From an optimization exercise on the open Yosys and OpenROAD flow, aimed at small area and a short achievable clock period; shortcuts taken in it are not production practice.
At most, simulation tests tie the RTL to the original design; equivalence was not proved.
The series may have gaps, and a smaller design here may also do less where the tests do not look.
Only the layout flow was run in runs 2, 3 and 5; the RTL was not checked for function there.

File: run.sh
#!/bin/bash
# synth_recipe.tcl (not shown) runs the flow's synth.tcl, then flattens the netlist and writes it again
# the make line also repeats each setting of config.mk as NAME=value (left out here)
make -C /OpenROAD-flow-scripts/flow DESIGN_CONFIG=/design/flow/config.mk WORK_HOME=/design/flow/orfs CLKGATE_MAP_FILE= SYNTH_SCRIPT=/design/flow/synth_recipe.tcl finish
File: config.mk
export PLATFORM = sky130hd
export DESIGN_NAME = pipelined_regfile_3stage
export DESIGN_NICKNAME = pipelined_regfile_3stage
export VERILOG_FILES = /design/flow/design.v
export SDC_FILE = /design/flow/constraint.sdc
export NUM_CORES = 4
export LEC_CHECK = 0
export CAP_MARGIN = 20
export CORE_MARGIN = 2
export CORE_UTILIZATION = 40
export SLEW_MARGIN = 20
File: constraint.sdc
create_clock -name core_clock -period 8.0 [get_ports {clk}]
set_input_delay 1.6000 -clock core_clock [delete_from_list [all_inputs] [get_ports {clk}]]
set_output_delay 1.6000 -clock core_clock [all_outputs]
set_load 0.01 [all_outputs]
File: design.v
`timescale 1ns / 10ps
`timescale 1ns / 10ps
module PC1(
       clk,
		 rst,       
		 nextPC,		 
		 currPC);
		 input clk,rst;		 
		 input [16 - 1:0]nextPC;		  
		 output reg [16 - 1:0]currPC;
always @( posedge clk)
begin
if (rst) begin
	 currPC <= 16'h0000;
	end else begin
	 currPC <= nextPC;
	end
end
endmodule	
`timescale 1ns / 10ps
module alu(
   a,    
   b,    
   op,    
   imm,    
	zero,  
   out    
   );
   input [16-1:0] a, b;
   input [2:0] op;
   input [16-1:0] imm;
	output zero;
   output [16-1:0] out;
	reg zero;
	reg [16-1:0] out; 
always @(a or b or op or imm)
begin
   case(op)
       4'h0: out = a+b;
       4'h1: out = a - b;
       4'h2: out = a & b;
       4'h3:  out = a^b;
       4'h4: out = a << imm;
       4'h5: out = a >> imm;
       4'h6: out = a<=b;
       4'h7: out = a*b;       
       default: out = a*b;
   endcase
	zero = out==0;
end
endmodule
`timescale 1ns / 10ps
module control(
	input [3:0] inst, 
	output reg reg_dst,
	output reg write_en,
	output reg alu_src,
	output reg branch,
	output reg mem_write,
	output reg mem_read,
	output reg mem_to_reg,
	output reg [2:0] aluop,
	output reg jump,
	output reg jal,
	output reg jr
	);
	always@(*)
	begin
		reg_dst = 0;
		alu_src = 0;
		branch = 0;
		write_en = 0;
		mem_write = 0;
		mem_read = 0;
		mem_to_reg = 1;
		aluop = inst[2:0];
		jal = 0;
		jump = 0;
		jr = 0;
		case(inst)
			4'h8:
				begin
					mem_read = 1;
					alu_src = 1;
					write_en = 1;
					mem_to_reg = 0;
					aluop = 4'h0;
				end
			4'h9:
				begin
					reg_dst = 1;
					mem_write = 1;
					alu_src = 1;
					aluop = 4'h0;
				end
			4'ha:
				begin
					reg_dst = 1;
					branch = 1;
					aluop = 4'h1;
				end
			4'hc:
				begin
					jr = 1;
				end
			4'hb:
				begin
					jump = 1;
				end
			4'hd:
				begin
					jal = 1;
					jump = 1;
				end
			default:
				begin
					write_en=1;
					mem_to_reg=1;
				end
		endcase
	end
endmodule
`timescale 1ns / 10ps
module regfile (
	clk,
	rst,
	wen,
	raddr1, 
	raddr2, 
	waddr, 
	wdata, 
	rdata1,
	rdata2
	);
	input clk;
	input rst;
	input wen;
	input [4-1:0] raddr1; 
	input [4-1:0] raddr2; 
	input [4-1:0] waddr; 
	input [16-1:0] wdata; 
	output [16-1:0] rdata1;
	output [16-1:0] rdata2;
	reg [16-1:0] regdata [0:16-1];
integer i;
	always@(posedge clk)
		begin
			if(rst)
				begin
					for (i=0; i<16; i=i+1)
					regdata[i] <=0;
					regdata[1] <=5; 
					end
			else
				regdata[waddr] <= ((wen == 1)) ? wdata : regdata[waddr];
		end
	assign rdata1 = ((wen) && (waddr == raddr1)) ? wdata : regdata[raddr1];
	assign rdata2 = ((wen) && (waddr == raddr2)) ? wdata : regdata[raddr2];
endmodule 
`timescale 1ns / 10ps
module ID_EXE_stage (
	input  clk,  rst, 
	input [16-1:0] nextpc_in,
	input [16-1:0] aluin1_in,
	input [16-1:0] aluin2_in,
	input [16-1:0] rdata2_in,
	input [16-1:0] imm_in,
	input [4-1:0] waddr_in,
	input write_en_in,
	input branch_in,
	input mem_write_in,
	input mem_read_in,
	input mem_to_reg_in,
	input [2:0] aluop_in,
	output reg [16-1:0] nextpc_out,
	output reg [16-1:0] aluin1_out,
	output reg [16-1:0] aluin2_out,
	output reg [16-1:0] rdata2_out,
	output reg [16-1:0] imm_out,
	output reg [4-1:0] waddr_out,
	output reg write_en_out,
	output reg branch_out,
	output reg mem_write_out,
	output reg mem_read_out,
	output reg mem_to_reg_out,
	output reg [2:0] aluop_out
);
always @ (posedge clk) begin
	if(rst)
	begin
		nextpc_out			<= 0;
		aluin1_out 			<= 0;
		aluin2_out 			<= 0;
		rdata2_out			<= 0;
		imm_out 				<= 0;
		waddr_out 			<= 0;
		write_en_out		<= 0;
		branch_out			<= 0;
		mem_write_out		<= 0;
		mem_read_out		<= 0;
		mem_to_reg_out		<= 0;
		aluop_out			<= 0;
	end
   else
	begin
		nextpc_out			<= nextpc_in;
		aluin1_out 			<= aluin1_in;
		aluin2_out 			<= aluin2_in;
		rdata2_out			<= rdata2_in;
		imm_out 				<= imm_in;
		waddr_out 			<= waddr_in;
		write_en_out		<= write_en_in;
		branch_out			<= branch_in;
		mem_write_out		<= mem_write_in;
		mem_read_out		<= mem_read_in;
		mem_to_reg_out		<= mem_to_reg_in;
		aluop_out			<= aluop_in;
	end
end
endmodule
`timescale 1ns / 10ps
module EXE_MEM_stage(
	input clk,
	input rst,
	input [16-1:0] aluout_in,
	input [16-1:0] rdata2_in,
	input [4-1:0] waddr_in,
	input write_en_in,
	input mem_write_in,
	input mem_read_in,
	input mem_to_reg_in,
	output reg [16-1:0] aluout_out,
	output reg [16-1:0] rdata2_out,
	output reg [4-1:0] waddr_out,
	output reg write_en_out,
	output reg mem_write_out,
	output reg mem_read_out,
	output reg mem_to_reg_out
   );
	always @ (posedge clk) begin
		if(rst)
		begin
			aluout_out 		<= 0;
			rdata2_out 		<= 0;
			waddr_out		<= 0;
			write_en_out 	<= 0;
			mem_write_out 	<= 0;
			mem_read_out	<= 0;
			mem_to_reg_out <= 0;
		end
		else
		begin
			aluout_out	 	<= aluout_in;
			rdata2_out 		<= rdata2_in;
			waddr_out		<= waddr_in;
			write_en_out 	<= write_en_in;
			mem_write_out 	<= mem_write_in;
			mem_read_out	<= mem_read_in;
			mem_to_reg_out <= mem_to_reg_in;
		end
	end
endmodule
`timescale 1ns / 10ps
`timescale 1ns / 1ps
module MEM_WB_stage(
    input clk,
    input rst,
    input [16-1:0] mem_data_in,
    input [16-1:0] aluout_in,
	 input [4-1:0] waddr_in,
	 input write_en_in,
	 input mem_to_reg_in,
    output reg [16-1:0] mem_data_out,
    output reg [16-1:0] aluout_out,
	 output reg [4-1:0] waddr_out,
	 output reg write_en_out,
	 output reg mem_to_reg_out
    );
	 always @ (posedge clk) begin
		if(rst)
			begin
				mem_data_out 	<= 0;
				aluout_out		<= 0;
				waddr_out		<= 0;
				write_en_out	<= 0;
				mem_to_reg_out	<= 0;
			end
		else
			begin
				mem_data_out	<= mem_data_in;
				aluout_out		<= aluout_in;
				waddr_out		<= waddr_in;
				write_en_out	<= write_en_in;
				mem_to_reg_out	<= mem_to_reg_in;
			end	 
	end
endmodule
`timescale 1ns / 1ps
`timescale 1ns / 10ps
module MEM_delay(
    input clk,
    input rst,
    input [16-1:0] aluout_in,
	 input [4-1:0] waddr_in,
	 input write_en_in,
	 input mem_to_reg_in,
    output reg [16-1:0] aluout_out,
	 output reg [4-1:0] waddr_out,
	 output reg write_en_out,
	 output reg mem_to_reg_out
    );
	 always @ (posedge clk) begin
		if(rst)
			begin
				aluout_out		<= 0;
				waddr_out		<= 0;
				write_en_out	<= 0;
				mem_to_reg_out	<= 0;
			end
		else
			begin
				aluout_out		<= aluout_in;
				waddr_out		<= waddr_in;
				write_en_out	<= write_en_in;
				mem_to_reg_out	<= mem_to_reg_in;
			end	 
	end
endmodule
`timescale 1ns / 1ps
`timescale 1ns / 10ps
module pipelined_regfile_3stage(clk, rst, aluout,
	imem_addr, imem_rdata,
	dmem_raddr, dmem_rdata, dmem_wen, dmem_waddr, dmem_wdata);
input clk;				
input	rst;
output [16-1:0] imem_addr;
input  [16-1:0] imem_rdata;
output [16-1:0] dmem_raddr;
input  [16-1:0] dmem_rdata;
output dmem_wen;
output [16-1:0] dmem_waddr;
output [16-1:0] dmem_wdata;
wire [16-1:0]PCOUT;
wire [16-1:0] INST;
output [16-1:0] aluout;				
wire [16-1:0]PCIN;
PC1 pc(.clk(clk),.rst(rst),.nextPC(PCIN),.currPC(PCOUT)); 
wire [16-1:0]nextpc;
assign nextpc = PCOUT + 16'b1;  
reg [16-1:0] im_addr_r;
always @(posedge clk)
	if (rst) im_addr_r <= 0;
	else     im_addr_r <= PCOUT;
assign imem_addr = im_addr_r;
assign INST = imem_rdata; 
wire [4-1:0] opcode = INST[15:12];
wire [4-1:0] rs = INST[7:4];
wire [4-1:0] rt = INST[3:0];
wire [4-1:0] imm = INST[3:0];
wire [4-1:0] rd = INST[11:8];
wire reg_dst_ID;
wire branch_ID;
wire mem_write_ID;
wire mem_read_ID;
wire mem_to_reg_ID;
wire write_en_ID;
wire alu_src_ID;
wire [2:0] aluop;
wire [4-1:0] waddr_ID;
wire jump;
wire jal;
wire jr;
control C0 (.inst(opcode),
				.reg_dst(reg_dst_ID),
				.write_en(write_en_ID),
				.alu_src(alu_src_ID),
				.branch(branch_ID),
				.mem_write(mem_write_ID),
				.mem_read(mem_read_ID),
				.mem_to_reg(mem_to_reg_ID),
				.aluop(aluop),
				.jump(jump),
				.jr(jr),
				.jal(jal)
				);
wire write_en_WB;
wire [4-1:0] waddr_WB;
wire [4-1:0] readaddr1 = rs;
wire [4-1:0] readaddr2 = (reg_dst_ID)? rd : rt;
wire [16-1:0] rdata1;
wire [16-1:0] rdata2;
wire [16-1:0] writeback_data;
wire [16-1:0] pcsrc_addr;
wire [16-1:0] jump_addr = {{nextpc[15:11]},{INST[11:0]}};
wire [16-1:0] pcsrc_or_jump_addr = (jump)? jump_addr : pcsrc_addr;
assign PCIN = (jr)? rdata1 : pcsrc_or_jump_addr;
wire [4-1:0] waddr = (jal)? 15'hf : waddr_WB;
wire [16-1:0] wdata = (jal)? nextpc : writeback_data;
regfile  RF0 (.clk(clk),
					.rst(rst),
					.wen(write_en_WB),
					.raddr1(readaddr1),
					.raddr2(readaddr2),
					.waddr(waddr),
					.wdata(wdata),
					.rdata1(rdata1),
					.rdata2(rdata2)
					); 
wire [16-1:0] imm_extended;
assign imm_extended = {{13{imm[3]}},{imm[2:0]}};
wire [16-1:0] aluin1_ID = rdata1;
wire [16-1:0] aluin2_ID = (alu_src_ID)?imm_extended:rdata2;
wire [16-1:0] nextpc_EXE;
wire [16-1:0] aluin1_EXE;
wire [16-1:0] aluin2_EXE;
wire [16-1:0] rdata2_EXE;
wire [16-1:0] imm_EXE;
wire [4-1:0] waddr_EXE;
wire [2:0] aluop_EXE;
wire branch_EXE;
wire mem_write_EXE;
wire mem_read_EXE;
wire mem_to_reg_EXE;
wire write_en_EXE;
wire [16-1:0] aluout_EXE;
wire aluzero;
ID_EXE_stage id_exe_pipe(.clk(clk),
								 .rst(rst),
								 .nextpc_in(nextpc),
								 .aluin1_in(aluin1_ID),
								 .aluin2_in(aluin2_ID),
								 .rdata2_in(rdata2),
								 .waddr_in(rd),
								 .imm_in(imm_extended),
								 .write_en_in(write_en_ID),
								 .branch_in(branch_ID),
								 .mem_write_in(mem_write_ID),
								 .mem_read_in(mem_read_ID),
								 .mem_to_reg_in(mem_to_reg_ID),
								 .aluop_in(aluop),
								 .nextpc_out(nextpc_EXE),
								 .waddr_out(waddr_EXE),
								 .imm_out(imm_EXE),
								 .aluin1_out(aluin1_EXE),
								 .aluin2_out(aluin2_EXE),
								 .rdata2_out(rdata2_EXE),
								 .write_en_out(write_en_EXE),
								 .branch_out(branch_EXE),
								 .mem_write_out(mem_write_EXE),
								 .mem_read_out(mem_read_EXE),
								 .mem_to_reg_out(mem_to_reg_EXE),
								 .aluop_out(aluop_EXE)
								 );
wire [16-1:0] newaddr = nextpc_EXE + imm_EXE;
wire pc_src = branch_EXE & aluzero;
assign pcsrc_addr = (pc_src)? newaddr: nextpc;
alu ALU0 (  .a(aluin1_EXE),
				.b(aluin2_EXE),
				.op(aluop_EXE),
				.imm(imm_EXE),
				.zero(aluzero),
				.out(aluout_EXE)); 
wire [16-1:0] aluout_MEM;
wire [16-1:0] rdata2_MEM;
wire [16-1:0] mem_data_MEM;
wire [4-1:0] waddr_MEM;
wire write_en_MEM;
wire mem_write_MEM;
wire mem_read_MEM;
wire mem_to_reg_MEM;
EXE_MEM_stage exe_mem_pipe(.clk(clk),
									.rst(rst),
									.aluout_in(aluout_EXE),
									.rdata2_in(rdata2_EXE),
									.waddr_in(waddr_EXE),
									.write_en_in(write_en_EXE),
									.mem_write_in(mem_write_EXE),
									.mem_read_in(mem_read_EXE),
									.mem_to_reg_in(mem_to_reg_EXE),
									.aluout_out(aluout_MEM),
									.rdata2_out(rdata2_MEM),
									.waddr_out(waddr_MEM),
									.write_en_out(write_en_MEM),
									.mem_write_out(mem_write_MEM),
									.mem_read_out(mem_read_MEM),
									.mem_to_reg_out(mem_to_reg_MEM)
									);
wire [16-1:0] aluout_delayed_MEM;
wire [16-1:0] rdata2_delayed_MEM;
wire [4-1:0] waddr_delayed_MEM;
wire write_en_delayed_MEM;
wire mem_write_delayed_MEM;
wire mem_read_delayed_MEM;
wire mem_to_reg_delayed_MEM;
reg [16-1:0] dm_addr_r;
always @(posedge clk)
	if (rst) dm_addr_r <= 0;
	else     dm_addr_r <= aluout_MEM;
assign dmem_raddr = dm_addr_r;
assign mem_data_MEM = dmem_rdata;
assign dmem_wen = mem_write_MEM & ~rst;
assign dmem_waddr = aluout_MEM;
assign dmem_wdata = rdata2_MEM;
MEM_delay delay(.clk(clk),
					 .rst(rst),
					 .aluout_in(aluout_MEM),
					 .waddr_in(waddr_MEM),
					 .write_en_in(write_en_MEM),
					 .mem_to_reg_in(mem_to_reg_MEM),
					 .aluout_out(aluout_delayed_MEM),
					 .waddr_out(waddr_delayed_MEM),
					 .write_en_out(write_en_delayed_MEM),
					 .mem_to_reg_out(mem_to_reg_delayed_MEM)
					 );
wire mem_to_reg_WB;
wire [16-1:0] mem_data_WB;
wire [16-1:0] aluout_WB;
MEM_WB_stage mem_wb_pipe(
    .clk(clk),
    .rst(rst),
    .mem_data_in(mem_data_MEM),
    .aluout_in(aluout_delayed_MEM),
	 .waddr_in(waddr_delayed_MEM),
	 .write_en_in(write_en_delayed_MEM),
	 .mem_to_reg_in(mem_to_reg_delayed_MEM),
    .mem_data_out(mem_data_WB),
    .aluout_out(aluout_WB),
	 .waddr_out(waddr_WB),
	 .write_en_out(write_en_WB),
	 .mem_to_reg_out(mem_to_reg_WB)
    );
assign writeback_data = (mem_to_reg_WB) ? aluout_WB : mem_data_WB;
assign aluout = aluout_WB;
endmodule
**Run 1: the metal 1 layer**

Supply wires on this layer in gray.
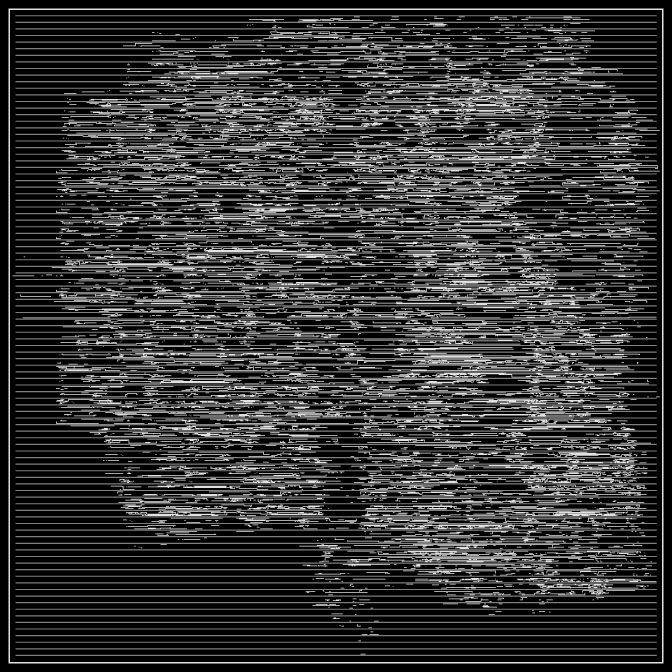
longest straight run: 60.3 um
nets with wire on the layer: 2,764
main direction: horizontal
vias: 21,300
WL final: 91,300 um
GRT met1 Usage: 32.8%

**Run 1: signal wires on met2**

Bar = 100 um.
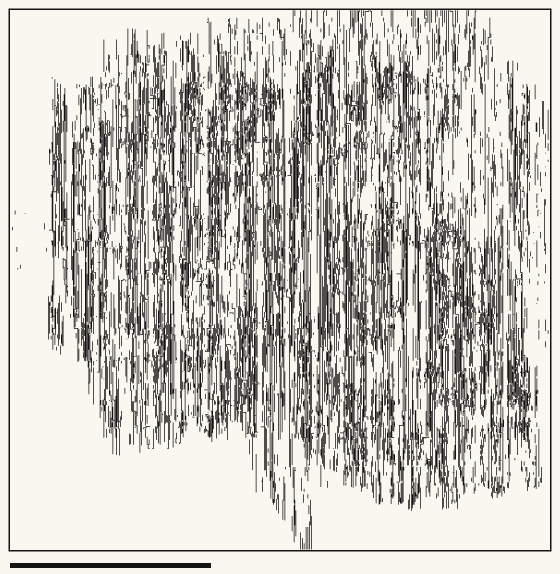
nets with wire on the layer: 2,487
share of all routed wire: 48%
longest straight run: 114 um
M2 GR Usage: 42.2%

**Run 1: signal wires on met3**

Cells faint in the background.
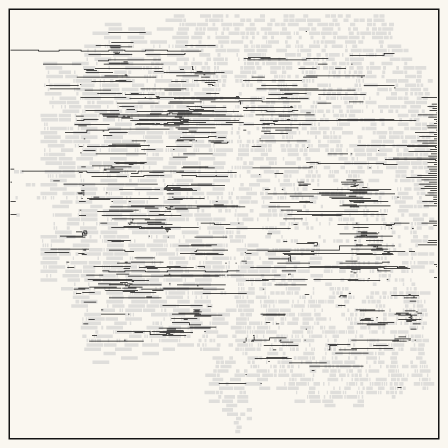
wire length on this layer: 8,250 um
longest straight run: 98.0 um
share of all routed wire: 9.0%
nets with wire on the layer: 360
met3 Use GR: 5.10%

**Run 1: the metal 4 layer**

Bar = 100 um. Supply wires on this layer in gray. Cells faint in the background.
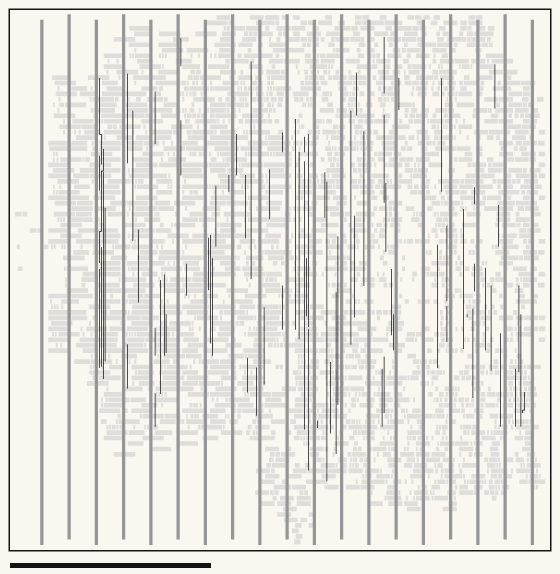
wire length on this layer: 3,280 um
share of all routed wire: 3.6%
nets with wire on the layer: 50
longest straight run: 149 um

==> results.py, run 1 <==
metrics = {
    "floorplan": {
        "die_y_um": 269,
    },
    "layout": {
        "clk_share_pct": 5.33,
        "largest_reg_flops": 256,
        "dominant_cells": "multi-input gates",
        "nClkBuffers": 70,
        "seq_cells": 466,
        "layout_commonest_cell": "nor2_1",
        "mostFrequentLayoutCells": "nor2_1 (411), edfxtp_1 (256), nand2_1 (212), dfxtp_1 (209), inv_1 (169)",
        "final_core_util_pct": 45.9,
        "multi_input_cells": 1822,
        "layout.nonclk_buf_share_pct": 5.19,
    },
    "min_path": {
        "worst_hold_path.num_cells": 1,
        "holdCritStartpoint": "id_exe_pipe.mem_write_out",
        "min_to": "exe_mem_pipe.mem_write_out",
    },
    "place": {
        "dpl.hpwl_um": 65000,
        "pre_cts_slack_ps": 797,
    },
    "clock_tree": {
        "cts_resized": 0,
    },
    "grt": {
        "grt_max_degree": 74,
    },
    "status": {
        "status": "finished clean",
    },
    "yosys": {
        "synth-simple-area-share_pct": 16.2,
        "yosys-top-cells-area": "edfxtp_1 (27%), dfxtp_1 (15%), mux4_2 (13%)",
        "synth_most_common_cell": "nor2_1",
        "yosysWarnings": 9,
    },
    "route": {
        "wl_met2_um": 44000,
        "drtAntennaViolNets": 0,
        "m1WireLength_um": 35800,
        "drtIter0Drc": 2129,
    },
    "worst_setup_path": {
        "critPathMaxFanout": 16,
        "critPathBufInv": 3,
    },
    "sta": {
        "setup_viol": 0,
        "period_needed_ps": 7240,
        "slew_headroom_pct": 22.0,
        "skew_ps": 32.3,
    },
}
==> run 2: a larger rewrite; changed files in full <==
==> design.v <==
module mul16_csa(input [15:0] a, input [15:0] b, output [15:0] x, output [15:0] y);
wire one0, two0, neg0, pp0_0, pp0_1, pp0_2, pp0_3, pp0_4, pp0_5, pp0_6, pp0_7, pp0_8, pp0_9, pp0_10, pp0_11, pp0_12, pp0_13, pp0_14, pp0_15, nc0, one1, two1, neg1, pp1_0, pp1_1, pp1_2, pp1_3, pp1_4, pp1_5, pp1_6, pp1_7, pp1_8, pp1_9, pp1_10, pp1_11, pp1_12, pp1_13, nc1, one2, two2, neg2, pp2_0, pp2_1, pp2_2, pp2_3, pp2_4, pp2_5, pp2_6, pp2_7, pp2_8, pp2_9, pp2_10, pp2_11, nc2, one3, two3, neg3, pp3_0, pp3_1, pp3_2, pp3_3, pp3_4, pp3_5, pp3_6, pp3_7, pp3_8, pp3_9, nc3, one4, two4, neg4, pp4_0, pp4_1, pp4_2, pp4_3, pp4_4, pp4_5, pp4_6, pp4_7, nc4, one5, two5, neg5, pp5_0, pp5_1, pp5_2, pp5_3, pp5_4, pp5_5, nc5, one6, two6, neg6, pp6_0, pp6_1, pp6_2, pp6_3, nc6, one7, two7, neg7, pp7_0, pp7_1, nc7, s0, c0, s1, c1, s2, c2, s3, c3, s4, c4, s5, c5, s6, s7, s8, s9, c9, s10, c10, s11, c11, s12, c12, s13, c13, s14, c14, s15, c15, s16, c16, s17, c17, s18, c18, s19, c19, s20, c20, s21, c21, s22, c22, s23, s24, s25, c25, s26, c26, s27, c27, s28, c28, s29, c29, s30, c30, s31, c31, s32, c32, s33, c33, s34, c34, s35, s36, c36, s37, c37, s38, c38, s39, c39, s40, c40, s41, c41, s42, c42, s43, c43, s44, c44, s45, c45, s46, c46, s47, c47, s48;
assign one0 = b[0] ^ 1'b0;
assign two0 = (b[1] & ~b[0] & ~1'b0) | (~b[1] & b[0] & 1'b0);
assign neg0 = b[1];
assign pp0_0 = one0 & a[0];
assign pp0_1 = ((one0 & a[1]) | (two0 & a[0])) ^ neg0;
assign pp0_2 = ((one0 & a[2]) | (two0 & a[1])) ^ neg0;
assign pp0_3 = ((one0 & a[3]) | (two0 & a[2])) ^ neg0;
assign pp0_4 = ((one0 & a[4]) | (two0 & a[3])) ^ neg0;
assign pp0_5 = ((one0 & a[5]) | (two0 & a[4])) ^ neg0;
assign pp0_6 = ((one0 & a[6]) | (two0 & a[5])) ^ neg0;
assign pp0_7 = ((one0 & a[7]) | (two0 & a[6])) ^ neg0;
assign pp0_8 = ((one0 & a[8]) | (two0 & a[7])) ^ neg0;
assign pp0_9 = ((one0 & a[9]) | (two0 & a[8])) ^ neg0;
assign pp0_10 = ((one0 & a[10]) | (two0 & a[9])) ^ neg0;
assign pp0_11 = ((one0 & a[11]) | (two0 & a[10])) ^ neg0;
assign pp0_12 = ((one0 & a[12]) | (two0 & a[11])) ^ neg0;
assign pp0_13 = ((one0 & a[13]) | (two0 & a[12])) ^ neg0;
assign pp0_14 = ((one0 & a[14]) | (two0 & a[13])) ^ neg0;
assign pp0_15 = ((one0 & a[15]) | (two0 & a[14])) ^ neg0;
assign nc0 = neg0 & ~pp0_0;
assign one1 = b[2] ^ b[1];
assign two1 = (b[3] & ~b[2] & ~b[1]) | (~b[3] & b[2] & b[1]);
assign neg1 = b[3];
assign pp1_0 = one1 & a[0];
assign pp1_1 = ((one1 & a[1]) | (two1 & a[0])) ^ neg1;
assign pp1_2 = ((one1 & a[2]) | (two1 & a[1])) ^ neg1;
assign pp1_3 = ((one1 & a[3]) | (two1 & a[2])) ^ neg1;
assign pp1_4 = ((one1 & a[4]) | (two1 & a[3])) ^ neg1;
assign pp1_5 = ((one1 & a[5]) | (two1 & a[4])) ^ neg1;
assign pp1_6 = ((one1 & a[6]) | (two1 & a[5])) ^ neg1;
assign pp1_7 = ((one1 & a[7]) | (two1 & a[6])) ^ neg1;
assign pp1_8 = ((one1 & a[8]) | (two1 & a[7])) ^ neg1;
assign pp1_9 = ((one1 & a[9]) | (two1 & a[8])) ^ neg1;
assign pp1_10 = ((one1 & a[10]) | (two1 & a[9])) ^ neg1;
assign pp1_11 = ((one1 & a[11]) | (two1 & a[10])) ^ neg1;
assign pp1_12 = ((one1 & a[12]) | (two1 & a[11])) ^ neg1;
assign pp1_13 = ((one1 & a[13]) | (two1 & a[12])) ^ neg1;
assign nc1 = neg1 & ~pp1_0;
assign one2 = b[4] ^ b[3];
assign two2 = (b[5] & ~b[4] & ~b[3]) | (~b[5] & b[4] & b[3]);
assign neg2 = b[5];
assign pp2_0 = one2 & a[0];
assign pp2_1 = ((one2 & a[1]) | (two2 & a[0])) ^ neg2;
assign pp2_2 = ((one2 & a[2]) | (two2 & a[1])) ^ neg2;
assign pp2_3 = ((one2 & a[3]) | (two2 & a[2])) ^ neg2;
assign pp2_4 = ((one2 & a[4]) | (two2 & a[3])) ^ neg2;
assign pp2_5 = ((one2 & a[5]) | (two2 & a[4])) ^ neg2;
assign pp2_6 = ((one2 & a[6]) | (two2 & a[5])) ^ neg2;
assign pp2_7 = ((one2 & a[7]) | (two2 & a[6])) ^ neg2;
assign pp2_8 = ((one2 & a[8]) | (two2 & a[7])) ^ neg2;
assign pp2_9 = ((one2 & a[9]) | (two2 & a[8])) ^ neg2;
assign pp2_10 = ((one2 & a[10]) | (two2 & a[9])) ^ neg2;
assign pp2_11 = ((one2 & a[11]) | (two2 & a[10])) ^ neg2;
assign nc2 = neg2 & ~pp2_0;
assign one3 = b[6] ^ b[5];
assign two3 = (b[7] & ~b[6] & ~b[5]) | (~b[7] & b[6] & b[5]);
assign neg3 = b[7];
assign pp3_0 = one3 & a[0];
assign pp3_1 = ((one3 & a[1]) | (two3 & a[0])) ^ neg3;
assign pp3_2 = ((one3 & a[2]) | (two3 & a[1])) ^ neg3;
assign pp3_3 = ((one3 & a[3]) | (two3 & a[2])) ^ neg3;
assign pp3_4 = ((one3 & a[4]) | (two3 & a[3])) ^ neg3;
assign pp3_5 = ((one3 & a[5]) | (two3 & a[4])) ^ neg3;
assign pp3_6 = ((one3 & a[6]) | (two3 & a[5])) ^ neg3;
assign pp3_7 = ((one3 & a[7]) | (two3 & a[6])) ^ neg3;
assign pp3_8 = ((one3 & a[8]) | (two3 & a[7])) ^ neg3;
assign pp3_9 = ((one3 & a[9]) | (two3 & a[8])) ^ neg3;
assign nc3 = neg3 & ~pp3_0;
assign one4 = b[8] ^ b[7];
assign two4 = (b[9] & ~b[8] & ~b[7]) | (~b[9] & b[8] & b[7]);
assign neg4 = b[9];
assign pp4_0 = one4 & a[0];
assign pp4_1 = ((one4 & a[1]) | (two4 & a[0])) ^ neg4;
assign pp4_2 = ((one4 & a[2]) | (two4 & a[1])) ^ neg4;
assign pp4_3 = ((one4 & a[3]) | (two4 & a[2])) ^ neg4;
assign pp4_4 = ((one4 & a[4]) | (two4 & a[3])) ^ neg4;
assign pp4_5 = ((one4 & a[5]) | (two4 & a[4])) ^ neg4;
assign pp4_6 = ((one4 & a[6]) | (two4 & a[5])) ^ neg4;
assign pp4_7 = ((one4 & a[7]) | (two4 & a[6])) ^ neg4;
assign nc4 = neg4 & ~pp4_0;
assign one5 = b[10] ^ b[9];
assign two5 = (b[11] & ~b[10] & ~b[9]) | (~b[11] & b[10] & b[9]);
assign neg5 = b[11];
assign pp5_0 = one5 & a[0];
assign pp5_1 = ((one5 & a[1]) | (two5 & a[0])) ^ neg5;
assign pp5_2 = ((one5 & a[2]) | (two5 & a[1])) ^ neg5;
assign pp5_3 = ((one5 & a[3]) | (two5 & a[2])) ^ neg5;
assign pp5_4 = ((one5 & a[4]) | (two5 & a[3])) ^ neg5;
assign pp5_5 = ((one5 & a[5]) | (two5 & a[4])) ^ neg5;
assign nc5 = neg5 & ~pp5_0;
assign one6 = b[12] ^ b[11];
assign two6 = (b[13] & ~b[12] & ~b[11]) | (~b[13] & b[12] & b[11]);
assign neg6 = b[13];
assign pp6_0 = one6 & a[0];
assign pp6_1 = ((one6 & a[1]) | (two6 & a[0])) ^ neg6;
assign pp6_2 = ((one6 & a[2]) | (two6 & a[1])) ^ neg6;
assign pp6_3 = ((one6 & a[3]) | (two6 & a[2])) ^ neg6;
assign nc6 = neg6 & ~pp6_0;
assign one7 = b[14] ^ b[13];
assign two7 = (b[15] & ~b[14] & ~b[13]) | (~b[15] & b[14] & b[13]);
assign neg7 = b[15];
assign pp7_0 = one7 & a[0];
assign pp7_1 = ((one7 & a[1]) | (two7 & a[0])) ^ neg7;
assign nc7 = neg7 & ~pp7_0;
assign s0 = pp0_11 ^ pp1_9;
assign c0 = pp0_11 & pp1_9;
assign s1 = pp0_12 ^ pp1_10 ^ pp2_8;
assign c1 = (pp0_12 & pp1_10) | (pp0_12 & pp2_8) | (pp1_10 & pp2_8);
assign s2 = pp0_13 ^ pp1_11 ^ pp2_9;
assign c2 = (pp0_13 & pp1_11) | (pp0_13 & pp2_9) | (pp1_11 & pp2_9);
assign s3 = pp3_7 ^ pp4_5;
assign c3 = pp3_7 & pp4_5;
assign s4 = pp0_14 ^ pp1_12 ^ pp2_10;
assign c4 = (pp0_14 & pp1_12) | (pp0_14 & pp2_10) | (pp1_12 & pp2_10);
assign s5 = pp3_8 ^ pp4_6 ^ pp5_4;
assign c5 = (pp3_8 & pp4_6) | (pp3_8 & pp5_4) | (pp4_6 & pp5_4);
assign s6 = pp0_15 ^ pp1_13 ^ pp2_11;
assign s7 = pp3_9 ^ pp4_7 ^ pp5_5;
assign s8 = pp6_3 ^ pp7_1;
assign s9 = pp0_7 ^ pp1_5;
assign c9 = pp0_7 & pp1_5;
assign s10 = pp0_8 ^ pp1_6 ^ pp2_4;
assign c10 = (pp0_8 & pp1_6) | (pp0_8 & pp2_4) | (pp1_6 & pp2_4);
assign s11 = pp0_9 ^ pp1_7 ^ pp2_5;
assign c11 = (pp0_9 & pp1_7) | (pp0_9 & pp2_5) | (pp1_7 & pp2_5);
assign s12 = pp3_3 ^ pp4_1;
assign c12 = pp3_3 & pp4_1;
assign s13 = pp0_10 ^ pp1_8 ^ pp2_6;
assign c13 = (pp0_10 & pp1_8) | (pp0_10 & pp2_6) | (pp1_8 & pp2_6);
assign s14 = pp3_4 ^ pp4_2 ^ pp5_0;
assign c14 = (pp3_4 & pp4_2) | (pp3_4 & pp5_0) | (pp4_2 & pp5_0);
assign s15 = s0 ^ pp2_7 ^ pp3_5;
assign c15 = (s0 & pp2_7) | (s0 & pp3_5) | (pp2_7 & pp3_5);
assign s16 = pp4_3 ^ pp5_1 ^ nc5;
assign c16 = (pp4_3 & pp5_1) | (pp4_3 & nc5) | (pp5_1 & nc5);
assign s17 = c0 ^ s1 ^ pp3_6;
assign c17 = (c0 & s1) | (c0 & pp3_6) | (s1 & pp3_6);
assign s18 = pp4_4 ^ pp5_2 ^ pp6_0;
assign c18 = (pp4_4 & pp5_2) | (pp4_4 & pp6_0) | (pp5_2 & pp6_0);
assign s19 = c1 ^ s2 ^ s3;
assign c19 = (c1 & s2) | (c1 & s3) | (s2 & s3);
assign s20 = pp5_3 ^ pp6_1 ^ nc6;
assign c20 = (pp5_3 & pp6_1) | (pp5_3 & nc6) | (pp6_1 & nc6);
assign s21 = c2 ^ c3 ^ s4;
assign c21 = (c2 & c3) | (c2 & s4) | (c3 & s4);
assign s22 = s5 ^ pp6_2 ^ pp7_0;
assign c22 = (s5 & pp6_2) | (s5 & pp7_0) | (pp6_2 & pp7_0);
assign s23 = c4 ^ c5 ^ s6;
assign s24 = s7 ^ s8 ^ nc7;
assign s25 = pp0_5 ^ pp1_3;
assign c25 = pp0_5 & pp1_3;
assign s26 = pp0_6 ^ pp1_4 ^ pp2_2;
assign c26 = (pp0_6 & pp1_4) | (pp0_6 & pp2_2) | (pp1_4 & pp2_2);
assign s27 = s9 ^ pp2_3 ^ pp3_1;
assign c27 = (s9 & pp2_3) | (s9 & pp3_1) | (pp2_3 & pp3_1);
assign s28 = c9 ^ s10 ^ pp3_2;
assign c28 = (c9 & s10) | (c9 & pp3_2) | (s10 & pp3_2);
assign s29 = c10 ^ s11 ^ s12;
assign c29 = (c10 & s11) | (c10 & s12) | (s11 & s12);
assign s30 = c11 ^ c12 ^ s13;
assign c30 = (c11 & c12) | (c11 & s13) | (c12 & s13);
assign s31 = c13 ^ c14 ^ s15;
assign c31 = (c13 & c14) | (c13 & s15) | (c14 & s15);
assign s32 = c15 ^ c16 ^ s17;
assign c32 = (c15 & c16) | (c15 & s17) | (c16 & s17);
assign s33 = c17 ^ c18 ^ s19;
assign c33 = (c17 & c18) | (c17 & s19) | (c18 & s19);
assign s34 = c19 ^ c20 ^ s21;
assign c34 = (c19 & c20) | (c19 & s21) | (c20 & s21);
assign s35 = c21 ^ c22 ^ s23;
assign s36 = pp0_3 ^ pp1_1;
assign c36 = pp0_3 & pp1_1;
assign s37 = pp0_4 ^ pp1_2 ^ pp2_0;
assign c37 = (pp0_4 & pp1_2) | (pp0_4 & pp2_0) | (pp1_2 & pp2_0);
assign s38 = s25 ^ pp2_1 ^ nc2;
assign c38 = (s25 & pp2_1) | (s25 & nc2) | (pp2_1 & nc2);
assign s39 = c25 ^ s26 ^ pp3_0;
assign c39 = (c25 & s26) | (c25 & pp3_0) | (s26 & pp3_0);
assign s40 = c26 ^ s27 ^ nc3;
assign c40 = (c26 & s27) | (c26 & nc3) | (s27 & nc3);
assign s41 = c27 ^ s28 ^ pp4_0;
assign c41 = (c27 & s28) | (c27 & pp4_0) | (s28 & pp4_0);
assign s42 = c28 ^ s29 ^ nc4;
assign c42 = (c28 & s29) | (c28 & nc4) | (s29 & nc4);
assign s43 = c29 ^ s30 ^ s14;
assign c43 = (c29 & s30) | (c29 & s14) | (s30 & s14);
assign s44 = c30 ^ s31 ^ s16;
assign c44 = (c30 & s31) | (c30 & s16) | (s31 & s16);
assign s45 = c31 ^ s32 ^ s18;
assign c45 = (c31 & s32) | (c31 & s18) | (s32 & s18);
assign s46 = c32 ^ s33 ^ s20;
assign c46 = (c32 & s33) | (c32 & s20) | (s33 & s20);
assign s47 = c33 ^ s34 ^ s22;
assign c47 = (c33 & s34) | (c33 & s22) | (s34 & s22);
assign s48 = c34 ^ s35 ^ s24;
assign x = {c47, c46, c45, c44, c43, c42, c41, c40, c39, c38, c37, c36, s36, pp0_2, pp0_1, pp0_0};
assign y = {s48, s47, s46, s45, s44, s43, s42, s41, s40, s39, s38, s37, nc1, pp1_0, nc0, 1'b0};
endmodule
`timescale 1ns / 1ps
module pipelined_regfile_3stage(clk, rst, aluout,
	imem_addr, imem_rdata,
	dmem_raddr, dmem_rdata, dmem_wen, dmem_waddr, dmem_wdata);
input clk;
input rst;
output [15:0] imem_addr;
input  [15:0] imem_rdata;
output [15:0] dmem_raddr;
input  [15:0] dmem_rdata;
output dmem_wen;
output [15:0] dmem_waddr;
output [15:0] dmem_wdata;
output [15:0] aluout;
function [15:0] rev16(input [15:0] v);
	integer k;
	for (k = 0; k < 16; k = k + 1) rev16[k] = v[15-k];
endfunction
reg [15:0] pc;            
reg [15:0] ia;            
reg [15:0] a_E, b_E;
reg [3:0]  imm_E, wa_E;
reg [2:0]  op_E;
reg        v_E, we_E, ld_E, sw_E, br_E, ls_E;
reg [15:0] x_M, y_M;
reg [3:0]  wa_M;
reg        we_M, ld_M, sw_M, mul_M, srl_M;
reg [15:0] dm;            
reg [3:0]  wa_D;
reg        we_D, ld_D;
reg [15:0] alu_W, md_W;
reg [3:0]  wa_W;
reg        we_W, ld_W;
reg [15:0] rf [0:15];
wire [15:0] inst = imem_rdata;
wire [3:0] op = inst[15:12];
wire [3:0] rd = inst[11:8];
wire [3:0] rs = inst[7:4];
wire [3:0] rt = inst[3:0];
wire d_lw  = op == 4'h8;
wire d_sw  = op == 4'h9;
wire d_beq = op == 4'ha;
wire d_jr  = op == 4'hc;
wire d_jal = op == 4'hd;
wire d_jmp = (op == 4'hb) | d_jal;
wire d_we  = ~(d_sw | d_beq | (op == 4'hb) | d_jr | d_jal);
wire [2:0] d_aluop = (d_lw | d_sw) ? 3'd0 : d_beq ? 3'd1 : op[2:0];
wire d_sll = d_aluop == 3'd4;
wire d_srl = d_aluop == 3'd5;
wire [15:0] nextpc = pc + 16'd1;
wire [3:0]  ra2 = (d_sw | d_beq) ? rd : rt;
wire [3:0]  wa  = d_jal ? 4'hf : wa_W;
wire [15:0] wd  = d_jal ? nextpc : (ld_W ? md_W : alu_W);
reg [15:0] vld;
wire [15:0] s1 = vld & (16'd1 << rs);
wire [15:0] s2 = vld & (16'd1 << ra2);
reg [15:0] t1, t2;
integer i;
always @(*) begin
	t1 = {13'd0, rs == 4'd1 && !vld[1], 1'b0, rs == 4'd1 && !vld[1]};
	t2 = {13'd0, ra2 == 4'd1 && !vld[1], 1'b0, ra2 == 4'd1 && !vld[1]};
	for (i = 0; i < 16; i = i + 1) begin
		t1 = t1 | (rf[i] & {16{s1[i]}});
		t2 = t2 | (rf[i] & {16{s2[i]}});
	end
end
wire [15:0] rdata1 = (we_W && wa == rs)  ? wd : t1;
wire [15:0] rdata2 = (we_W && wa == ra2) ? wd : t2;
always @(posedge clk) begin
	if (we_W) rf[wa] <= wd;
	if (rst) vld <= 16'd0;
	else if (we_W) vld[wa] <= 1'b1;
end
wire [15:0] shf = rt[3] ? 16'd0 : (16'd1 << rt[2:0]);
wire [15:0] immx_E = {{12{imm_E[3]}}, imm_E};
wire eq_E = a_E == b_E;
wire take = br_E & eq_E;
wire [15:0] btarget = ia + 16'd1 + immx_E;
wire sub_E = (op_E == 3'd1) | (op_E == 3'd6);
wire mul_E = (op_E == 3'd7) | (op_E == 3'd4) | (op_E == 3'd5);
wire [15:0] bb_E = (ls_E ? immx_E : b_E) ^ {16{sub_E}};
wire [16:0] as_E = {1'b0, a_E} + {1'b0, bb_E} + {16'd0, sub_E};
wire le_E = ~as_E[16] | eq_E;
wire [15:0] mx, my;
mul16_csa MUL0(.a(a_E), .b(b_E), .x(mx), .y(my));
reg [15:0] res_E;
always @(*) begin
	case (op_E)
		3'd0, 3'd1: res_E = as_E[15:0];
		3'd2:       res_E = a_E & b_E;
		3'd3:       res_E = a_E ^ b_E;
		3'd6:       res_E = {15'd0, le_E};
		default:    res_E = mx;
	endcase
end
wire [15:0] pcin = d_jr ? rdata1 : d_jmp ? {nextpc[14:11], inst[11:0]} :
                   take ? btarget : nextpc;
always @(posedge clk) begin
	if (rst) begin
		pc <= 16'd0;
		ia <= 16'd0;
	end else begin
		pc <= pcin;
		ia <= pc;
	end
end
assign imem_addr = ia;
wire [15:0] mem_sum = x_M + (mul_M ? y_M : 16'd0);
always @(posedge clk) begin
	a_E   <= d_srl ? rev16(rdata1) : rdata1;
	b_E   <= (d_sll | d_srl) ? shf : rdata2;
	imm_E <= rt;
	wa_E  <= rd;
	op_E  <= d_aluop;
	ld_E  <= d_lw;
	ls_E  <= d_lw | d_sw;
	y_M   <= mul_E ? my : b_E;
	wa_M  <= wa_E;
	ld_M  <= ld_E;
	srl_M <= op_E == 3'd5;
	wa_D  <= wa_M;
	ld_D  <= ld_M;
	md_W  <= dmem_rdata;
	wa_W  <= wa_D;
	ld_W  <= ld_D;
	if (rst) begin
		v_E <= 1'b0; we_E <= 1'b0; sw_E <= 1'b0; br_E <= 1'b0;
		x_M <= 16'd0; we_M <= 1'b0; sw_M <= 1'b0; mul_M <= 1'b0;
		dm <= 16'd0; we_D <= 1'b0;
		alu_W <= 16'd0; we_W <= 1'b0;
	end else begin
		v_E <= 1'b1; we_E <= d_we; sw_E <= d_sw; br_E <= d_beq;
		x_M <= v_E ? res_E : 16'd0;
		we_M <= we_E; sw_M <= sw_E; mul_M <= v_E & mul_E;
		dm <= srl_M ? rev16(mem_sum) : mem_sum;
		we_D <= we_M;
		alu_W <= dm;
		we_W <= we_D;
	end
end
assign dmem_raddr = dm;
assign dmem_wen   = sw_M & ~rst;
assign dmem_waddr = x_M;
assign dmem_wdata = y_M;
assign aluout     = alu_W;
endmodule
==> config.mk <==
export PLATFORM = sky130hd
export DESIGN_NAME = pipelined_regfile_3stage
export DESIGN_NICKNAME = pipelined_regfile_3stage
export VERILOG_FILES = /design/flow/design.v
export SDC_FILE = /design/flow/constraint.sdc
export NUM_CORES = 4
export LEC_CHECK = 0
export CAP_MARGIN = 20
export CORE_MARGIN = 2
export CORE_UTILIZATION = 40
export SETUP_SLACK_MARGIN = 4
export SLEW_MARGIN = 20
==> results.py, run 2 <==
metrics = {
    "grt": {
        "grtUsageMet3_pct": 7.44,
        "grt_max_degree": 78,
        "grtUsageMet1_pct": 36.9,
        "use_met2_pct": 44.7,
    },
    "place": {
        "placed_cells": 3175,
        "io_buffers": 114,
        "dpl.hpwl_um": 61600,
        "pre_cts_slack_ps": 2260,
    },
    "worst_setup_path": {
        "critPathBufInv": 1,
        "critPathCaptureType": "register",
        "cpMostUsedCell": "nand3_1",
        "cpMaxStageDelayCell": "and3_4",
        "start_kind": "input port",
    },
    "route": {
        "vias": 21200,
        "drtIter0Drc": 3104,
        "m1WireLength_um": 36500,
        "drt-total-wl_um": 93100,
        "drtAntennaViolNets": 0,
        "wl_met2_um": 41600,
    },
    "floorplan": {
        "die_y_um": 253,
    },
    "min_path": {
        "holdCritStartpoint": "wa_E[0]",
        "worst_hold_path.num_cells": 0,
        "min_to": "wa_M[0]",
    },
    "layout": {
        "dominant_cells": "multi-input gates",
        "final_core_util_pct": 47.3,
        "multi_input_cells": 1699,
        "seq_cells": 454,
        "layout.nonclk_buf_share_pct": 6.80,
        "clk_share_pct": 5.85,
        "nClkBuffers": 63,
        "mostFrequentLayoutCells": "edfxtp_1 (256), nand2_1 (202), dfxtp_1 (190), nor2_1 (157), a21oi_1 (113)",
        "largest_reg_flops": 256,
        "stdcell_count": 3294,
        "layout_commonest_cell": "edfxtp_1",
    },
    "clock_tree": {
        "cts_resized": 92,
        "cts.sinks": 454,
    },
    "sta": {
        "slew_headroom_pct": 24.2,
        "period_needed_ps": 3980,
        "skew_ps": 40.0,
        "setup_viol": 0,
    },
    "yosys": {
        "ys.flop_type": "edfxtp_1",
        "synth_most_common_cell": "edfxtp_1",
        "netlist_area_sq_mm": 0.0247,
        "yosysWarnings": 1,
        "yosys-top-cells-area": "edfxtp_1 (31%), dfxtp_1 (16%), a221oi_1 (3.9%)",
        "synth-simple-area-share_pct": 13.8,
        "synth_compound_area_share_pct": 20.2,
        "synth-edff-count": 256,
    },
    "flow_run": {
        "max_cap_violations": 0,
    },
    "status": {
        "status": "finished clean",
    },
}
**Run 2: signal wires on met2**

Bar = 100 um.
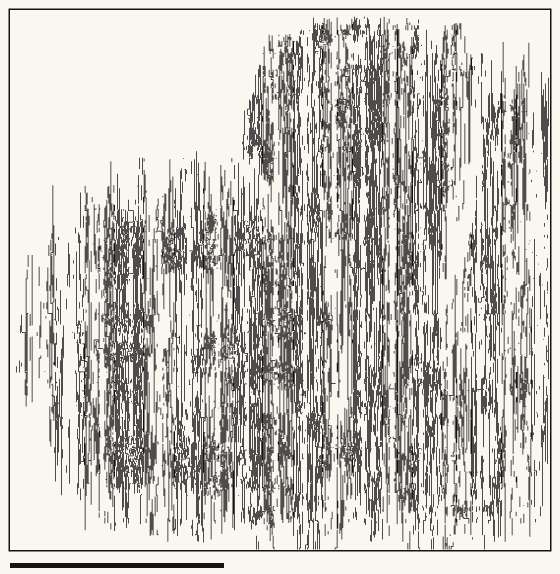
wire length on this layer: 41.6 mm
share of all routed wire: 45%
nets with wire on the layer: 2,180
longest straight run: 92.1 um
main direction: vertical

**Run 2: the metal 1 layer**

Supply wires on this layer in gray.
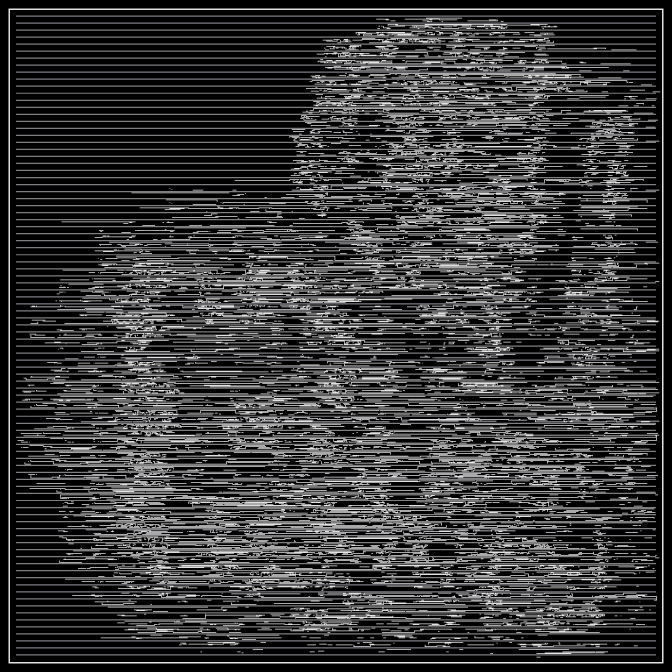
longest straight run: 81.9 um
share of all routed wire: 39%
wire length on this layer: 36.5 mm

## Run 3: what changed since run 2
--- a/config.mk
+++ b/config.mk
@@ -10,3 +10,3 @@
 export CORE_UTILIZATION = 40
-export SETUP_SLACK_MARGIN = 4
+export SETUP_SLACK_MARGIN = 3
 export SLEW_MARGIN = 20
==> results.py, run 3 <==
metrics = {
    "status": {
        "status": "finished clean",
    },
    "sta": {
        "slew_headroom_pct": 13.6,
        "skew_ps": 34.3,
        "period_needed_ps": 4840,
    },
    "min_path": {
        "holdCritStartpoint": "wa_D[0]",
        "worst_hold_path.num_cells": 0,
        "min_to": "wa_W[0]",
        "worstHoldPathType": "reg -> reg",
    },
    "floorplan": {
        "die_y_um": 253,
    },
    "clock_tree": {
        "cts.sinks": 454,
        "cts_resized": 9,
    },
    "yosys": {
        "yosys-top-cells-area": "edfxtp_1 (31%), dfxtp_1 (16%), a221oi_1 (3.9%)",
        "synth_compound_area_share_pct": 20.2,
        "netlist_area_sq_mm": 0.0247,
        "synth-simple-area-share_pct": 13.8,
        "synth-edff-count": 256,
        "yosysWarnings": 1,
    },
    "route": {
        "wl_met2_um": 40000,
        "drtAntennaViolNets": 0,
        "drtIter0Drc": 3157,
    },
    "worst_setup_path": {
        "start_kind": "input port",
        "cpMaxStageDelayCell": "nor2b_1",
        "critPathBufInv": 1,
    },
    "grt": {
        "grtUsageMet3_pct": 6.84,
        "use_met2_pct": 43.5,
        "grt_max_degree": 47,
    },
    "layout": {
        "mostFrequentLayoutCells": "edfxtp_1 (256), nand2_1 (204), dfxtp_1 (195), nor2_1 (162), a21oi_1 (118)",
        "largest_reg_flops": 256,
        "dominant_cells": "multi-input gates",
        "clk_share_pct": 6.18,
        "seq_cells": 454,
        "nClkBuffers": 55,
        "layout_commonest_cell": "edfxtp_1",
        "multi_input_cells": 1697,
        "final_core_util_pct": 46.2,
    },
    "place": {
        "dpl.hpwl_um": 61800,
        "io_buffers": 114,
        "pre_cts_slack_ps": 2210,
        "placed_cells": 3173,
    },
    "flow_run": {
        "max_cap_violations": 0,
    },
}
**Run 3: the metal 1 layer**

Supply wires on this layer in gray.
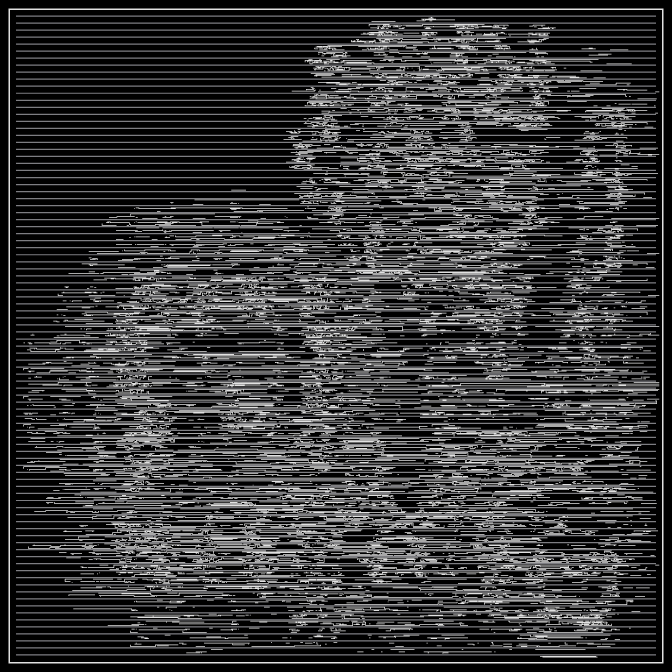
main direction: horizontal
nets with wire on the layer: 2,429
wire length on this layer: 36.3 mm
longest straight run: 104 um
WL final: 91,200 um
vias: 21,100
GRT met1 Usage: 36.8%

**Run 3: the metal 4 layer**

Bar = 100 um. Supply wires on this layer in gray. Cells faint in the background.
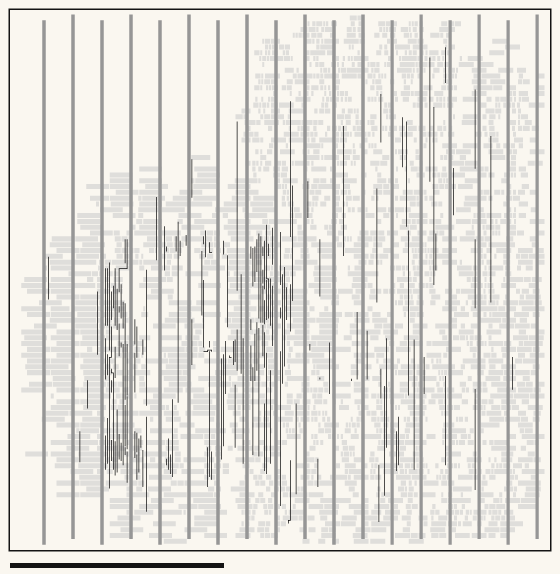
longest straight run: 84.3 um
share of all routed wire: 4.5%

## Run 4: what changed since run 3
--- a/design.v
+++ b/design.v
@@ -253,21 +253,11 @@
 wire [15:0] wd  = d_jal ? nextpc : (ld_W ? md_W : alu_W);
-reg [15:0] vld;
-wire [15:0] s1 = vld & (16'd1 << rs);
-wire [15:0] s2 = vld & (16'd1 << ra2);
-reg [15:0] t1, t2;
+wire [15:0] rdata1 = (we_W && wa == rs)  ? wd : rf[rs];
+wire [15:0] rdata2 = (we_W && wa == ra2) ? wd : rf[ra2];
 integer i;
-always @(*) begin
-	t1 = {13'd0, rs == 4'd1 && !vld[1], 1'b0, rs == 4'd1 && !vld[1]};
-	t2 = {13'd0, ra2 == 4'd1 && !vld[1], 1'b0, ra2 == 4'd1 && !vld[1]};
-	for (i = 0; i < 16; i = i + 1) begin
-		t1 = t1 | (rf[i] & {16{s1[i]}});
-		t2 = t2 | (rf[i] & {16{s2[i]}});
-	end
-end
-wire [15:0] rdata1 = (we_W && wa == rs)  ? wd : t1;
-wire [15:0] rdata2 = (we_W && wa == ra2) ? wd : t2;
 always @(posedge clk) begin
-	if (we_W) rf[wa] <= wd;
-	if (rst) vld <= 16'd0;
-	else if (we_W) vld[wa] <= 1'b1;
+	if (rst) begin
+		for (i = 0; i < 16; i = i + 1) rf[i] <= 16'd0;
+		rf[1] <= 16'd5;
+	end else if (we_W)
+		rf[wa] <= wd;
 end
--- a/config.mk
+++ b/config.mk
@@ -10,3 +10,2 @@
 export CORE_UTILIZATION = 40
-export SETUP_SLACK_MARGIN = 3
 export SLEW_MARGIN = 20
==> results.py, run 4 <==
metrics = {
    "layout": {
        "dominant_cells": "multi-input gates",
        "mostFrequentLayoutCells": "nor2_1 (384), nand2_1 (297), edfxtp_1 (256), dfxtp_1 (181), a21oi_1 (141)",
        "nClkBuffers": 51,
        "layout.nonclk_buf_share_pct": 5.02,
        "clk_share_pct": 5.10,
        "multi_input_cells": 1844,
        "seq_cells": 438,
    },
    "status": {
        "status": "finished clean",
    },
    "yosys": {
        "yosys-top-cells-area": "edfxtp_1 (30%), dfxtp_1 (14%), mux4_2 (8.9%)",
        "synth_most_common_cell": "nor2_1",
    },
    "min_path": {
        "holdCritStartpoint": "wa_E[2]",
        "worstHoldPathType": "reg -> reg",
        "min_to": "wa_M[2]",
    },
    "sta": {
        "slew_headroom_pct": 25.6,
        "setup_viol": 0,
    },
    "worst_setup_path": {
        "critPathCaptureType": "register",
        "critPathBufInv": 1,
        "critPathMaxFanout": 17,
    },
    "flow_run": {
        "max_cap_violations": 0,
    },
    "place": {
        "placed_cells": 3363,
    },
    "floorplan": {
        "die_y_um": 259,
    },
    "clock_tree": {
        "cts.sinks": 438,
    },
    "route": {
        "drtIter0Drc": 2385,
        "wl_met2_um": 39300,
        "drtAntennaViolNets": 0,
    },
    "grt": {
        "use_met2_pct": 40.2,
    },
}
**Run 4: the metal 4 layer**

Bar = 100 um. Supply wires on this layer in gray. Cells faint in the background.
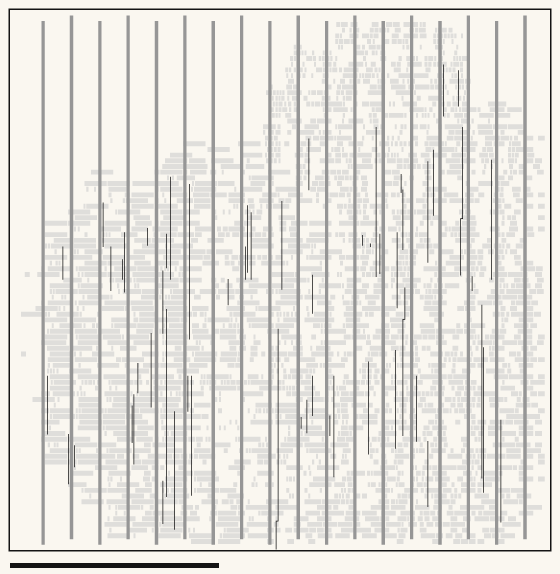
share of all routed wire: 2.2%
longest straight run: 91.9 um
main direction: vertical
nets with wire on the layer: 37
WL final: 85,600 um
vias: 20,700

**Run 4: path with the least slack**

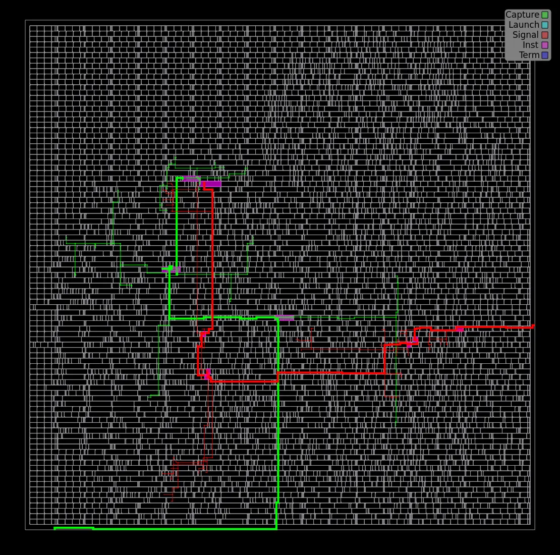
Finished Layout Cells: 3,447
worst setup margin: 2640 ps
Final min period: 5360 ps
Fin Setup TNS: 0 ps
fin util: 45.3%

## Run 5: what changed since run 4
--- a/design.v
+++ b/design.v
@@ -1,3 +1,3 @@
-module mul16_csa(input [15:0] a, input [15:0] b, output [15:0] x, output [15:0] y);
-wire one0, two0, neg0, pp0_0, pp0_1, pp0_2, pp0_3, pp0_4, pp0_5, pp0_6, pp0_7, pp0_8, pp0_9, pp0_10, pp0_11, pp0_12, pp0_13, pp0_14, pp0_15, nc0, one1, two1, neg1, pp1_0, pp1_1, pp1_2, pp1_3, pp1_4, pp1_5, pp1_6, pp1_7, pp1_8, pp1_9, pp1_10, pp1_11, pp1_12, pp1_13, nc1, one2, two2, neg2, pp2_0, pp2_1, pp2_2, pp2_3, pp2_4, pp2_5, pp2_6, pp2_7, pp2_8, pp2_9, pp2_10, pp2_11, nc2, one3, two3, neg3, pp3_0, pp3_1, pp3_2, pp3_3, pp3_4, pp3_5, pp3_6, pp3_7, pp3_8, pp3_9, nc3, one4, two4, neg4, pp4_0, pp4_1, pp4_2, pp4_3, pp4_4, pp4_5, pp4_6, pp4_7, nc4, one5, two5, neg5, pp5_0, pp5_1, pp5_2, pp5_3, pp5_4, pp5_5, nc5, one6, two6, neg6, pp6_0, pp6_1, pp6_2, pp6_3, nc6, one7, two7, neg7, pp7_0, pp7_1, nc7, s0, c0, s1, c1, s2, c2, s3, c3, s4, c4, s5, c5, s6, s7, s8, s9, c9, s10, c10, s11, c11, s12, c12, s13, c13, s14, c14, s15, c15, s16, c16, s17, c17, s18, c18, s19, c19, s20, c20, s21, c21, s22, c22, s23, s24, s25, c25, s26, c26, s27, c27, s28, c28, s29, c29, s30, c30, s31, c31, s32, c32, s33, c33, s34, c34, s35, s36, c36, s37, c37, s38, c38, s39, c39, s40, c40, s41, c41, s42, c42, s43, c43, s44, c44, s45, c45, s46, c46, s47, c47, s48;
+module mul16_csa(input [15:0] a, input [15:0] b, output [15:0] x, output [15:0] y, output [15:0] z);
+wire one0, two0, neg0, pp0_0, pp0_1, pp0_2, pp0_3, pp0_4, pp0_5, pp0_6, pp0_7, pp0_8, pp0_9, pp0_10, pp0_11, pp0_12, pp0_13, pp0_14, pp0_15, nc0, one1, two1, neg1, pp1_0, pp1_1, pp1_2, pp1_3, pp1_4, pp1_5, pp1_6, pp1_7, pp1_8, pp1_9, pp1_10, pp1_11, pp1_12, pp1_13, nc1, one2, two2, neg2, pp2_0, pp2_1, pp2_2, pp2_3, pp2_4, pp2_5, pp2_6, pp2_7, pp2_8, pp2_9, pp2_10, pp2_11, nc2, one3, two3, neg3, pp3_0, pp3_1, pp3_2, pp3_3, pp3_4, pp3_5, pp3_6, pp3_7, pp3_8, pp3_9, nc3, one4, two4, neg4, pp4_0, pp4_1, pp4_2, pp4_3, pp4_4, pp4_5, pp4_6, pp4_7, nc4, one5, two5, neg5, pp5_0, pp5_1, pp5_2, pp5_3, pp5_4, pp5_5, nc5, one6, two6, neg6, pp6_0, pp6_1, pp6_2, pp6_3, nc6, one7, two7, neg7, pp7_0, pp7_1, nc7, s0, c0, s1, c1, s2, c2, s3, c3, s4, c4, s5, c5, s6, s7, s8, s9, c9, s10, c10, s11, c11, s12, c12, s13, c13, s14, c14, s15, c15, s16, c16, s17, c17, s18, c18, s19, c19, s20, c20, s21, c21, s22, c22, s23, s24, s25, c25, s26, c26, s27, c27, s28, c28, s29, c29, s30, c30, s31, c31, s32, c32, s33, c33, s34, c34, s35;
 assign one0 = b[0] ^ 1'b0;
@@ -172,29 +172,5 @@
 assign s35 = c21 ^ c22 ^ s23;
-assign s36 = pp0_3 ^ pp1_1;
-assign c36 = pp0_3 & pp1_1;
-assign s37 = pp0_4 ^ pp1_2 ^ pp2_0;
-assign c37 = (pp0_4 & pp1_2) | (pp0_4 & pp2_0) | (pp1_2 & pp2_0);
-assign s38 = s25 ^ pp2_1 ^ nc2;
-assign c38 = (s25 & pp2_1) | (s25 & nc2) | (pp2_1 & nc2);
-assign s39 = c25 ^ s26 ^ pp3_0;
-assign c39 = (c25 & s26) | (c25 & pp3_0) | (s26 & pp3_0);
-assign s40 = c26 ^ s27 ^ nc3;
-assign c40 = (c26 & s27) | (c26 & nc3) | (s27 & nc3);
-assign s41 = c27 ^ s28 ^ pp4_0;
-assign c41 = (c27 & s28) | (c27 & pp4_0) | (s28 & pp4_0);
-assign s42 = c28 ^ s29 ^ nc4;
-assign c42 = (c28 & s29) | (c28 & nc4) | (s29 & nc4);
-assign s43 = c29 ^ s30 ^ s14;
-assign c43 = (c29 & s30) | (c29 & s14) | (s30 & s14);
-assign s44 = c30 ^ s31 ^ s16;
-assign c44 = (c30 & s31) | (c30 & s16) | (s31 & s16);
-assign s45 = c31 ^ s32 ^ s18;
-assign c45 = (c31 & s32) | (c31 & s18) | (s32 & s18);
-assign s46 = c32 ^ s33 ^ s20;
-assign c46 = (c32 & s33) | (c32 & s20) | (s33 & s20);
-assign s47 = c33 ^ s34 ^ s22;
-assign c47 = (c33 & s34) | (c33 & s22) | (s34 & s22);
-assign s48 = c34 ^ s35 ^ s24;
-assign x = {c47, c46, c45, c44, c43, c42, c41, c40, c39, c38, c37, c36, s36, pp0_2, pp0_1, pp0_0};
-assign y = {s48, s47, s46, s45, s44, s43, s42, s41, s40, s39, s38, s37, nc1, pp1_0, nc0, 1'b0};
+assign x = {c34, c33, c32, c31, c30, c29, c28, c27, c26, c25, s25, pp0_4, pp0_3, pp0_2, pp0_1, pp0_0};
+assign y = {s35, s34, s33, s32, s31, s30, s29, s28, s27, s26, pp2_1, pp1_2, pp1_1, pp1_0, nc0, 1'b0};
+assign z = {s24, s22, s20, s18, s16, s14, nc4, pp4_0, nc3, pp3_0, nc2, pp2_0, nc1, 1'b0, 1'b0, 1'b0};
 endmodule
@@ -224,3 +200,3 @@
 reg        v_E, we_E, ld_E, sw_E, br_E, ls_E;
-reg [15:0] x_M, y_M;
+reg [15:0] x_M, y_M, z_M;
 reg [3:0]  wa_M;
@@ -250,14 +226,34 @@
 wire [15:0] nextpc = pc + 16'd1;
+wire [15:0] wbdata = ld_W ? md_W : alu_W;
+wire [15:0] woh = (16'd1 << wa_W) & {16{we_W}};
+wire [15:0] wen = d_jal ? {we_W, 15'd0} : woh;
+wire [15:0] wd  = d_jal ? nextpc : wbdata;
+wire [15:0] oh1 = 16'd1 << rs;
+wire [15:0] oh2 = (d_sw | d_beq) ? (16'd1 << rd) : (16'd1 << rt);
 wire [3:0]  ra2 = (d_sw | d_beq) ? rd : rt;
-wire [3:0]  wa  = d_jal ? 4'hf : wa_W;
-wire [15:0] wd  = d_jal ? nextpc : (ld_W ? md_W : alu_W);
-wire [15:0] rdata1 = (we_W && wa == rs)  ? wd : rf[rs];
-wire [15:0] rdata2 = (we_W && wa == ra2) ? wd : rf[ra2];
+reg [15:0] vld;
+wire [15:0] s1 = vld & oh1;
+wire [15:0] s2 = vld & oh2;
+reg [15:0] t1, t2;
 integer i;
+always @(*) begin
+	t1 = {13'd0, oh1[1] && !vld[1], 1'b0, oh1[1] && !vld[1]};
+	t2 = {13'd0, oh2[1] && !vld[1], 1'b0, oh2[1] && !vld[1]};
+	for (i = 0; i < 16; i = i + 1) begin
+		t1 = t1 | (rf[i] & {16{s1[i]}});
+		t2 = t2 | (rf[i] & {16{s2[i]}});
+	end
+end
+wire jb1 = we_W & d_jal & oh1[15];
+wire jb2 = we_W & d_jal & oh2[15];
+wire wb1 = we_W & ~d_jal & (wa_W == rs);
+wire wb2 = we_W & ~d_jal & (wa_W == ra2);
+wire [15:0] rdata1 = jb1 ? nextpc : wb1 ? wbdata : t1;
+wire [15:0] rdata2 = jb2 ? nextpc : wb2 ? wbdata : t2;
+integer k;
 always @(posedge clk) begin
-	if (rst) begin
-		for (i = 0; i < 16; i = i + 1) rf[i] <= 16'd0;
-		rf[1] <= 16'd5;
-	end else if (we_W)
-		rf[wa] <= wd;
+	for (k = 0; k < 16; k = k + 1)
+		if (wen[k]) rf[k] <= wd;
+	if (rst) vld <= 16'd0;
+	else     vld <= vld | wen;
 end
@@ -273,4 +269,4 @@
 wire le_E = ~as_E[16] | eq_E;
-wire [15:0] mx, my;
-mul16_csa MUL0(.a(a_E), .b(b_E), .x(mx), .y(my));
+wire [15:0] mx, my, mz;
+mul16_csa MUL0(.a(a_E), .b(b_E), .x(mx), .y(my), .z(mz));
 reg [15:0] res_E;
@@ -285,4 +281,4 @@
 end
-wire [15:0] pcin = d_jr ? rdata1 : d_jmp ? {nextpc[14:11], inst[11:0]} :
-                   take ? btarget : nextpc;
+wire [15:0] pc_seq = d_jmp ? {nextpc[14:11], inst[11:0]} : take ? btarget : nextpc;
+wire [15:0] pcin = d_jr ? rdata1 : pc_seq;
 always @(posedge clk) begin
@@ -297,3 +293,3 @@
 assign imem_addr = ia;
-wire [15:0] mem_sum = x_M + (mul_M ? y_M : 16'd0);
+wire [15:0] mem_sum = x_M + (mul_M ? y_M : 16'd0) + (mul_M ? z_M : 16'd0);
 always @(posedge clk) begin
@@ -307,2 +303,3 @@
 	y_M   <= mul_E ? my : b_E;
+	z_M   <= mz;
 	wa_M  <= wa_E;
--- a/config.mk
+++ b/config.mk
@@ -10,2 +10,3 @@
 export CORE_UTILIZATION = 40
+export SETUP_SLACK_MARGIN = 4.5
 export SLEW_MARGIN = 20
==> results.py, run 5 <==
metrics = {
    "layout": {
        "mostFrequentLayoutCells": "edfxtp_1 (256), dfxtp_1 (198), nand2_1 (167), nor2_1 (163), a22oi_1 (137)",
        "layout.nonclk_buf_share_pct": 10.4,
        "dominant_cells": "multi-input gates",
        "largest_reg_flops": 256,
        "clk_share_pct": 5.33,
        "seq_cells": 467,
        "stdcell_count": 3551,
        "layout_commonest_cell": "edfxtp_1",
    },
    "route": {
        "drtIter0Drc": 4338,
        "vias": 23500,
        "drt-total-wl_um": 107000,
        "drtAntennaViolNets": 0,
        "wl_met2_um": 45500,
        "m1WireLength_um": 40600,
    },
    "place": {
        "placed_cells": 3336,
        "pre_cts_slack_ps": 2580,
        "io_buffers": 114,
    },
    "grt": {
        "use_met2_pct": 45.5,
        "grt_max_degree": 49,
    },
    "worst_setup_path": {
        "critPathCaptureType": "register",
        "critPathBufInv": 3,
        "cpMostUsedCell": "buf_8",
        "critPathMaxFanout": 12,
        "cpMaxStageDelayCell": "clkdlybuf4s50_1",
    },
    "sta": {
        "skew_ps": 37.3,
        "slew_headroom_pct": 27.1,
        "period_needed_ps": 3520,
        "worst_slack_ps": 4480,
    },
    "yosys": {
        "synth-simple-area-share_pct": 15.6,
        "ys.flop_type": "edfxtp_1",
        "netlist_area_sq_mm": 0.0256,
        "synth_compound_area_share_pct": 20.4,
        "synth_most_common_cell": "edfxtp_1",
    },
    "min_path": {
        "worst_hold_path.num_cells": 0,
        "min_to": "wa_D[2]",
        "worstHoldPathType": "reg -> reg",
    },
    "clock_tree": {
        "cts.sinks": 467,
    },
    "flow_run": {
        "max_cap_violations": 0,
    },
    "status": {
        "status": "finished clean",
    },
}
**Run 5: the metal 1 layer**

Supply wires on this layer in gray.
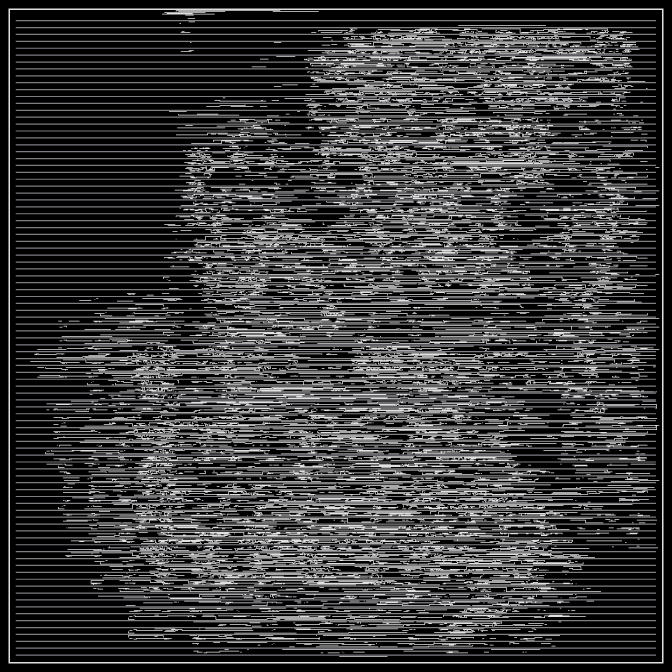
nets with wire on the layer: 2,639
main direction: horizontal
longest straight run: 75.7 um
share of all routed wire: 38%
wire length on this layer: 40.6 mm

**Run 5: signal wires on met3**

Cells faint in the background.
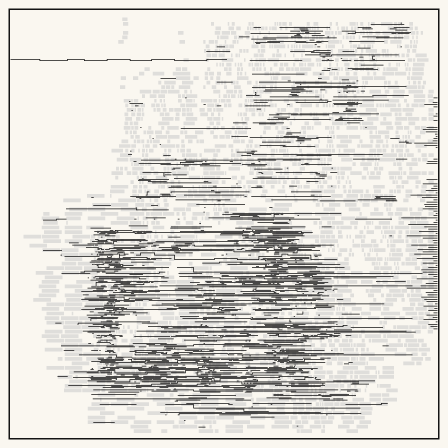
main direction: horizontal
share of all routed wire: 14%
nets with wire on the layer: 582
longest straight run: 162 um
wire length on this layer: 14,900 um

==> run 6: a larger rewrite; changed files in full <==
removed: run.sh
==> design.v <==
module mul16_csa(input [15:0] a, input [15:0] b, output [15:0] x, output [15:0] y, output [15:0] z);
wire pp0_0, pp0_1, pp0_2, pp0_3, pp0_4, pp0_5, pp0_6, pp0_7, pp0_8, pp0_9, pp0_10, pp0_11, pp0_12, pp0_13, pp0_14, pp0_15, pp1_0, pp1_1, pp1_2, pp1_3, pp1_4, pp1_5, pp1_6, pp1_7, pp1_8, pp1_9, pp1_10, pp1_11, pp1_12, pp1_13, pp1_14, pp2_0, pp2_1, pp2_2, pp2_3, pp2_4, pp2_5, pp2_6, pp2_7, pp2_8, pp2_9, pp2_10, pp2_11, pp2_12, pp2_13, pp3_0, pp3_1, pp3_2, pp3_3, pp3_4, pp3_5, pp3_6, pp3_7, pp3_8, pp3_9, pp3_10, pp3_11, pp3_12, pp4_0, pp4_1, pp4_2, pp4_3, pp4_4, pp4_5, pp4_6, pp4_7, pp4_8, pp4_9, pp4_10, pp4_11, pp5_0, pp5_1, pp5_2, pp5_3, pp5_4, pp5_5, pp5_6, pp5_7, pp5_8, pp5_9, pp5_10, pp6_0, pp6_1, pp6_2, pp6_3, pp6_4, pp6_5, pp6_6, pp6_7, pp6_8, pp6_9, pp7_0, pp7_1, pp7_2, pp7_3, pp7_4, pp7_5, pp7_6, pp7_7, pp7_8, pp8_0, pp8_1, pp8_2, pp8_3, pp8_4, pp8_5, pp8_6, pp8_7, pp9_0, pp9_1, pp9_2, pp9_3, pp9_4, pp9_5, pp9_6, pp10_0, pp10_1, pp10_2, pp10_3, pp10_4, pp10_5, pp11_0, pp11_1, pp11_2, pp11_3, pp11_4, pp12_0, pp12_1, pp12_2, pp12_3, pp13_0, pp13_1, pp13_2, pp14_0, pp14_1, pp15_0, s0, c0, s1, c1, s2, c2, s3, s4, s5, s6, c6, s7, c7, s8, c8, s9, c9, s10, c10, s11, c11, s12, c12, s13, c13, s14, c14, s15, c15, s16, c16, s17, c17, s18, c18, s19, c19, s20, c20, s21, c21, s22, c22, s23, c23, s24, s25, s26, s27, s28, c28, s29, c29, s30, c30, s31, c31, s32, c32, s33, c33, s34, c34, s35, c35, s36, c36, s37, c37, s38, c38, s39, c39, s40, c40, s41, c41, s42, c42, s43, c43, s44, c44, s45, c45, s46, c46, s47, c47, s48, c48, s49, c49, s50, c50, s51, c51, s52, s53, s54, s55, c55, s56, c56, s57, c57, s58, c58, s59, c59, s60, c60, s61, c61, s62, c62, s63, c63, s64, c64, s65, c65, s66, c66, s67, c67, s68, c68, s69, c69, s70, c70, s71, c71, s72, c72, s73, c73, s74, c74, s75, c75, s76, s77, s78, c78, s79, c79, s80, c80, s81, c81, s82, c82, s83, c83, s84, c84, s85, c85, s86, c86, s87, c87, s88, c88, s89, c89, s90;
assign pp0_0 = a[0] & b[0];
assign pp0_1 = a[1] & b[0];
assign pp0_2 = a[2] & b[0];
assign pp0_3 = a[3] & b[0];
assign pp0_4 = a[4] & b[0];
assign pp0_5 = a[5] & b[0];
assign pp0_6 = a[6] & b[0];
assign pp0_7 = a[7] & b[0];
assign pp0_8 = a[8] & b[0];
assign pp0_9 = a[9] & b[0];
assign pp0_10 = a[10] & b[0];
assign pp0_11 = a[11] & b[0];
assign pp0_12 = a[12] & b[0];
assign pp0_13 = a[13] & b[0];
assign pp0_14 = a[14] & b[0];
assign pp0_15 = a[15] & b[0];
assign pp1_0 = a[0] & b[1];
assign pp1_1 = a[1] & b[1];
assign pp1_2 = a[2] & b[1];
assign pp1_3 = a[3] & b[1];
assign pp1_4 = a[4] & b[1];
assign pp1_5 = a[5] & b[1];
assign pp1_6 = a[6] & b[1];
assign pp1_7 = a[7] & b[1];
assign pp1_8 = a[8] & b[1];
assign pp1_9 = a[9] & b[1];
assign pp1_10 = a[10] & b[1];
assign pp1_11 = a[11] & b[1];
assign pp1_12 = a[12] & b[1];
assign pp1_13 = a[13] & b[1];
assign pp1_14 = a[14] & b[1];
assign pp2_0 = a[0] & b[2];
assign pp2_1 = a[1] & b[2];
assign pp2_2 = a[2] & b[2];
assign pp2_3 = a[3] & b[2];
assign pp2_4 = a[4] & b[2];
assign pp2_5 = a[5] & b[2];
assign pp2_6 = a[6] & b[2];
assign pp2_7 = a[7] & b[2];
assign pp2_8 = a[8] & b[2];
assign pp2_9 = a[9] & b[2];
assign pp2_10 = a[10] & b[2];
assign pp2_11 = a[11] & b[2];
assign pp2_12 = a[12] & b[2];
assign pp2_13 = a[13] & b[2];
assign pp3_0 = a[0] & b[3];
assign pp3_1 = a[1] & b[3];
assign pp3_2 = a[2] & b[3];
assign pp3_3 = a[3] & b[3];
assign pp3_4 = a[4] & b[3];
assign pp3_5 = a[5] & b[3];
assign pp3_6 = a[6] & b[3];
assign pp3_7 = a[7] & b[3];
assign pp3_8 = a[8] & b[3];
assign pp3_9 = a[9] & b[3];
assign pp3_10 = a[10] & b[3];
assign pp3_11 = a[11] & b[3];
assign pp3_12 = a[12] & b[3];
assign pp4_0 = a[0] & b[4];
assign pp4_1 = a[1] & b[4];
assign pp4_2 = a[2] & b[4];
assign pp4_3 = a[3] & b[4];
assign pp4_4 = a[4] & b[4];
assign pp4_5 = a[5] & b[4];
assign pp4_6 = a[6] & b[4];
assign pp4_7 = a[7] & b[4];
assign pp4_8 = a[8] & b[4];
assign pp4_9 = a[9] & b[4];
assign pp4_10 = a[10] & b[4];
assign pp4_11 = a[11] & b[4];
assign pp5_0 = a[0] & b[5];
assign pp5_1 = a[1] & b[5];
assign pp5_2 = a[2] & b[5];
assign pp5_3 = a[3] & b[5];
assign pp5_4 = a[4] & b[5];
assign pp5_5 = a[5] & b[5];
assign pp5_6 = a[6] & b[5];
assign pp5_7 = a[7] & b[5];
assign pp5_8 = a[8] & b[5];
assign pp5_9 = a[9] & b[5];
assign pp5_10 = a[10] & b[5];
assign pp6_0 = a[0] & b[6];
assign pp6_1 = a[1] & b[6];
assign pp6_2 = a[2] & b[6];
assign pp6_3 = a[3] & b[6];
assign pp6_4 = a[4] & b[6];
assign pp6_5 = a[5] & b[6];
assign pp6_6 = a[6] & b[6];
assign pp6_7 = a[7] & b[6];
assign pp6_8 = a[8] & b[6];
assign pp6_9 = a[9] & b[6];
assign pp7_0 = a[0] & b[7];
assign pp7_1 = a[1] & b[7];
assign pp7_2 = a[2] & b[7];
assign pp7_3 = a[3] & b[7];
assign pp7_4 = a[4] & b[7];
assign pp7_5 = a[5] & b[7];
assign pp7_6 = a[6] & b[7];
assign pp7_7 = a[7] & b[7];
assign pp7_8 = a[8] & b[7];
assign pp8_0 = a[0] & b[8];
assign pp8_1 = a[1] & b[8];
assign pp8_2 = a[2] & b[8];
assign pp8_3 = a[3] & b[8];
assign pp8_4 = a[4] & b[8];
assign pp8_5 = a[5] & b[8];
assign pp8_6 = a[6] & b[8];
assign pp8_7 = a[7] & b[8];
assign pp9_0 = a[0] & b[9];
assign pp9_1 = a[1] & b[9];
assign pp9_2 = a[2] & b[9];
assign pp9_3 = a[3] & b[9];
assign pp9_4 = a[4] & b[9];
assign pp9_5 = a[5] & b[9];
assign pp9_6 = a[6] & b[9];
assign pp10_0 = a[0] & b[10];
assign pp10_1 = a[1] & b[10];
assign pp10_2 = a[2] & b[10];
assign pp10_3 = a[3] & b[10];
assign pp10_4 = a[4] & b[10];
assign pp10_5 = a[5] & b[10];
assign pp11_0 = a[0] & b[11];
assign pp11_1 = a[1] & b[11];
assign pp11_2 = a[2] & b[11];
assign pp11_3 = a[3] & b[11];
assign pp11_4 = a[4] & b[11];
assign pp12_0 = a[0] & b[12];
assign pp12_1 = a[1] & b[12];
assign pp12_2 = a[2] & b[12];
assign pp12_3 = a[3] & b[12];
assign pp13_0 = a[0] & b[13];
assign pp13_1 = a[1] & b[13];
assign pp13_2 = a[2] & b[13];
assign pp14_0 = a[0] & b[14];
assign pp14_1 = a[1] & b[14];
assign pp15_0 = a[0] & b[15];
assign s0 = pp0_13 ^ pp1_12;
assign c0 = pp0_13 & pp1_12;
assign s1 = pp0_14 ^ pp1_13 ^ pp2_12;
assign c1 = (pp0_14 & pp1_13) | (pp0_14 & pp2_12) | (pp1_13 & pp2_12);
assign s2 = pp3_11 ^ pp4_10;
assign c2 = pp3_11 & pp4_10;
assign s3 = pp0_15 ^ pp1_14 ^ pp2_13;
assign s4 = pp3_12 ^ pp4_11 ^ pp5_10;
assign s5 = pp6_9 ^ pp7_8;
assign s6 = pp0_9 ^ pp1_8;
assign c6 = pp0_9 & pp1_8;
assign s7 = pp0_10 ^ pp1_9 ^ pp2_8;
assign c7 = (pp0_10 & pp1_9) | (pp0_10 & pp2_8) | (pp1_9 & pp2_8);
assign s8 = pp3_7 ^ pp4_6;
assign c8 = pp3_7 & pp4_6;
assign s9 = pp0_11 ^ pp1_10 ^ pp2_9;
assign c9 = (pp0_11 & pp1_10) | (pp0_11 & pp2_9) | (pp1_10 & pp2_9);
assign s10 = pp3_8 ^ pp4_7 ^ pp5_6;
assign c10 = (pp3_8 & pp4_7) | (pp3_8 & pp5_6) | (pp4_7 & pp5_6);
assign s11 = pp6_5 ^ pp7_4;
assign c11 = pp6_5 & pp7_4;
assign s12 = pp0_12 ^ pp1_11 ^ pp2_10;
assign c12 = (pp0_12 & pp1_11) | (pp0_12 & pp2_10) | (pp1_11 & pp2_10);
assign s13 = pp3_9 ^ pp4_8 ^ pp5_7;
assign c13 = (pp3_9 & pp4_8) | (pp3_9 & pp5_7) | (pp4_8 & pp5_7);
assign s14 = pp6_6 ^ pp7_5 ^ pp8_4;
assign c14 = (pp6_6 & pp7_5) | (pp6_6 & pp8_4) | (pp7_5 & pp8_4);
assign s15 = pp9_3 ^ pp10_2;
assign c15 = pp9_3 & pp10_2;
assign s16 = s0 ^ pp2_11 ^ pp3_10;
assign c16 = (s0 & pp2_11) | (s0 & pp3_10) | (pp2_11 & pp3_10);
assign s17 = pp4_9 ^ pp5_8 ^ pp6_7;
assign c17 = (pp4_9 & pp5_8) | (pp4_9 & pp6_7) | (pp5_8 & pp6_7);
assign s18 = pp7_6 ^ pp8_5 ^ pp9_4;
assign c18 = (pp7_6 & pp8_5) | (pp7_6 & pp9_4) | (pp8_5 & pp9_4);
assign s19 = pp10_3 ^ pp11_2 ^ pp12_1;
assign c19 = (pp10_3 & pp11_2) | (pp10_3 & pp12_1) | (pp11_2 & pp12_1);
assign s20 = c0 ^ s1 ^ s2;
assign c20 = (c0 & s1) | (c0 & s2) | (s1 & s2);
assign s21 = pp5_9 ^ pp6_8 ^ pp7_7;
assign c21 = (pp5_9 & pp6_8) | (pp5_9 & pp7_7) | (pp6_8 & pp7_7);
assign s22 = pp8_6 ^ pp9_5 ^ pp10_4;
assign c22 = (pp8_6 & pp9_5) | (pp8_6 & pp10_4) | (pp9_5 & pp10_4);
assign s23 = pp11_3 ^ pp12_2 ^ pp13_1;
assign c23 = (pp11_3 & pp12_2) | (pp11_3 & pp13_1) | (pp12_2 & pp13_1);
assign s24 = c1 ^ c2 ^ s3;
assign s25 = s4 ^ s5 ^ pp8_7;
assign s26 = pp9_6 ^ pp10_5 ^ pp11_4;
assign s27 = pp12_3 ^ pp13_2 ^ pp14_1;
assign s28 = pp0_6 ^ pp1_5;
assign c28 = pp0_6 & pp1_5;
assign s29 = pp0_7 ^ pp1_6 ^ pp2_5;
assign c29 = (pp0_7 & pp1_6) | (pp0_7 & pp2_5) | (pp1_6 & pp2_5);
assign s30 = pp3_4 ^ pp4_3;
assign c30 = pp3_4 & pp4_3;
assign s31 = pp0_8 ^ pp1_7 ^ pp2_6;
assign c31 = (pp0_8 & pp1_7) | (pp0_8 & pp2_6) | (pp1_7 & pp2_6);
assign s32 = pp3_5 ^ pp4_4 ^ pp5_3;
assign c32 = (pp3_5 & pp4_4) | (pp3_5 & pp5_3) | (pp4_4 & pp5_3);
assign s33 = pp6_2 ^ pp7_1;
assign c33 = pp6_2 & pp7_1;
assign s34 = s6 ^ pp2_7 ^ pp3_6;
assign c34 = (s6 & pp2_7) | (s6 & pp3_6) | (pp2_7 & pp3_6);
assign s35 = pp4_5 ^ pp5_4 ^ pp6_3;
assign c35 = (pp4_5 & pp5_4) | (pp4_5 & pp6_3) | (pp5_4 & pp6_3);
assign s36 = pp7_2 ^ pp8_1 ^ pp9_0;
assign c36 = (pp7_2 & pp8_1) | (pp7_2 & pp9_0) | (pp8_1 & pp9_0);
assign s37 = c6 ^ s7 ^ s8;
assign c37 = (c6 & s7) | (c6 & s8) | (s7 & s8);
assign s38 = pp5_5 ^ pp6_4 ^ pp7_3;
assign c38 = (pp5_5 & pp6_4) | (pp5_5 & pp7_3) | (pp6_4 & pp7_3);
assign s39 = pp8_2 ^ pp9_1 ^ pp10_0;
assign c39 = (pp8_2 & pp9_1) | (pp8_2 & pp10_0) | (pp9_1 & pp10_0);
assign s40 = c7 ^ c8 ^ s9;
assign c40 = (c7 & c8) | (c7 & s9) | (c8 & s9);
assign s41 = s10 ^ s11 ^ pp8_3;
assign c41 = (s10 & s11) | (s10 & pp8_3) | (s11 & pp8_3);
assign s42 = pp9_2 ^ pp10_1 ^ pp11_0;
assign c42 = (pp9_2 & pp10_1) | (pp9_2 & pp11_0) | (pp10_1 & pp11_0);
assign s43 = c9 ^ c10 ^ c11;
assign c43 = (c9 & c10) | (c9 & c11) | (c10 & c11);
assign s44 = s12 ^ s13 ^ s14;
assign c44 = (s12 & s13) | (s12 & s14) | (s13 & s14);
assign s45 = s15 ^ pp11_1 ^ pp12_0;
assign c45 = (s15 & pp11_1) | (s15 & pp12_0) | (pp11_1 & pp12_0);
assign s46 = c12 ^ c13 ^ c14;
assign c46 = (c12 & c13) | (c12 & c14) | (c13 & c14);
assign s47 = c15 ^ s16 ^ s17;
assign c47 = (c15 & s16) | (c15 & s17) | (s16 & s17);
assign s48 = s18 ^ s19 ^ pp13_0;
assign c48 = (s18 & s19) | (s18 & pp13_0) | (s19 & pp13_0);
assign s49 = c16 ^ c17 ^ c18;
assign c49 = (c16 & c17) | (c16 & c18) | (c17 & c18);
assign s50 = c19 ^ s20 ^ s21;
assign c50 = (c19 & s20) | (c19 & s21) | (s20 & s21);
assign s51 = s22 ^ s23 ^ pp14_0;
assign c51 = (s22 & s23) | (s22 & pp14_0) | (s23 & pp14_0);
assign s52 = c20 ^ c21 ^ c22;
assign s53 = c23 ^ s24 ^ s25;
assign s54 = s26 ^ s27 ^ pp15_0;
assign s55 = pp0_4 ^ pp1_3;
assign c55 = pp0_4 & pp1_3;
assign s56 = pp0_5 ^ pp1_4 ^ pp2_3;
assign c56 = (pp0_5 & pp1_4) | (pp0_5 & pp2_3) | (pp1_4 & pp2_3);
assign s57 = pp3_2 ^ pp4_1;
assign c57 = pp3_2 & pp4_1;
assign s58 = s28 ^ pp2_4 ^ pp3_3;
assign c58 = (s28 & pp2_4) | (s28 & pp3_3) | (pp2_4 & pp3_3);
assign s59 = pp4_2 ^ pp5_1 ^ pp6_0;
assign c59 = (pp4_2 & pp5_1) | (pp4_2 & pp6_0) | (pp5_1 & pp6_0);
assign s60 = c28 ^ s29 ^ s30;
assign c60 = (c28 & s29) | (c28 & s30) | (s29 & s30);
assign s61 = pp5_2 ^ pp6_1 ^ pp7_0;
assign c61 = (pp5_2 & pp6_1) | (pp5_2 & pp7_0) | (pp6_1 & pp7_0);
assign s62 = c29 ^ c30 ^ s31;
assign c62 = (c29 & c30) | (c29 & s31) | (c30 & s31);
assign s63 = s32 ^ s33 ^ pp8_0;
assign c63 = (s32 & s33) | (s32 & pp8_0) | (s33 & pp8_0);
assign s64 = c31 ^ c32 ^ c33;
assign c64 = (c31 & c32) | (c31 & c33) | (c32 & c33);
assign s65 = s34 ^ s35 ^ s36;
assign c65 = (s34 & s35) | (s34 & s36) | (s35 & s36);
assign s66 = c34 ^ c35 ^ c36;
assign c66 = (c34 & c35) | (c34 & c36) | (c35 & c36);
assign s67 = s37 ^ s38 ^ s39;
assign c67 = (s37 & s38) | (s37 & s39) | (s38 & s39);
assign s68 = c37 ^ c38 ^ c39;
assign c68 = (c37 & c38) | (c37 & c39) | (c38 & c39);
assign s69 = s40 ^ s41 ^ s42;
assign c69 = (s40 & s41) | (s40 & s42) | (s41 & s42);
assign s70 = c40 ^ c41 ^ c42;
assign c70 = (c40 & c41) | (c40 & c42) | (c41 & c42);
assign s71 = s43 ^ s44 ^ s45;
assign c71 = (s43 & s44) | (s43 & s45) | (s44 & s45);
assign s72 = c43 ^ c44 ^ c45;
assign c72 = (c43 & c44) | (c43 & c45) | (c44 & c45);
assign s73 = s46 ^ s47 ^ s48;
assign c73 = (s46 & s47) | (s46 & s48) | (s47 & s48);
assign s74 = c46 ^ c47 ^ c48;
assign c74 = (c46 & c47) | (c46 & c48) | (c47 & c48);
assign s75 = s49 ^ s50 ^ s51;
assign c75 = (s49 & s50) | (s49 & s51) | (s50 & s51);
assign s76 = c49 ^ c50 ^ c51;
assign s77 = s52 ^ s53 ^ s54;
assign s78 = pp0_3 ^ pp1_2;
assign c78 = pp0_3 & pp1_2;
assign s79 = s55 ^ pp2_2 ^ pp3_1;
assign c79 = (s55 & pp2_2) | (s55 & pp3_1) | (pp2_2 & pp3_1);
assign s80 = c55 ^ s56 ^ s57;
assign c80 = (c55 & s56) | (c55 & s57) | (s56 & s57);
assign s81 = c56 ^ c57 ^ s58;
assign c81 = (c56 & c57) | (c56 & s58) | (c57 & s58);
assign s82 = c58 ^ c59 ^ s60;
assign c82 = (c58 & c59) | (c58 & s60) | (c59 & s60);
assign s83 = c60 ^ c61 ^ s62;
assign c83 = (c60 & c61) | (c60 & s62) | (c61 & s62);
assign s84 = c62 ^ c63 ^ s64;
assign c84 = (c62 & c63) | (c62 & s64) | (c63 & s64);
assign s85 = c64 ^ c65 ^ s66;
assign c85 = (c64 & c65) | (c64 & s66) | (c65 & s66);
assign s86 = c66 ^ c67 ^ s68;
assign c86 = (c66 & c67) | (c66 & s68) | (c67 & s68);
assign s87 = c68 ^ c69 ^ s70;
assign c87 = (c68 & c69) | (c68 & s70) | (c69 & s70);
assign s88 = c70 ^ c71 ^ s72;
assign c88 = (c70 & c71) | (c70 & s72) | (c71 & s72);
assign s89 = c72 ^ c73 ^ s74;
assign c89 = (c72 & c73) | (c72 & s74) | (c73 & s74);
assign s90 = c74 ^ c75 ^ s76;
assign x = {c89, c88, c87, c86, c85, c84, c83, c82, c81, c80, c79, c78, s78, pp0_2, pp0_1, pp0_0};
assign y = {s90, s89, s88, s87, s86, s85, s84, s83, s82, s81, s80, s79, pp2_1, pp1_1, pp1_0, 1'b0};
assign z = {s77, s75, s73, s71, s69, s67, s65, s63, s61, s59, pp5_0, pp4_0, pp3_0, pp2_0, 1'b0, 1'b0};
endmodule
`timescale 1ns / 1ps
module pipelined_regfile_3stage(clk, rst, aluout,
	imem_addr, imem_rdata,
	dmem_raddr, dmem_rdata, dmem_wen, dmem_waddr, dmem_wdata);
input clk;
input rst;
output [15:0] imem_addr;
input  [15:0] imem_rdata;
output [15:0] dmem_raddr;
input  [15:0] dmem_rdata;
output dmem_wen;
output [15:0] dmem_waddr;
output [15:0] dmem_wdata;
output [15:0] aluout;
function [15:0] rev16(input [15:0] v);
	integer k;
	for (k = 0; k < 16; k = k + 1) rev16[k] = v[15-k];
endfunction
reg [15:0] pc;            
reg [15:0] ia;            
reg [15:0] a_E, b_E;
reg [3:0]  imm_E, wa_E;
reg [2:0]  op_E;
reg        v_E, we_E, ld_E, sw_E, br_E, ls_E;
reg [15:0] x_M, y_M, z_M;
reg [3:0]  wa_M;
reg        we_M, ld_M, sw_M, mul_M, srl_M;
reg [15:0] dm;            
reg [3:0]  wa_D;
reg        we_D, ld_D;
reg [15:0] alu_W, md_W;
reg [3:0]  wa_W;
reg        we_W, ld_W;
reg [15:0] rf [0:15];
wire [15:0] inst = imem_rdata;
wire [3:0] op = inst[15:12];
wire [3:0] rd = inst[11:8];
wire [3:0] rs = inst[7:4];
wire [3:0] rt = inst[3:0];
wire d_lw  = op == 4'h8;
wire d_sw  = op == 4'h9;
wire d_beq = op == 4'ha;
wire d_jr  = op == 4'hc;
wire d_jal = op == 4'hd;
wire d_jmp = (op == 4'hb) | d_jal;
wire d_we  = ~(d_sw | d_beq | (op == 4'hb) | d_jr | d_jal);
wire [2:0] d_aluop = (d_lw | d_sw) ? 3'd0 : d_beq ? 3'd1 : op[2:0];
wire d_sll = d_aluop == 3'd4;
wire d_srl = d_aluop == 3'd5;
wire [15:0] nextpc = pc + 16'd1;
wire [15:0] wbdata = ld_W ? md_W : alu_W;
wire [15:0] woh = (16'd1 << wa_W) & {16{we_W}};
wire [15:0] wen = d_jal ? {we_W, 15'd0} : woh;
wire [15:0] wd  = d_jal ? nextpc : wbdata;
wire [15:0] oh1 = 16'd1 << rs;
wire [15:0] oh2 = (d_sw | d_beq) ? (16'd1 << rd) : (16'd1 << rt);
wire [3:0]  ra2 = (d_sw | d_beq) ? rd : rt;
reg [15:0] vld;
wire [15:0] s1 = vld & oh1;
wire [15:0] s2 = vld & oh2;
reg [15:0] t1, t2;
integer i;
always @(*) begin
	t1 = {13'd0, oh1[1] && !vld[1], 1'b0, oh1[1] && !vld[1]};
	t2 = {13'd0, oh2[1] && !vld[1], 1'b0, oh2[1] && !vld[1]};
	for (i = 0; i < 16; i = i + 1) begin
		t1 = t1 | (rf[i] & {16{s1[i]}});
		t2 = t2 | (rf[i] & {16{s2[i]}});
	end
end
wire jb1 = we_W & d_jal & oh1[15];
wire jb2 = we_W & d_jal & oh2[15];
wire wb1 = we_W & ~d_jal & (wa_W == rs);
wire wb2 = we_W & ~d_jal & (wa_W == ra2);
wire [15:0] rdata1 = jb1 ? nextpc : wb1 ? wbdata : t1;
wire [15:0] rdata2 = jb2 ? nextpc : wb2 ? wbdata : t2;
integer k;
always @(posedge clk) begin
	for (k = 0; k < 16; k = k + 1)
		if (wen[k]) rf[k] <= wd;
	if (rst) vld <= 16'd0;
	else     vld <= vld | wen;
end
wire [15:0] shf = rt[3] ? 16'd0 : (16'd1 << rt[2:0]);
wire [15:0] immx_E = {{12{imm_E[3]}}, imm_E};
wire eq_E = a_E == b_E;
wire take = br_E & eq_E;
wire [15:0] btarget = ia + 16'd1 + immx_E;
wire sub_E = (op_E == 3'd1) | (op_E == 3'd6);
wire mul_E = (op_E == 3'd7) | (op_E == 3'd4) | (op_E == 3'd5);
wire [15:0] bb_E = (ls_E ? immx_E : b_E) ^ {16{sub_E}};
wire [16:0] as_E = {1'b0, a_E} + {1'b0, bb_E} + {16'd0, sub_E};
wire le_E = ~as_E[16] | eq_E;
wire [15:0] mx, my, mz;
mul16_csa MUL0(.a(a_E), .b(b_E), .x(mx), .y(my), .z(mz));
reg [15:0] res_E;
always @(*) begin
	case (op_E)
		3'd0, 3'd1: res_E = as_E[15:0];
		3'd2:       res_E = a_E & b_E;
		3'd3:       res_E = a_E ^ b_E;
		3'd6:       res_E = {15'd0, le_E};
		default:    res_E = mx;
	endcase
end
wire [15:0] pc_seq = d_jmp ? {nextpc[14:11], inst[11:0]} : take ? btarget : nextpc;
wire [15:0] pcin = d_jr ? rdata1 : pc_seq;
always @(posedge clk) begin
	if (rst) begin
		pc <= 16'd0;
		ia <= 16'd0;
	end else begin
		pc <= pcin;
		ia <= pc;
	end
end
assign imem_addr = ia;
wire [15:0] mem_sum = x_M + (mul_M ? y_M : 16'd0) + (mul_M ? z_M : 16'd0);
always @(posedge clk) begin
	a_E   <= d_srl ? rev16(rdata1) : rdata1;
	b_E   <= (d_sll | d_srl) ? shf : rdata2;
	imm_E <= rt;
	wa_E  <= rd;
	op_E  <= d_aluop;
	ld_E  <= d_lw;
	ls_E  <= d_lw | d_sw;
	y_M   <= mul_E ? my : b_E;
	z_M   <= mz;
	wa_M  <= wa_E;
	ld_M  <= ld_E;
	srl_M <= op_E == 3'd5;
	wa_D  <= wa_M;
	ld_D  <= ld_M;
	md_W  <= dmem_rdata;
	wa_W  <= wa_D;
	ld_W  <= ld_D;
	if (rst) begin
		v_E <= 1'b0; we_E <= 1'b0; sw_E <= 1'b0; br_E <= 1'b0;
		x_M <= 16'd0; we_M <= 1'b0; sw_M <= 1'b0; mul_M <= 1'b0;
		dm <= 16'd0; we_D <= 1'b0;
		alu_W <= 16'd0; we_W <= 1'b0;
	end else begin
		v_E <= 1'b1; we_E <= d_we; sw_E <= d_sw; br_E <= d_beq;
		x_M <= v_E ? res_E : 16'd0;
		we_M <= we_E; sw_M <= sw_E; mul_M <= v_E & mul_E;
		dm <= srl_M ? rev16(mem_sum) : mem_sum;
		we_D <= we_M;
		alu_W <= dm;
		we_W <= we_D;
	end
end
assign dmem_raddr = dm;
assign dmem_wen   = sw_M & ~rst;
assign dmem_waddr = x_M;
assign dmem_wdata = y_M;
assign aluout     = alu_W;
endmodule
==> flow/run.sh <==
#!/bin/bash
# Standard layout, with plain buffers (instead of ORFS's default delay cell)
# on the input and output ports.
export BUFFER_PORTS_ARGS="-buffer_cell sky130_fd_sc_hd__buf_2"
bash standard.sh > standard.log 2>&1
==> standard.sh <==
#!/bin/bash
# synth_recipe.tcl (not shown) runs the flow's synth.tcl, then flattens the netlist and writes it again
# the make line also repeats each setting of config.mk as NAME=value (left out here)
make -C /OpenROAD-flow-scripts/flow DESIGN_CONFIG=/design/flow/config.mk WORK_HOME=/design/flow/orfs CLKGATE_MAP_FILE= SYNTH_SCRIPT=/design/flow/synth_recipe.tcl "${@:-finish}"
==> results.py, run 6 <==
metrics = {
    "status": {
        "status": "finished clean",
    },
    "worst_setup_path": {
        "start_kind": "input port",
        "critPathBufInv": 2,
        "critPathCaptureType": "output port",
    },
    "clock_tree": {
        "cts.sinks": 468,
        "cts_resized": 91,
    },
    "layout": {
        "layout.nonclk_buf_share_pct": 5.38,
        "layout_commonest_cell": "edfxtp_1",
        "seq_cells": 468,
        "nClkBuffers": 65,
        "largest_reg_flops": 256,
        "clk_share_pct": 6.18,
        "multi_input_cells": 1609,
    },
    "place": {
        "dpl.hpwl_um": 64500,
        "io_buffers": 114,
        "placed_cells": 3114,
    },
    "min_path": {
        "worstHoldPathType": "reg -> reg",
    },
    "sta": {
        "slew_headroom_pct": 30.6,
        "setup-tns-final_ps": 0,
    },
    "yosys": {
        "synth-simple-area-share_pct": 16.0,
        "yosysWarnings": 2,
        "ys.flop_type": "edfxtp_1",
        "netlist_area_sq_mm": 0.0246,
        "synth_most_common_cell": "edfxtp_1",
    },
    "flow_run": {
        "max_cap_violations": 0,
    },
    "grt": {
        "grt_max_degree": 71,
        "use_met2_pct": 48.1,
    },
    "route": {
        "m1WireLength_um": 34800,
        "drtIter0Drc": 2911,
    },
}
**Run 6: the metal 1 layer**

Supply wires on this layer in gray.
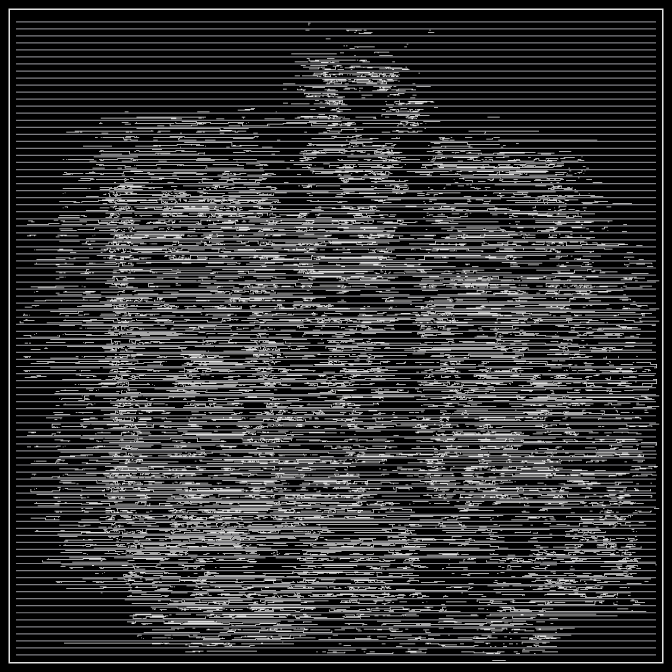
nets with wire on the layer: 2,449
wire length on this layer: 34.8 mm
share of all routed wire: 36%
main direction: horizontal
WL final: 96,000 um
GRT met1 Usage: 35.6%

**Run 6: path with the least slack**

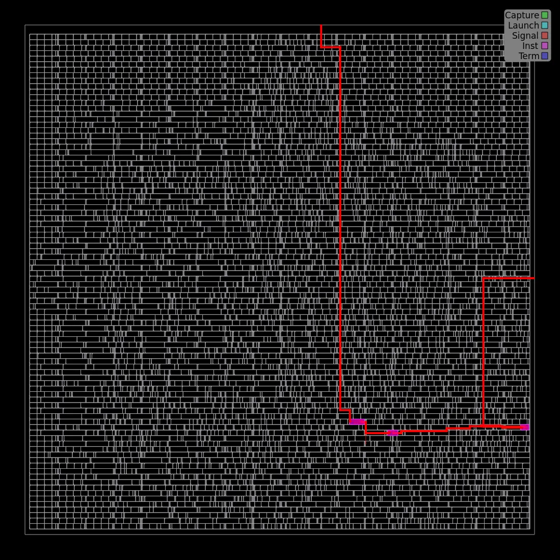
worst setup margin: 4410 ps
fin util: 48.6%
Finished Layout Cells: 3,262

## Run 7: what changed since run 6
--- a/config.mk
+++ b/config.mk
@@ -10,2 +10,4 @@
 export CORE_UTILIZATION = 40
+export CTS_BUF_LIST = sky130_fd_sc_hd__clkbuf_8
+export CTS_CLUSTER_SIZE = 25
 export SETUP_SLACK_MARGIN = 4.5
==> results.py, run 7 <==
metrics = {
    "flow_run": {
        "max_cap_violations": 0,
    },
    "clock_tree": {
        "cts.sinks": 468,
        "clk_latency_ps": 700,
        "cts_resized": 76,
        "cts_tree": "done",
    },
    "sta": {
        "setup-tns-final_ps": 0,
        "skew_ps": 42.3,
        "slew_headroom_pct": 27.5,
        "worst_slack_ps": 4400,
        "setup_viol": 0,
    },
    "min_path": {
        "min_to": "wa_W[2]",
        "holdCritStartpoint": "wa_D[2]",
        "worstHoldPathType": "reg -> reg",
        "worst_hold_path.num_cells": 0,
    },
    "yosys": {
        "netlist_area_sq_mm": 0.0246,
        "yosysWarnings": 2,
        "synth_most_common_cell": "edfxtp_1",
        "synth_adder_area_share_pct": 10.5,
        "synth-edff-count": 256,
        "ys.flop_type": "edfxtp_1",
        "synth_compound_area_share_pct": 15.4,
        "yosys-top-cells-area": "edfxtp_1 (31%), dfxtp_1 (17%), fa_1 (6.7%)",
        "synth-simple-area-share_pct": 16.0,
    },
    "grt": {
        "grtUsageMet1_pct": 35.7,
        "use_met2_pct": 48.6,
        "grt_max_degree": 71,
    },
    "worst_setup_path": {
        "critPathCaptureType": "output port",
        "critPathBufInv": 2,
        "critPathMaxFanout": 2,
        "start_kind": "input port",
        "max_stage_delay_ps": 150,
        "cpMaxStageDelayCell": "buf_6",
    },
    "route": {
        "wl_met2_um": 43900,
        "drtAntennaViolNets": 0,
        "drtIter0Drc": 3156,
        "drt_pass1_iterations": 11,
    },
    "layout": {
        "final_core_util_pct": 47.7,
        "seq_area_sq_mm": 0.0119,
        "layout.nonclk_buf_share_pct": 4.70,
        "clk_share_pct": 5.57,
        "seq_cells": 468,
        "layout_commonest_cell": "edfxtp_1",
        "multi_input_cells": 1610,
        "dominant_cells": "multi-input gates",
        "largest_reg_flops": 256,
        "stdcell_count": 3294,
        "nClkBuffers": 92,
    },
    "status": {
        "status": "finished clean",
    },
    "place": {
        "dpl.hpwl_um": 64500,
        "pre_cts_slack_ps": 3100,
        "placed_cells": 3114,
        "io_buffers": 114,
    },
    "floorplan": {
        "die_y_um": 252,
    },
}
**Run 7: signal routing as the flow saved it**

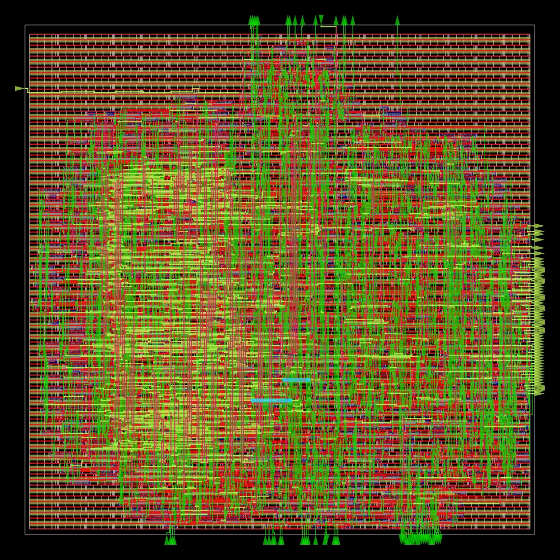
GRT Resource Usage Total: 29.9%
WL final: 95,800 um
Top Metal Used: met5
M1 WL: 34,900 um
WL/cell: 29.1 um

**Run 7: signal wires on met3**

Cells faint in the background.
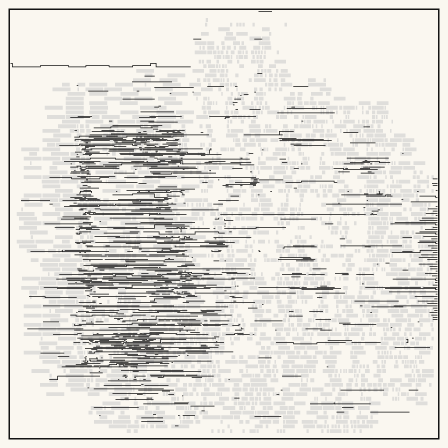
main direction: horizontal
share of all routed wire: 10%
vias: 20,500
met3 Use GR: 7.55%

## Run 8: what changed since run 7
--- a/config.mk
+++ b/config.mk
@@ -7,3 +7,3 @@
 export LEC_CHECK = 0
-export CAP_MARGIN = 20
+export CAP_MARGIN = 10
 export CORE_MARGIN = 2
@@ -12,3 +12,4 @@
 export CTS_CLUSTER_SIZE = 25
+export PLACE_DENSITY = 0.72
 export SETUP_SLACK_MARGIN = 4.5
-export SLEW_MARGIN = 20
+export SLEW_MARGIN = 10
==> results.py, run 8 <==
metrics = {
    "clock_tree": {
        "clk_latency_ps": 710,
        "cts.sinks": 468,
        "cts_tree": "done",
    },
    "place": {
        "dpl.hpwl_um": 60800,
        "placed_cells": 3102,
        "pre_cts_slack_ps": 3310,
        "io_buffers": 114,
    },
    "route": {
        "routedWlPerCell_um": 27.5,
        "drt_pass1_iterations": 13,
        "drtAntennaViolNets": 0,
        "top_layer": "met5",
        "drtIter0Drc": 3755,
    },
    "layout": {
        "layout.nonclk_buf_share_pct": 5.83,
        "clk_share_pct": 5.13,
        "largest_reg_flops": 256,
        "mostFrequentLayoutCells": "edfxtp_1 (256), dfxtp_1 (205), nand2_1 (204), and2_1 (123), nor2_1 (121)",
        "nClkBuffers": 86,
        "layout_commonest_cell": "edfxtp_1",
        "multi_input_cells": 1609,
        "seq_cells": 468,
        "dominant_cells": "multi-input gates",
    },
    "sta": {
        "slew_headroom_pct": 11.7,
        "setup_viol": 0,
        "setup-tns-final_ps": 0,
        "skew_ps": 54.7,
        "fin_crit_sh_pct": 45.6,
    },
    "min_path": {
        "holdCritStartpoint": "ld_D",
        "worstHoldPathType": "reg -> reg",
        "worst_hold_path.num_cells": 0,
        "min_to": "ld_W",
    },
    "flow_run": {
        "max_cap_violations": 0,
    },
    "yosys": {
        "ys.flop_type": "edfxtp_1",
        "synth-simple-area-share_pct": 16.0,
        "synth_adder_area_share_pct": 10.5,
        "netlist_area_sq_mm": 0.0246,
        "synth-edff-count": 256,
        "synth_most_common_cell": "edfxtp_1",
    },
    "grt": {
        "grtUsageMet1_pct": 32.5,
        "grt_max_degree": 36,
        "grt_usage_pct": 27.8,
    },
    "worst_setup_path": {
        "critPathBufInv": 3,
        "start_kind": "input port",
        "cpMaxStageDelayCell": "buf_12",
        "cpMostUsedCell": "buf_12",
        "max_stage_delay_ps": 130,
    },
    "floorplan": {
        "die_y_um": 252,
        "ioPinCount": 115,
    },
    "status": {
        "status": "finished clean",
    },
}
**Run 8: path with the least slack**

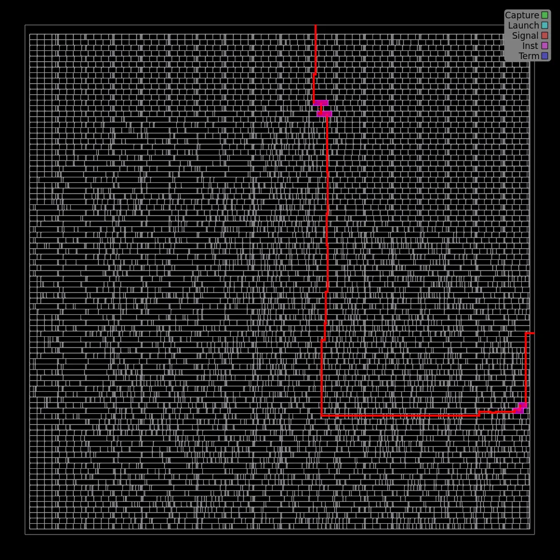
Final min period: 3650 ps
worst setup margin: 4350 ps
fin util: 47.9%
Finished Layout Cells: 3,303

**Run 8: signal routing as the flow saved it**

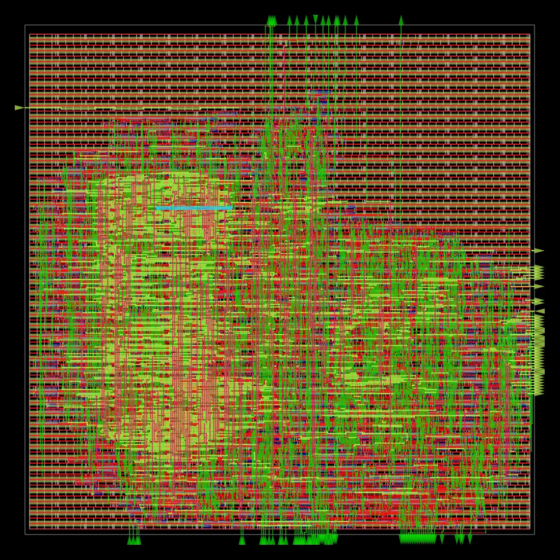
vias: 21,100
met3 routed WL: 11,700 um
WL final: 90,800 um
M1 WL: 31,400 um
WL met2: 40,200 um

## Run 9: what changed since run 8
==> flow/run.sh (replaced) <==
#!/bin/bash
# Standard layout, with plain buffers (instead of ORFS's default delay cell)
# on the input and output ports, and the rst and dmem_wen pins side by side
# (dmem_wen is rst gated, a path from an input straight to an output).
export BUFFER_PORTS_ARGS="-buffer_cell sky130_fd_sc_hd__buf_2"
export IO_CONSTRAINTS=$PWD/flow/io.tcl
bash standard.sh > standard.log 2>&1
==> flow/io.tcl (new file) <==
set_io_pin_constraint -pin_names {rst dmem_wen} -group -order
--- a/config.mk
+++ b/config.mk
@@ -7,3 +7,3 @@
 export LEC_CHECK = 0
-export CAP_MARGIN = 10
+export CAP_MARGIN = 20
 export CORE_MARGIN = 2
@@ -12,4 +12,3 @@
 export CTS_CLUSTER_SIZE = 25
-export PLACE_DENSITY = 0.72
 export SETUP_SLACK_MARGIN = 4.5
-export SLEW_MARGIN = 10
+export SLEW_MARGIN = 20
==> results.py, run 9 <==
metrics = {
    "status": {
        "status": "finished clean",
    },
    "route": {
        "drt_pass1_iterations": 9,
        "drtIter0Drc": 3087,
        "m1WireLength_um": 35500,
        "wl_met3_um": 10500,
    },
    "yosys": {
        "yosysWarnings": 2,
        "synth_compound_area_share_pct": 15.4,
        "synth_adder_area_share_pct": 10.5,
    },
    "layout": {
        "layout_commonest_cell": "edfxtp_1",
        "multi_input_cells": 1609,
        "seq_area_sq_mm": 0.0119,
        "stdcell_count": 3293,
        "seq_cells": 468,
        "dominant_cells": "multi-input gates",
        "nClkBuffers": 95,
    },
    "min_path": {
        "holdCritStartpoint": "wa_D[3]",
        "min_to": "wa_W[3]",
        "worst_hold_path.num_cells": 0,
    },
    "place": {
        "dpl.hpwl_um": 65000,
        "io_buffers": 114,
        "pre_cts_slack_ps": 3180,
    },
    "sta": {
        "setup_viol": 0,
        "fin_crit_sh_pct": 45.2,
        "skew_ps": 41.5,
        "period_needed_ps": 3610,
        "setup-tns-final_ps": 0,
    },
    "clock_tree": {
        "cts_resized": 81,
        "cts.sinks": 468,
    },
    "grt": {
        "use_met2_pct": 48.3,
        "grt_max_degree": 55,
        "grtUsageMet3_pct": 8.90,
    },
    "flow_run": {
        "max_cap_violations": 0,
    },
}
**Run 9: the metal 4 layer**

Bar = 100 um. Supply wires on this layer in gray. Cells faint in the background.
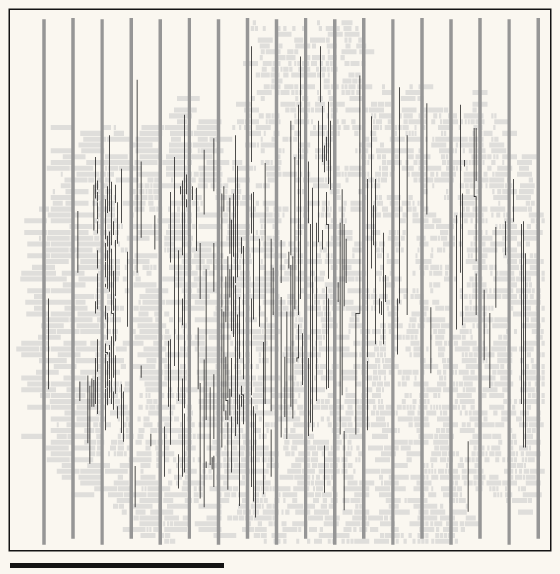
main direction: vertical
longest straight run: 137 um
WL final: 97,400 um
vias: 20,700

**Run 9: signal routing as the flow saved it**

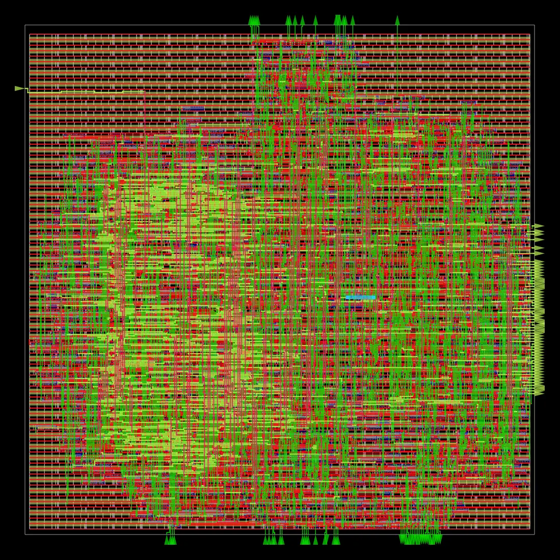
WL/cell: 29.6 um
WL met2: 44,400 um
GRT Resource Usage Total: 30.1%

## Run 10: what changed since run 9
--- a/config.mk
+++ b/config.mk
@@ -10,4 +10,5 @@
 export CORE_UTILIZATION = 40
-export CTS_BUF_LIST = sky130_fd_sc_hd__clkbuf_8
-export CTS_CLUSTER_SIZE = 25
+export CTS_BUF_LIST = sky130_fd_sc_hd__clkbuf_16
+export CTS_CLUSTER_DIAMETER = 100
+export CTS_CLUSTER_SIZE = 20
 export SETUP_SLACK_MARGIN = 4.5
==> results.py, run 10 <==
metrics = {
    "status": {
        "status": "finished clean",
    },
    "yosys": {
        "synth-simple-area-share_pct": 16.0,
        "yosysWarnings": 2,
        "synth-edff-count": 256,
        "synth_adder_area_share_pct": 10.5,
        "ys.flop_type": "edfxtp_1",
        "netlist_area_sq_mm": 0.0246,
        "yosys-top-cells-area": "edfxtp_1 (31%), dfxtp_1 (17%), fa_1 (6.7%)",
        "synth_compound_area_share_pct": 15.4,
    },
    "worst_setup_path": {
        "cpMaxStageDelayCell": "buf_12",
        "start_kind": "input port",
        "critPathCaptureType": "output port",
        "max_stage_delay_ps": 110,
    },
    "route": {
        "top_layer": "met5",
        "wl_met2_um": 44500,
        "drtIter0Drc": 3017,
        "drt_pass1_iterations": 10,
        "routedWlPerCell_um": 29.7,
        "wl_met3_um": 9580,
    },
    "grt": {
        "grtUsageMet3_pct": 6.22,
        "use_met2_pct": 48.2,
        "grt_max_degree": 55,
        "grt_usage_pct": 29.5,
    },
    "place": {
        "dpl.hpwl_um": 65000,
        "placed_cells": 3117,
        "io_buffers": 114,
        "pre_cts_slack_ps": 3180,
    },
    "layout": {
        "drive_above_1_share_pct": 19.2,
        "mostFrequentLayoutCells": "edfxtp_1 (256), nand2_1 (204), dfxtp_1 (198), and2_1 (126), nor2_1 (114)",
        "final_core_util_pct": 47.6,
        "largest_reg_flops": 256,
        "clk_share_pct": 2.81,
        "stdcell_count": 3242,
        "layout_commonest_cell": "edfxtp_1",
        "seq_area_sq_mm": 0.0120,
        "nClkBuffers": 28,
        "multi_input_cells": 1609,
    },
    "clock_tree": {
        "cts_resized": 94,
        "clk_latency_ps": 620,
        "cts.sinks": 468,
        "cts_tree": "done",
    },
    "sta": {
        "slew_headroom_pct": 26.6,
        "skew_ps": 20.2,
        "setup-tns-final_ps": 0,
        "period_needed_ps": 3620,
        "worst_slack_ps": 4380,
        "setup_viol": 0,
    },
    "min_path": {
        "worst_hold_path.num_cells": 0,
        "worstHoldPathType": "reg -> reg",
        "holdCritStartpoint": "wa_D[3]",
        "min_to": "wa_W[3]",
    },
    "flow_run": {
        "max_cap_violations": 0,
    },
}
**Run 10: the metal 1 layer**

Supply wires on this layer in gray.
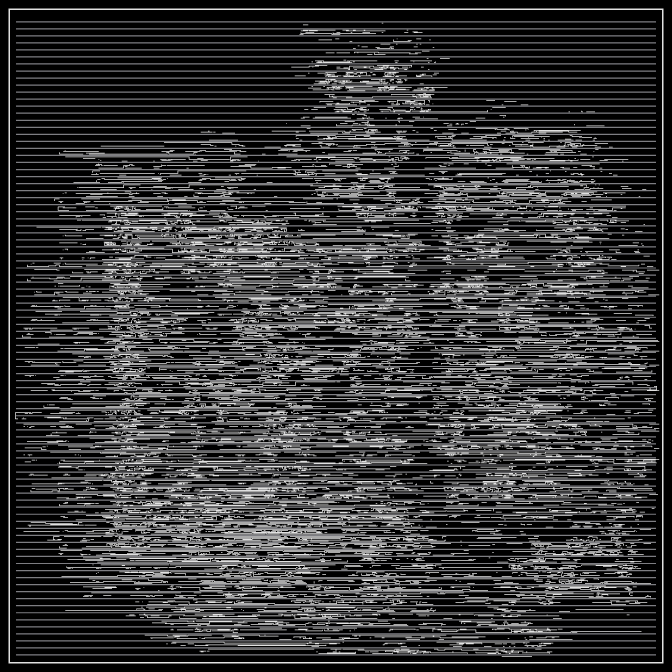
share of all routed wire: 37%
nets with wire on the layer: 2,467
main direction: horizontal
longest straight run: 68.5 um
wire length on this layer: 35.6 mm
vias: 20,500
GRT met1 Usage: 36.4%
WL final: 96,400 um

**Run 10: signal wires on met3**

Cells faint in the background.
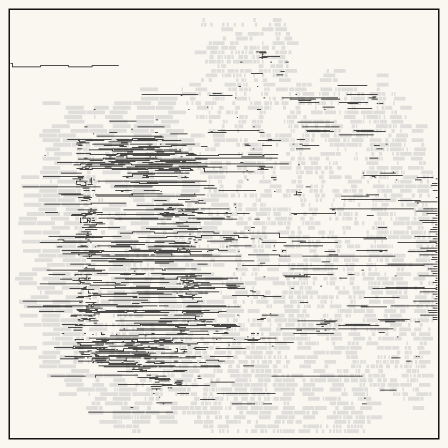
wire length on this layer: 9,580 um
nets with wire on the layer: 411


## Gallery

The metal 1 layer.
Supply wires on this layer in gray.
(a)
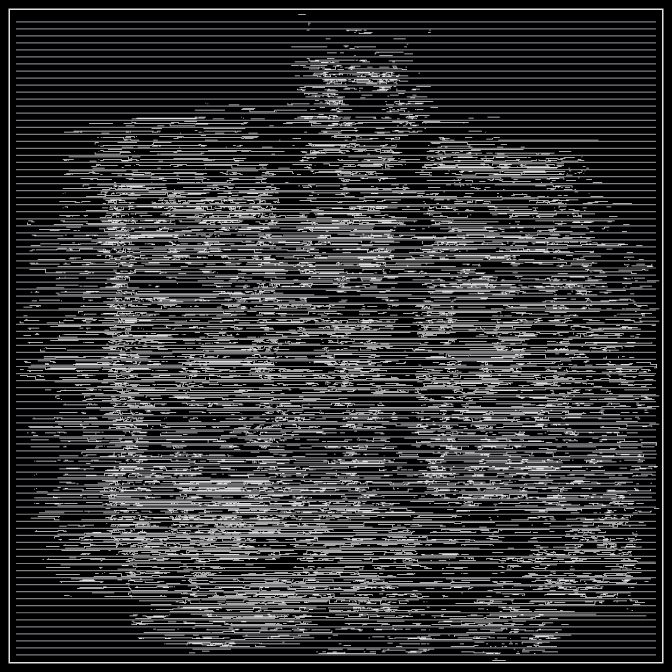
(b)
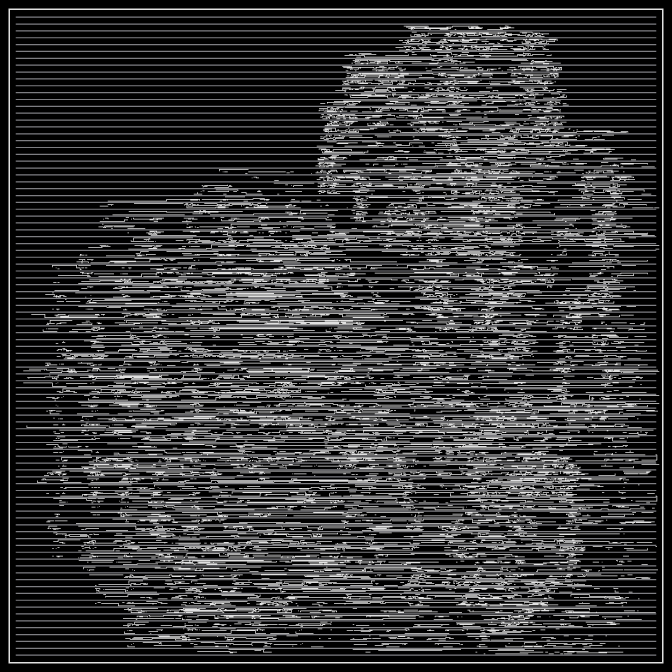
(b) is run 4.
(a) is run 7.

Key to (a):
main direction: horizontal
nets with wire on the layer: 2,482
share of all routed wire: 36%

-- re-timing with driven ports --
Ports are ideal in the flow. The routed layouts listed here were re-timed in OpenROAD. Step 1: set_driving_cell puts a clkbuf_16 on clk and a buf_2 on each other input, an assumption about the parent block. Step 2 also shifts input and output timing later by t, the mid clock arrival at the registers, as if the neighbouring blocks saw the same clock. Slacks: ideal / step 1 / step 2; pairs: ideal / step 1.
run	t, ns	setup slack, ns	worst setup path at the end	latest minus earliest clock arrival (ns)	slew at the worst register clock pin (ns)
run 1	0.678	0.759 / 0.759 / 0.759	register to register	0.033 / 0.032	0.07 / 0.07
run 2	0.631	4.016 / 4.012 / 3.381	input to register	0.040 / 0.040	0.07 / 0.07
run 3	0.653	3.158 / 3.155 / 2.502	input to register	0.036 / 0.036	0.07 / 0.07
run 4	0.628	2.643 / 2.650 / 2.022	input to register	0.034 / 0.034	0.07 / 0.07
run 5	0.671	4.481 / 4.389 / 3.844	input to register	0.039 / 0.039	0.07 / 0.07
run 6	0.670	4.406 / 4.262 / 3.832	input to register	0.037 / 0.037	0.07 / 0.07
run 7	0.738	4.402 / 4.256 / 3.767	input to register	0.044 / 0.044	0.07 / 0.07
run 8	0.728	4.349 / 4.293 / 3.793	input to register	0.059 / 0.059	0.07 / 0.07
run 9	0.752	4.386 / 4.347 / 3.792	input to register	0.046 / 0.045	0.07 / 0.07
run 10	0.667	4.384 / 4.346 / 3.852	input to register	0.022 / 0.021	0.09 / 0.09
After both steps every run listed still meets setup and hold. The setup slack of run 3, which loses most, moves by -0.003 ns with the drivers and by -0.656 ns with both steps.
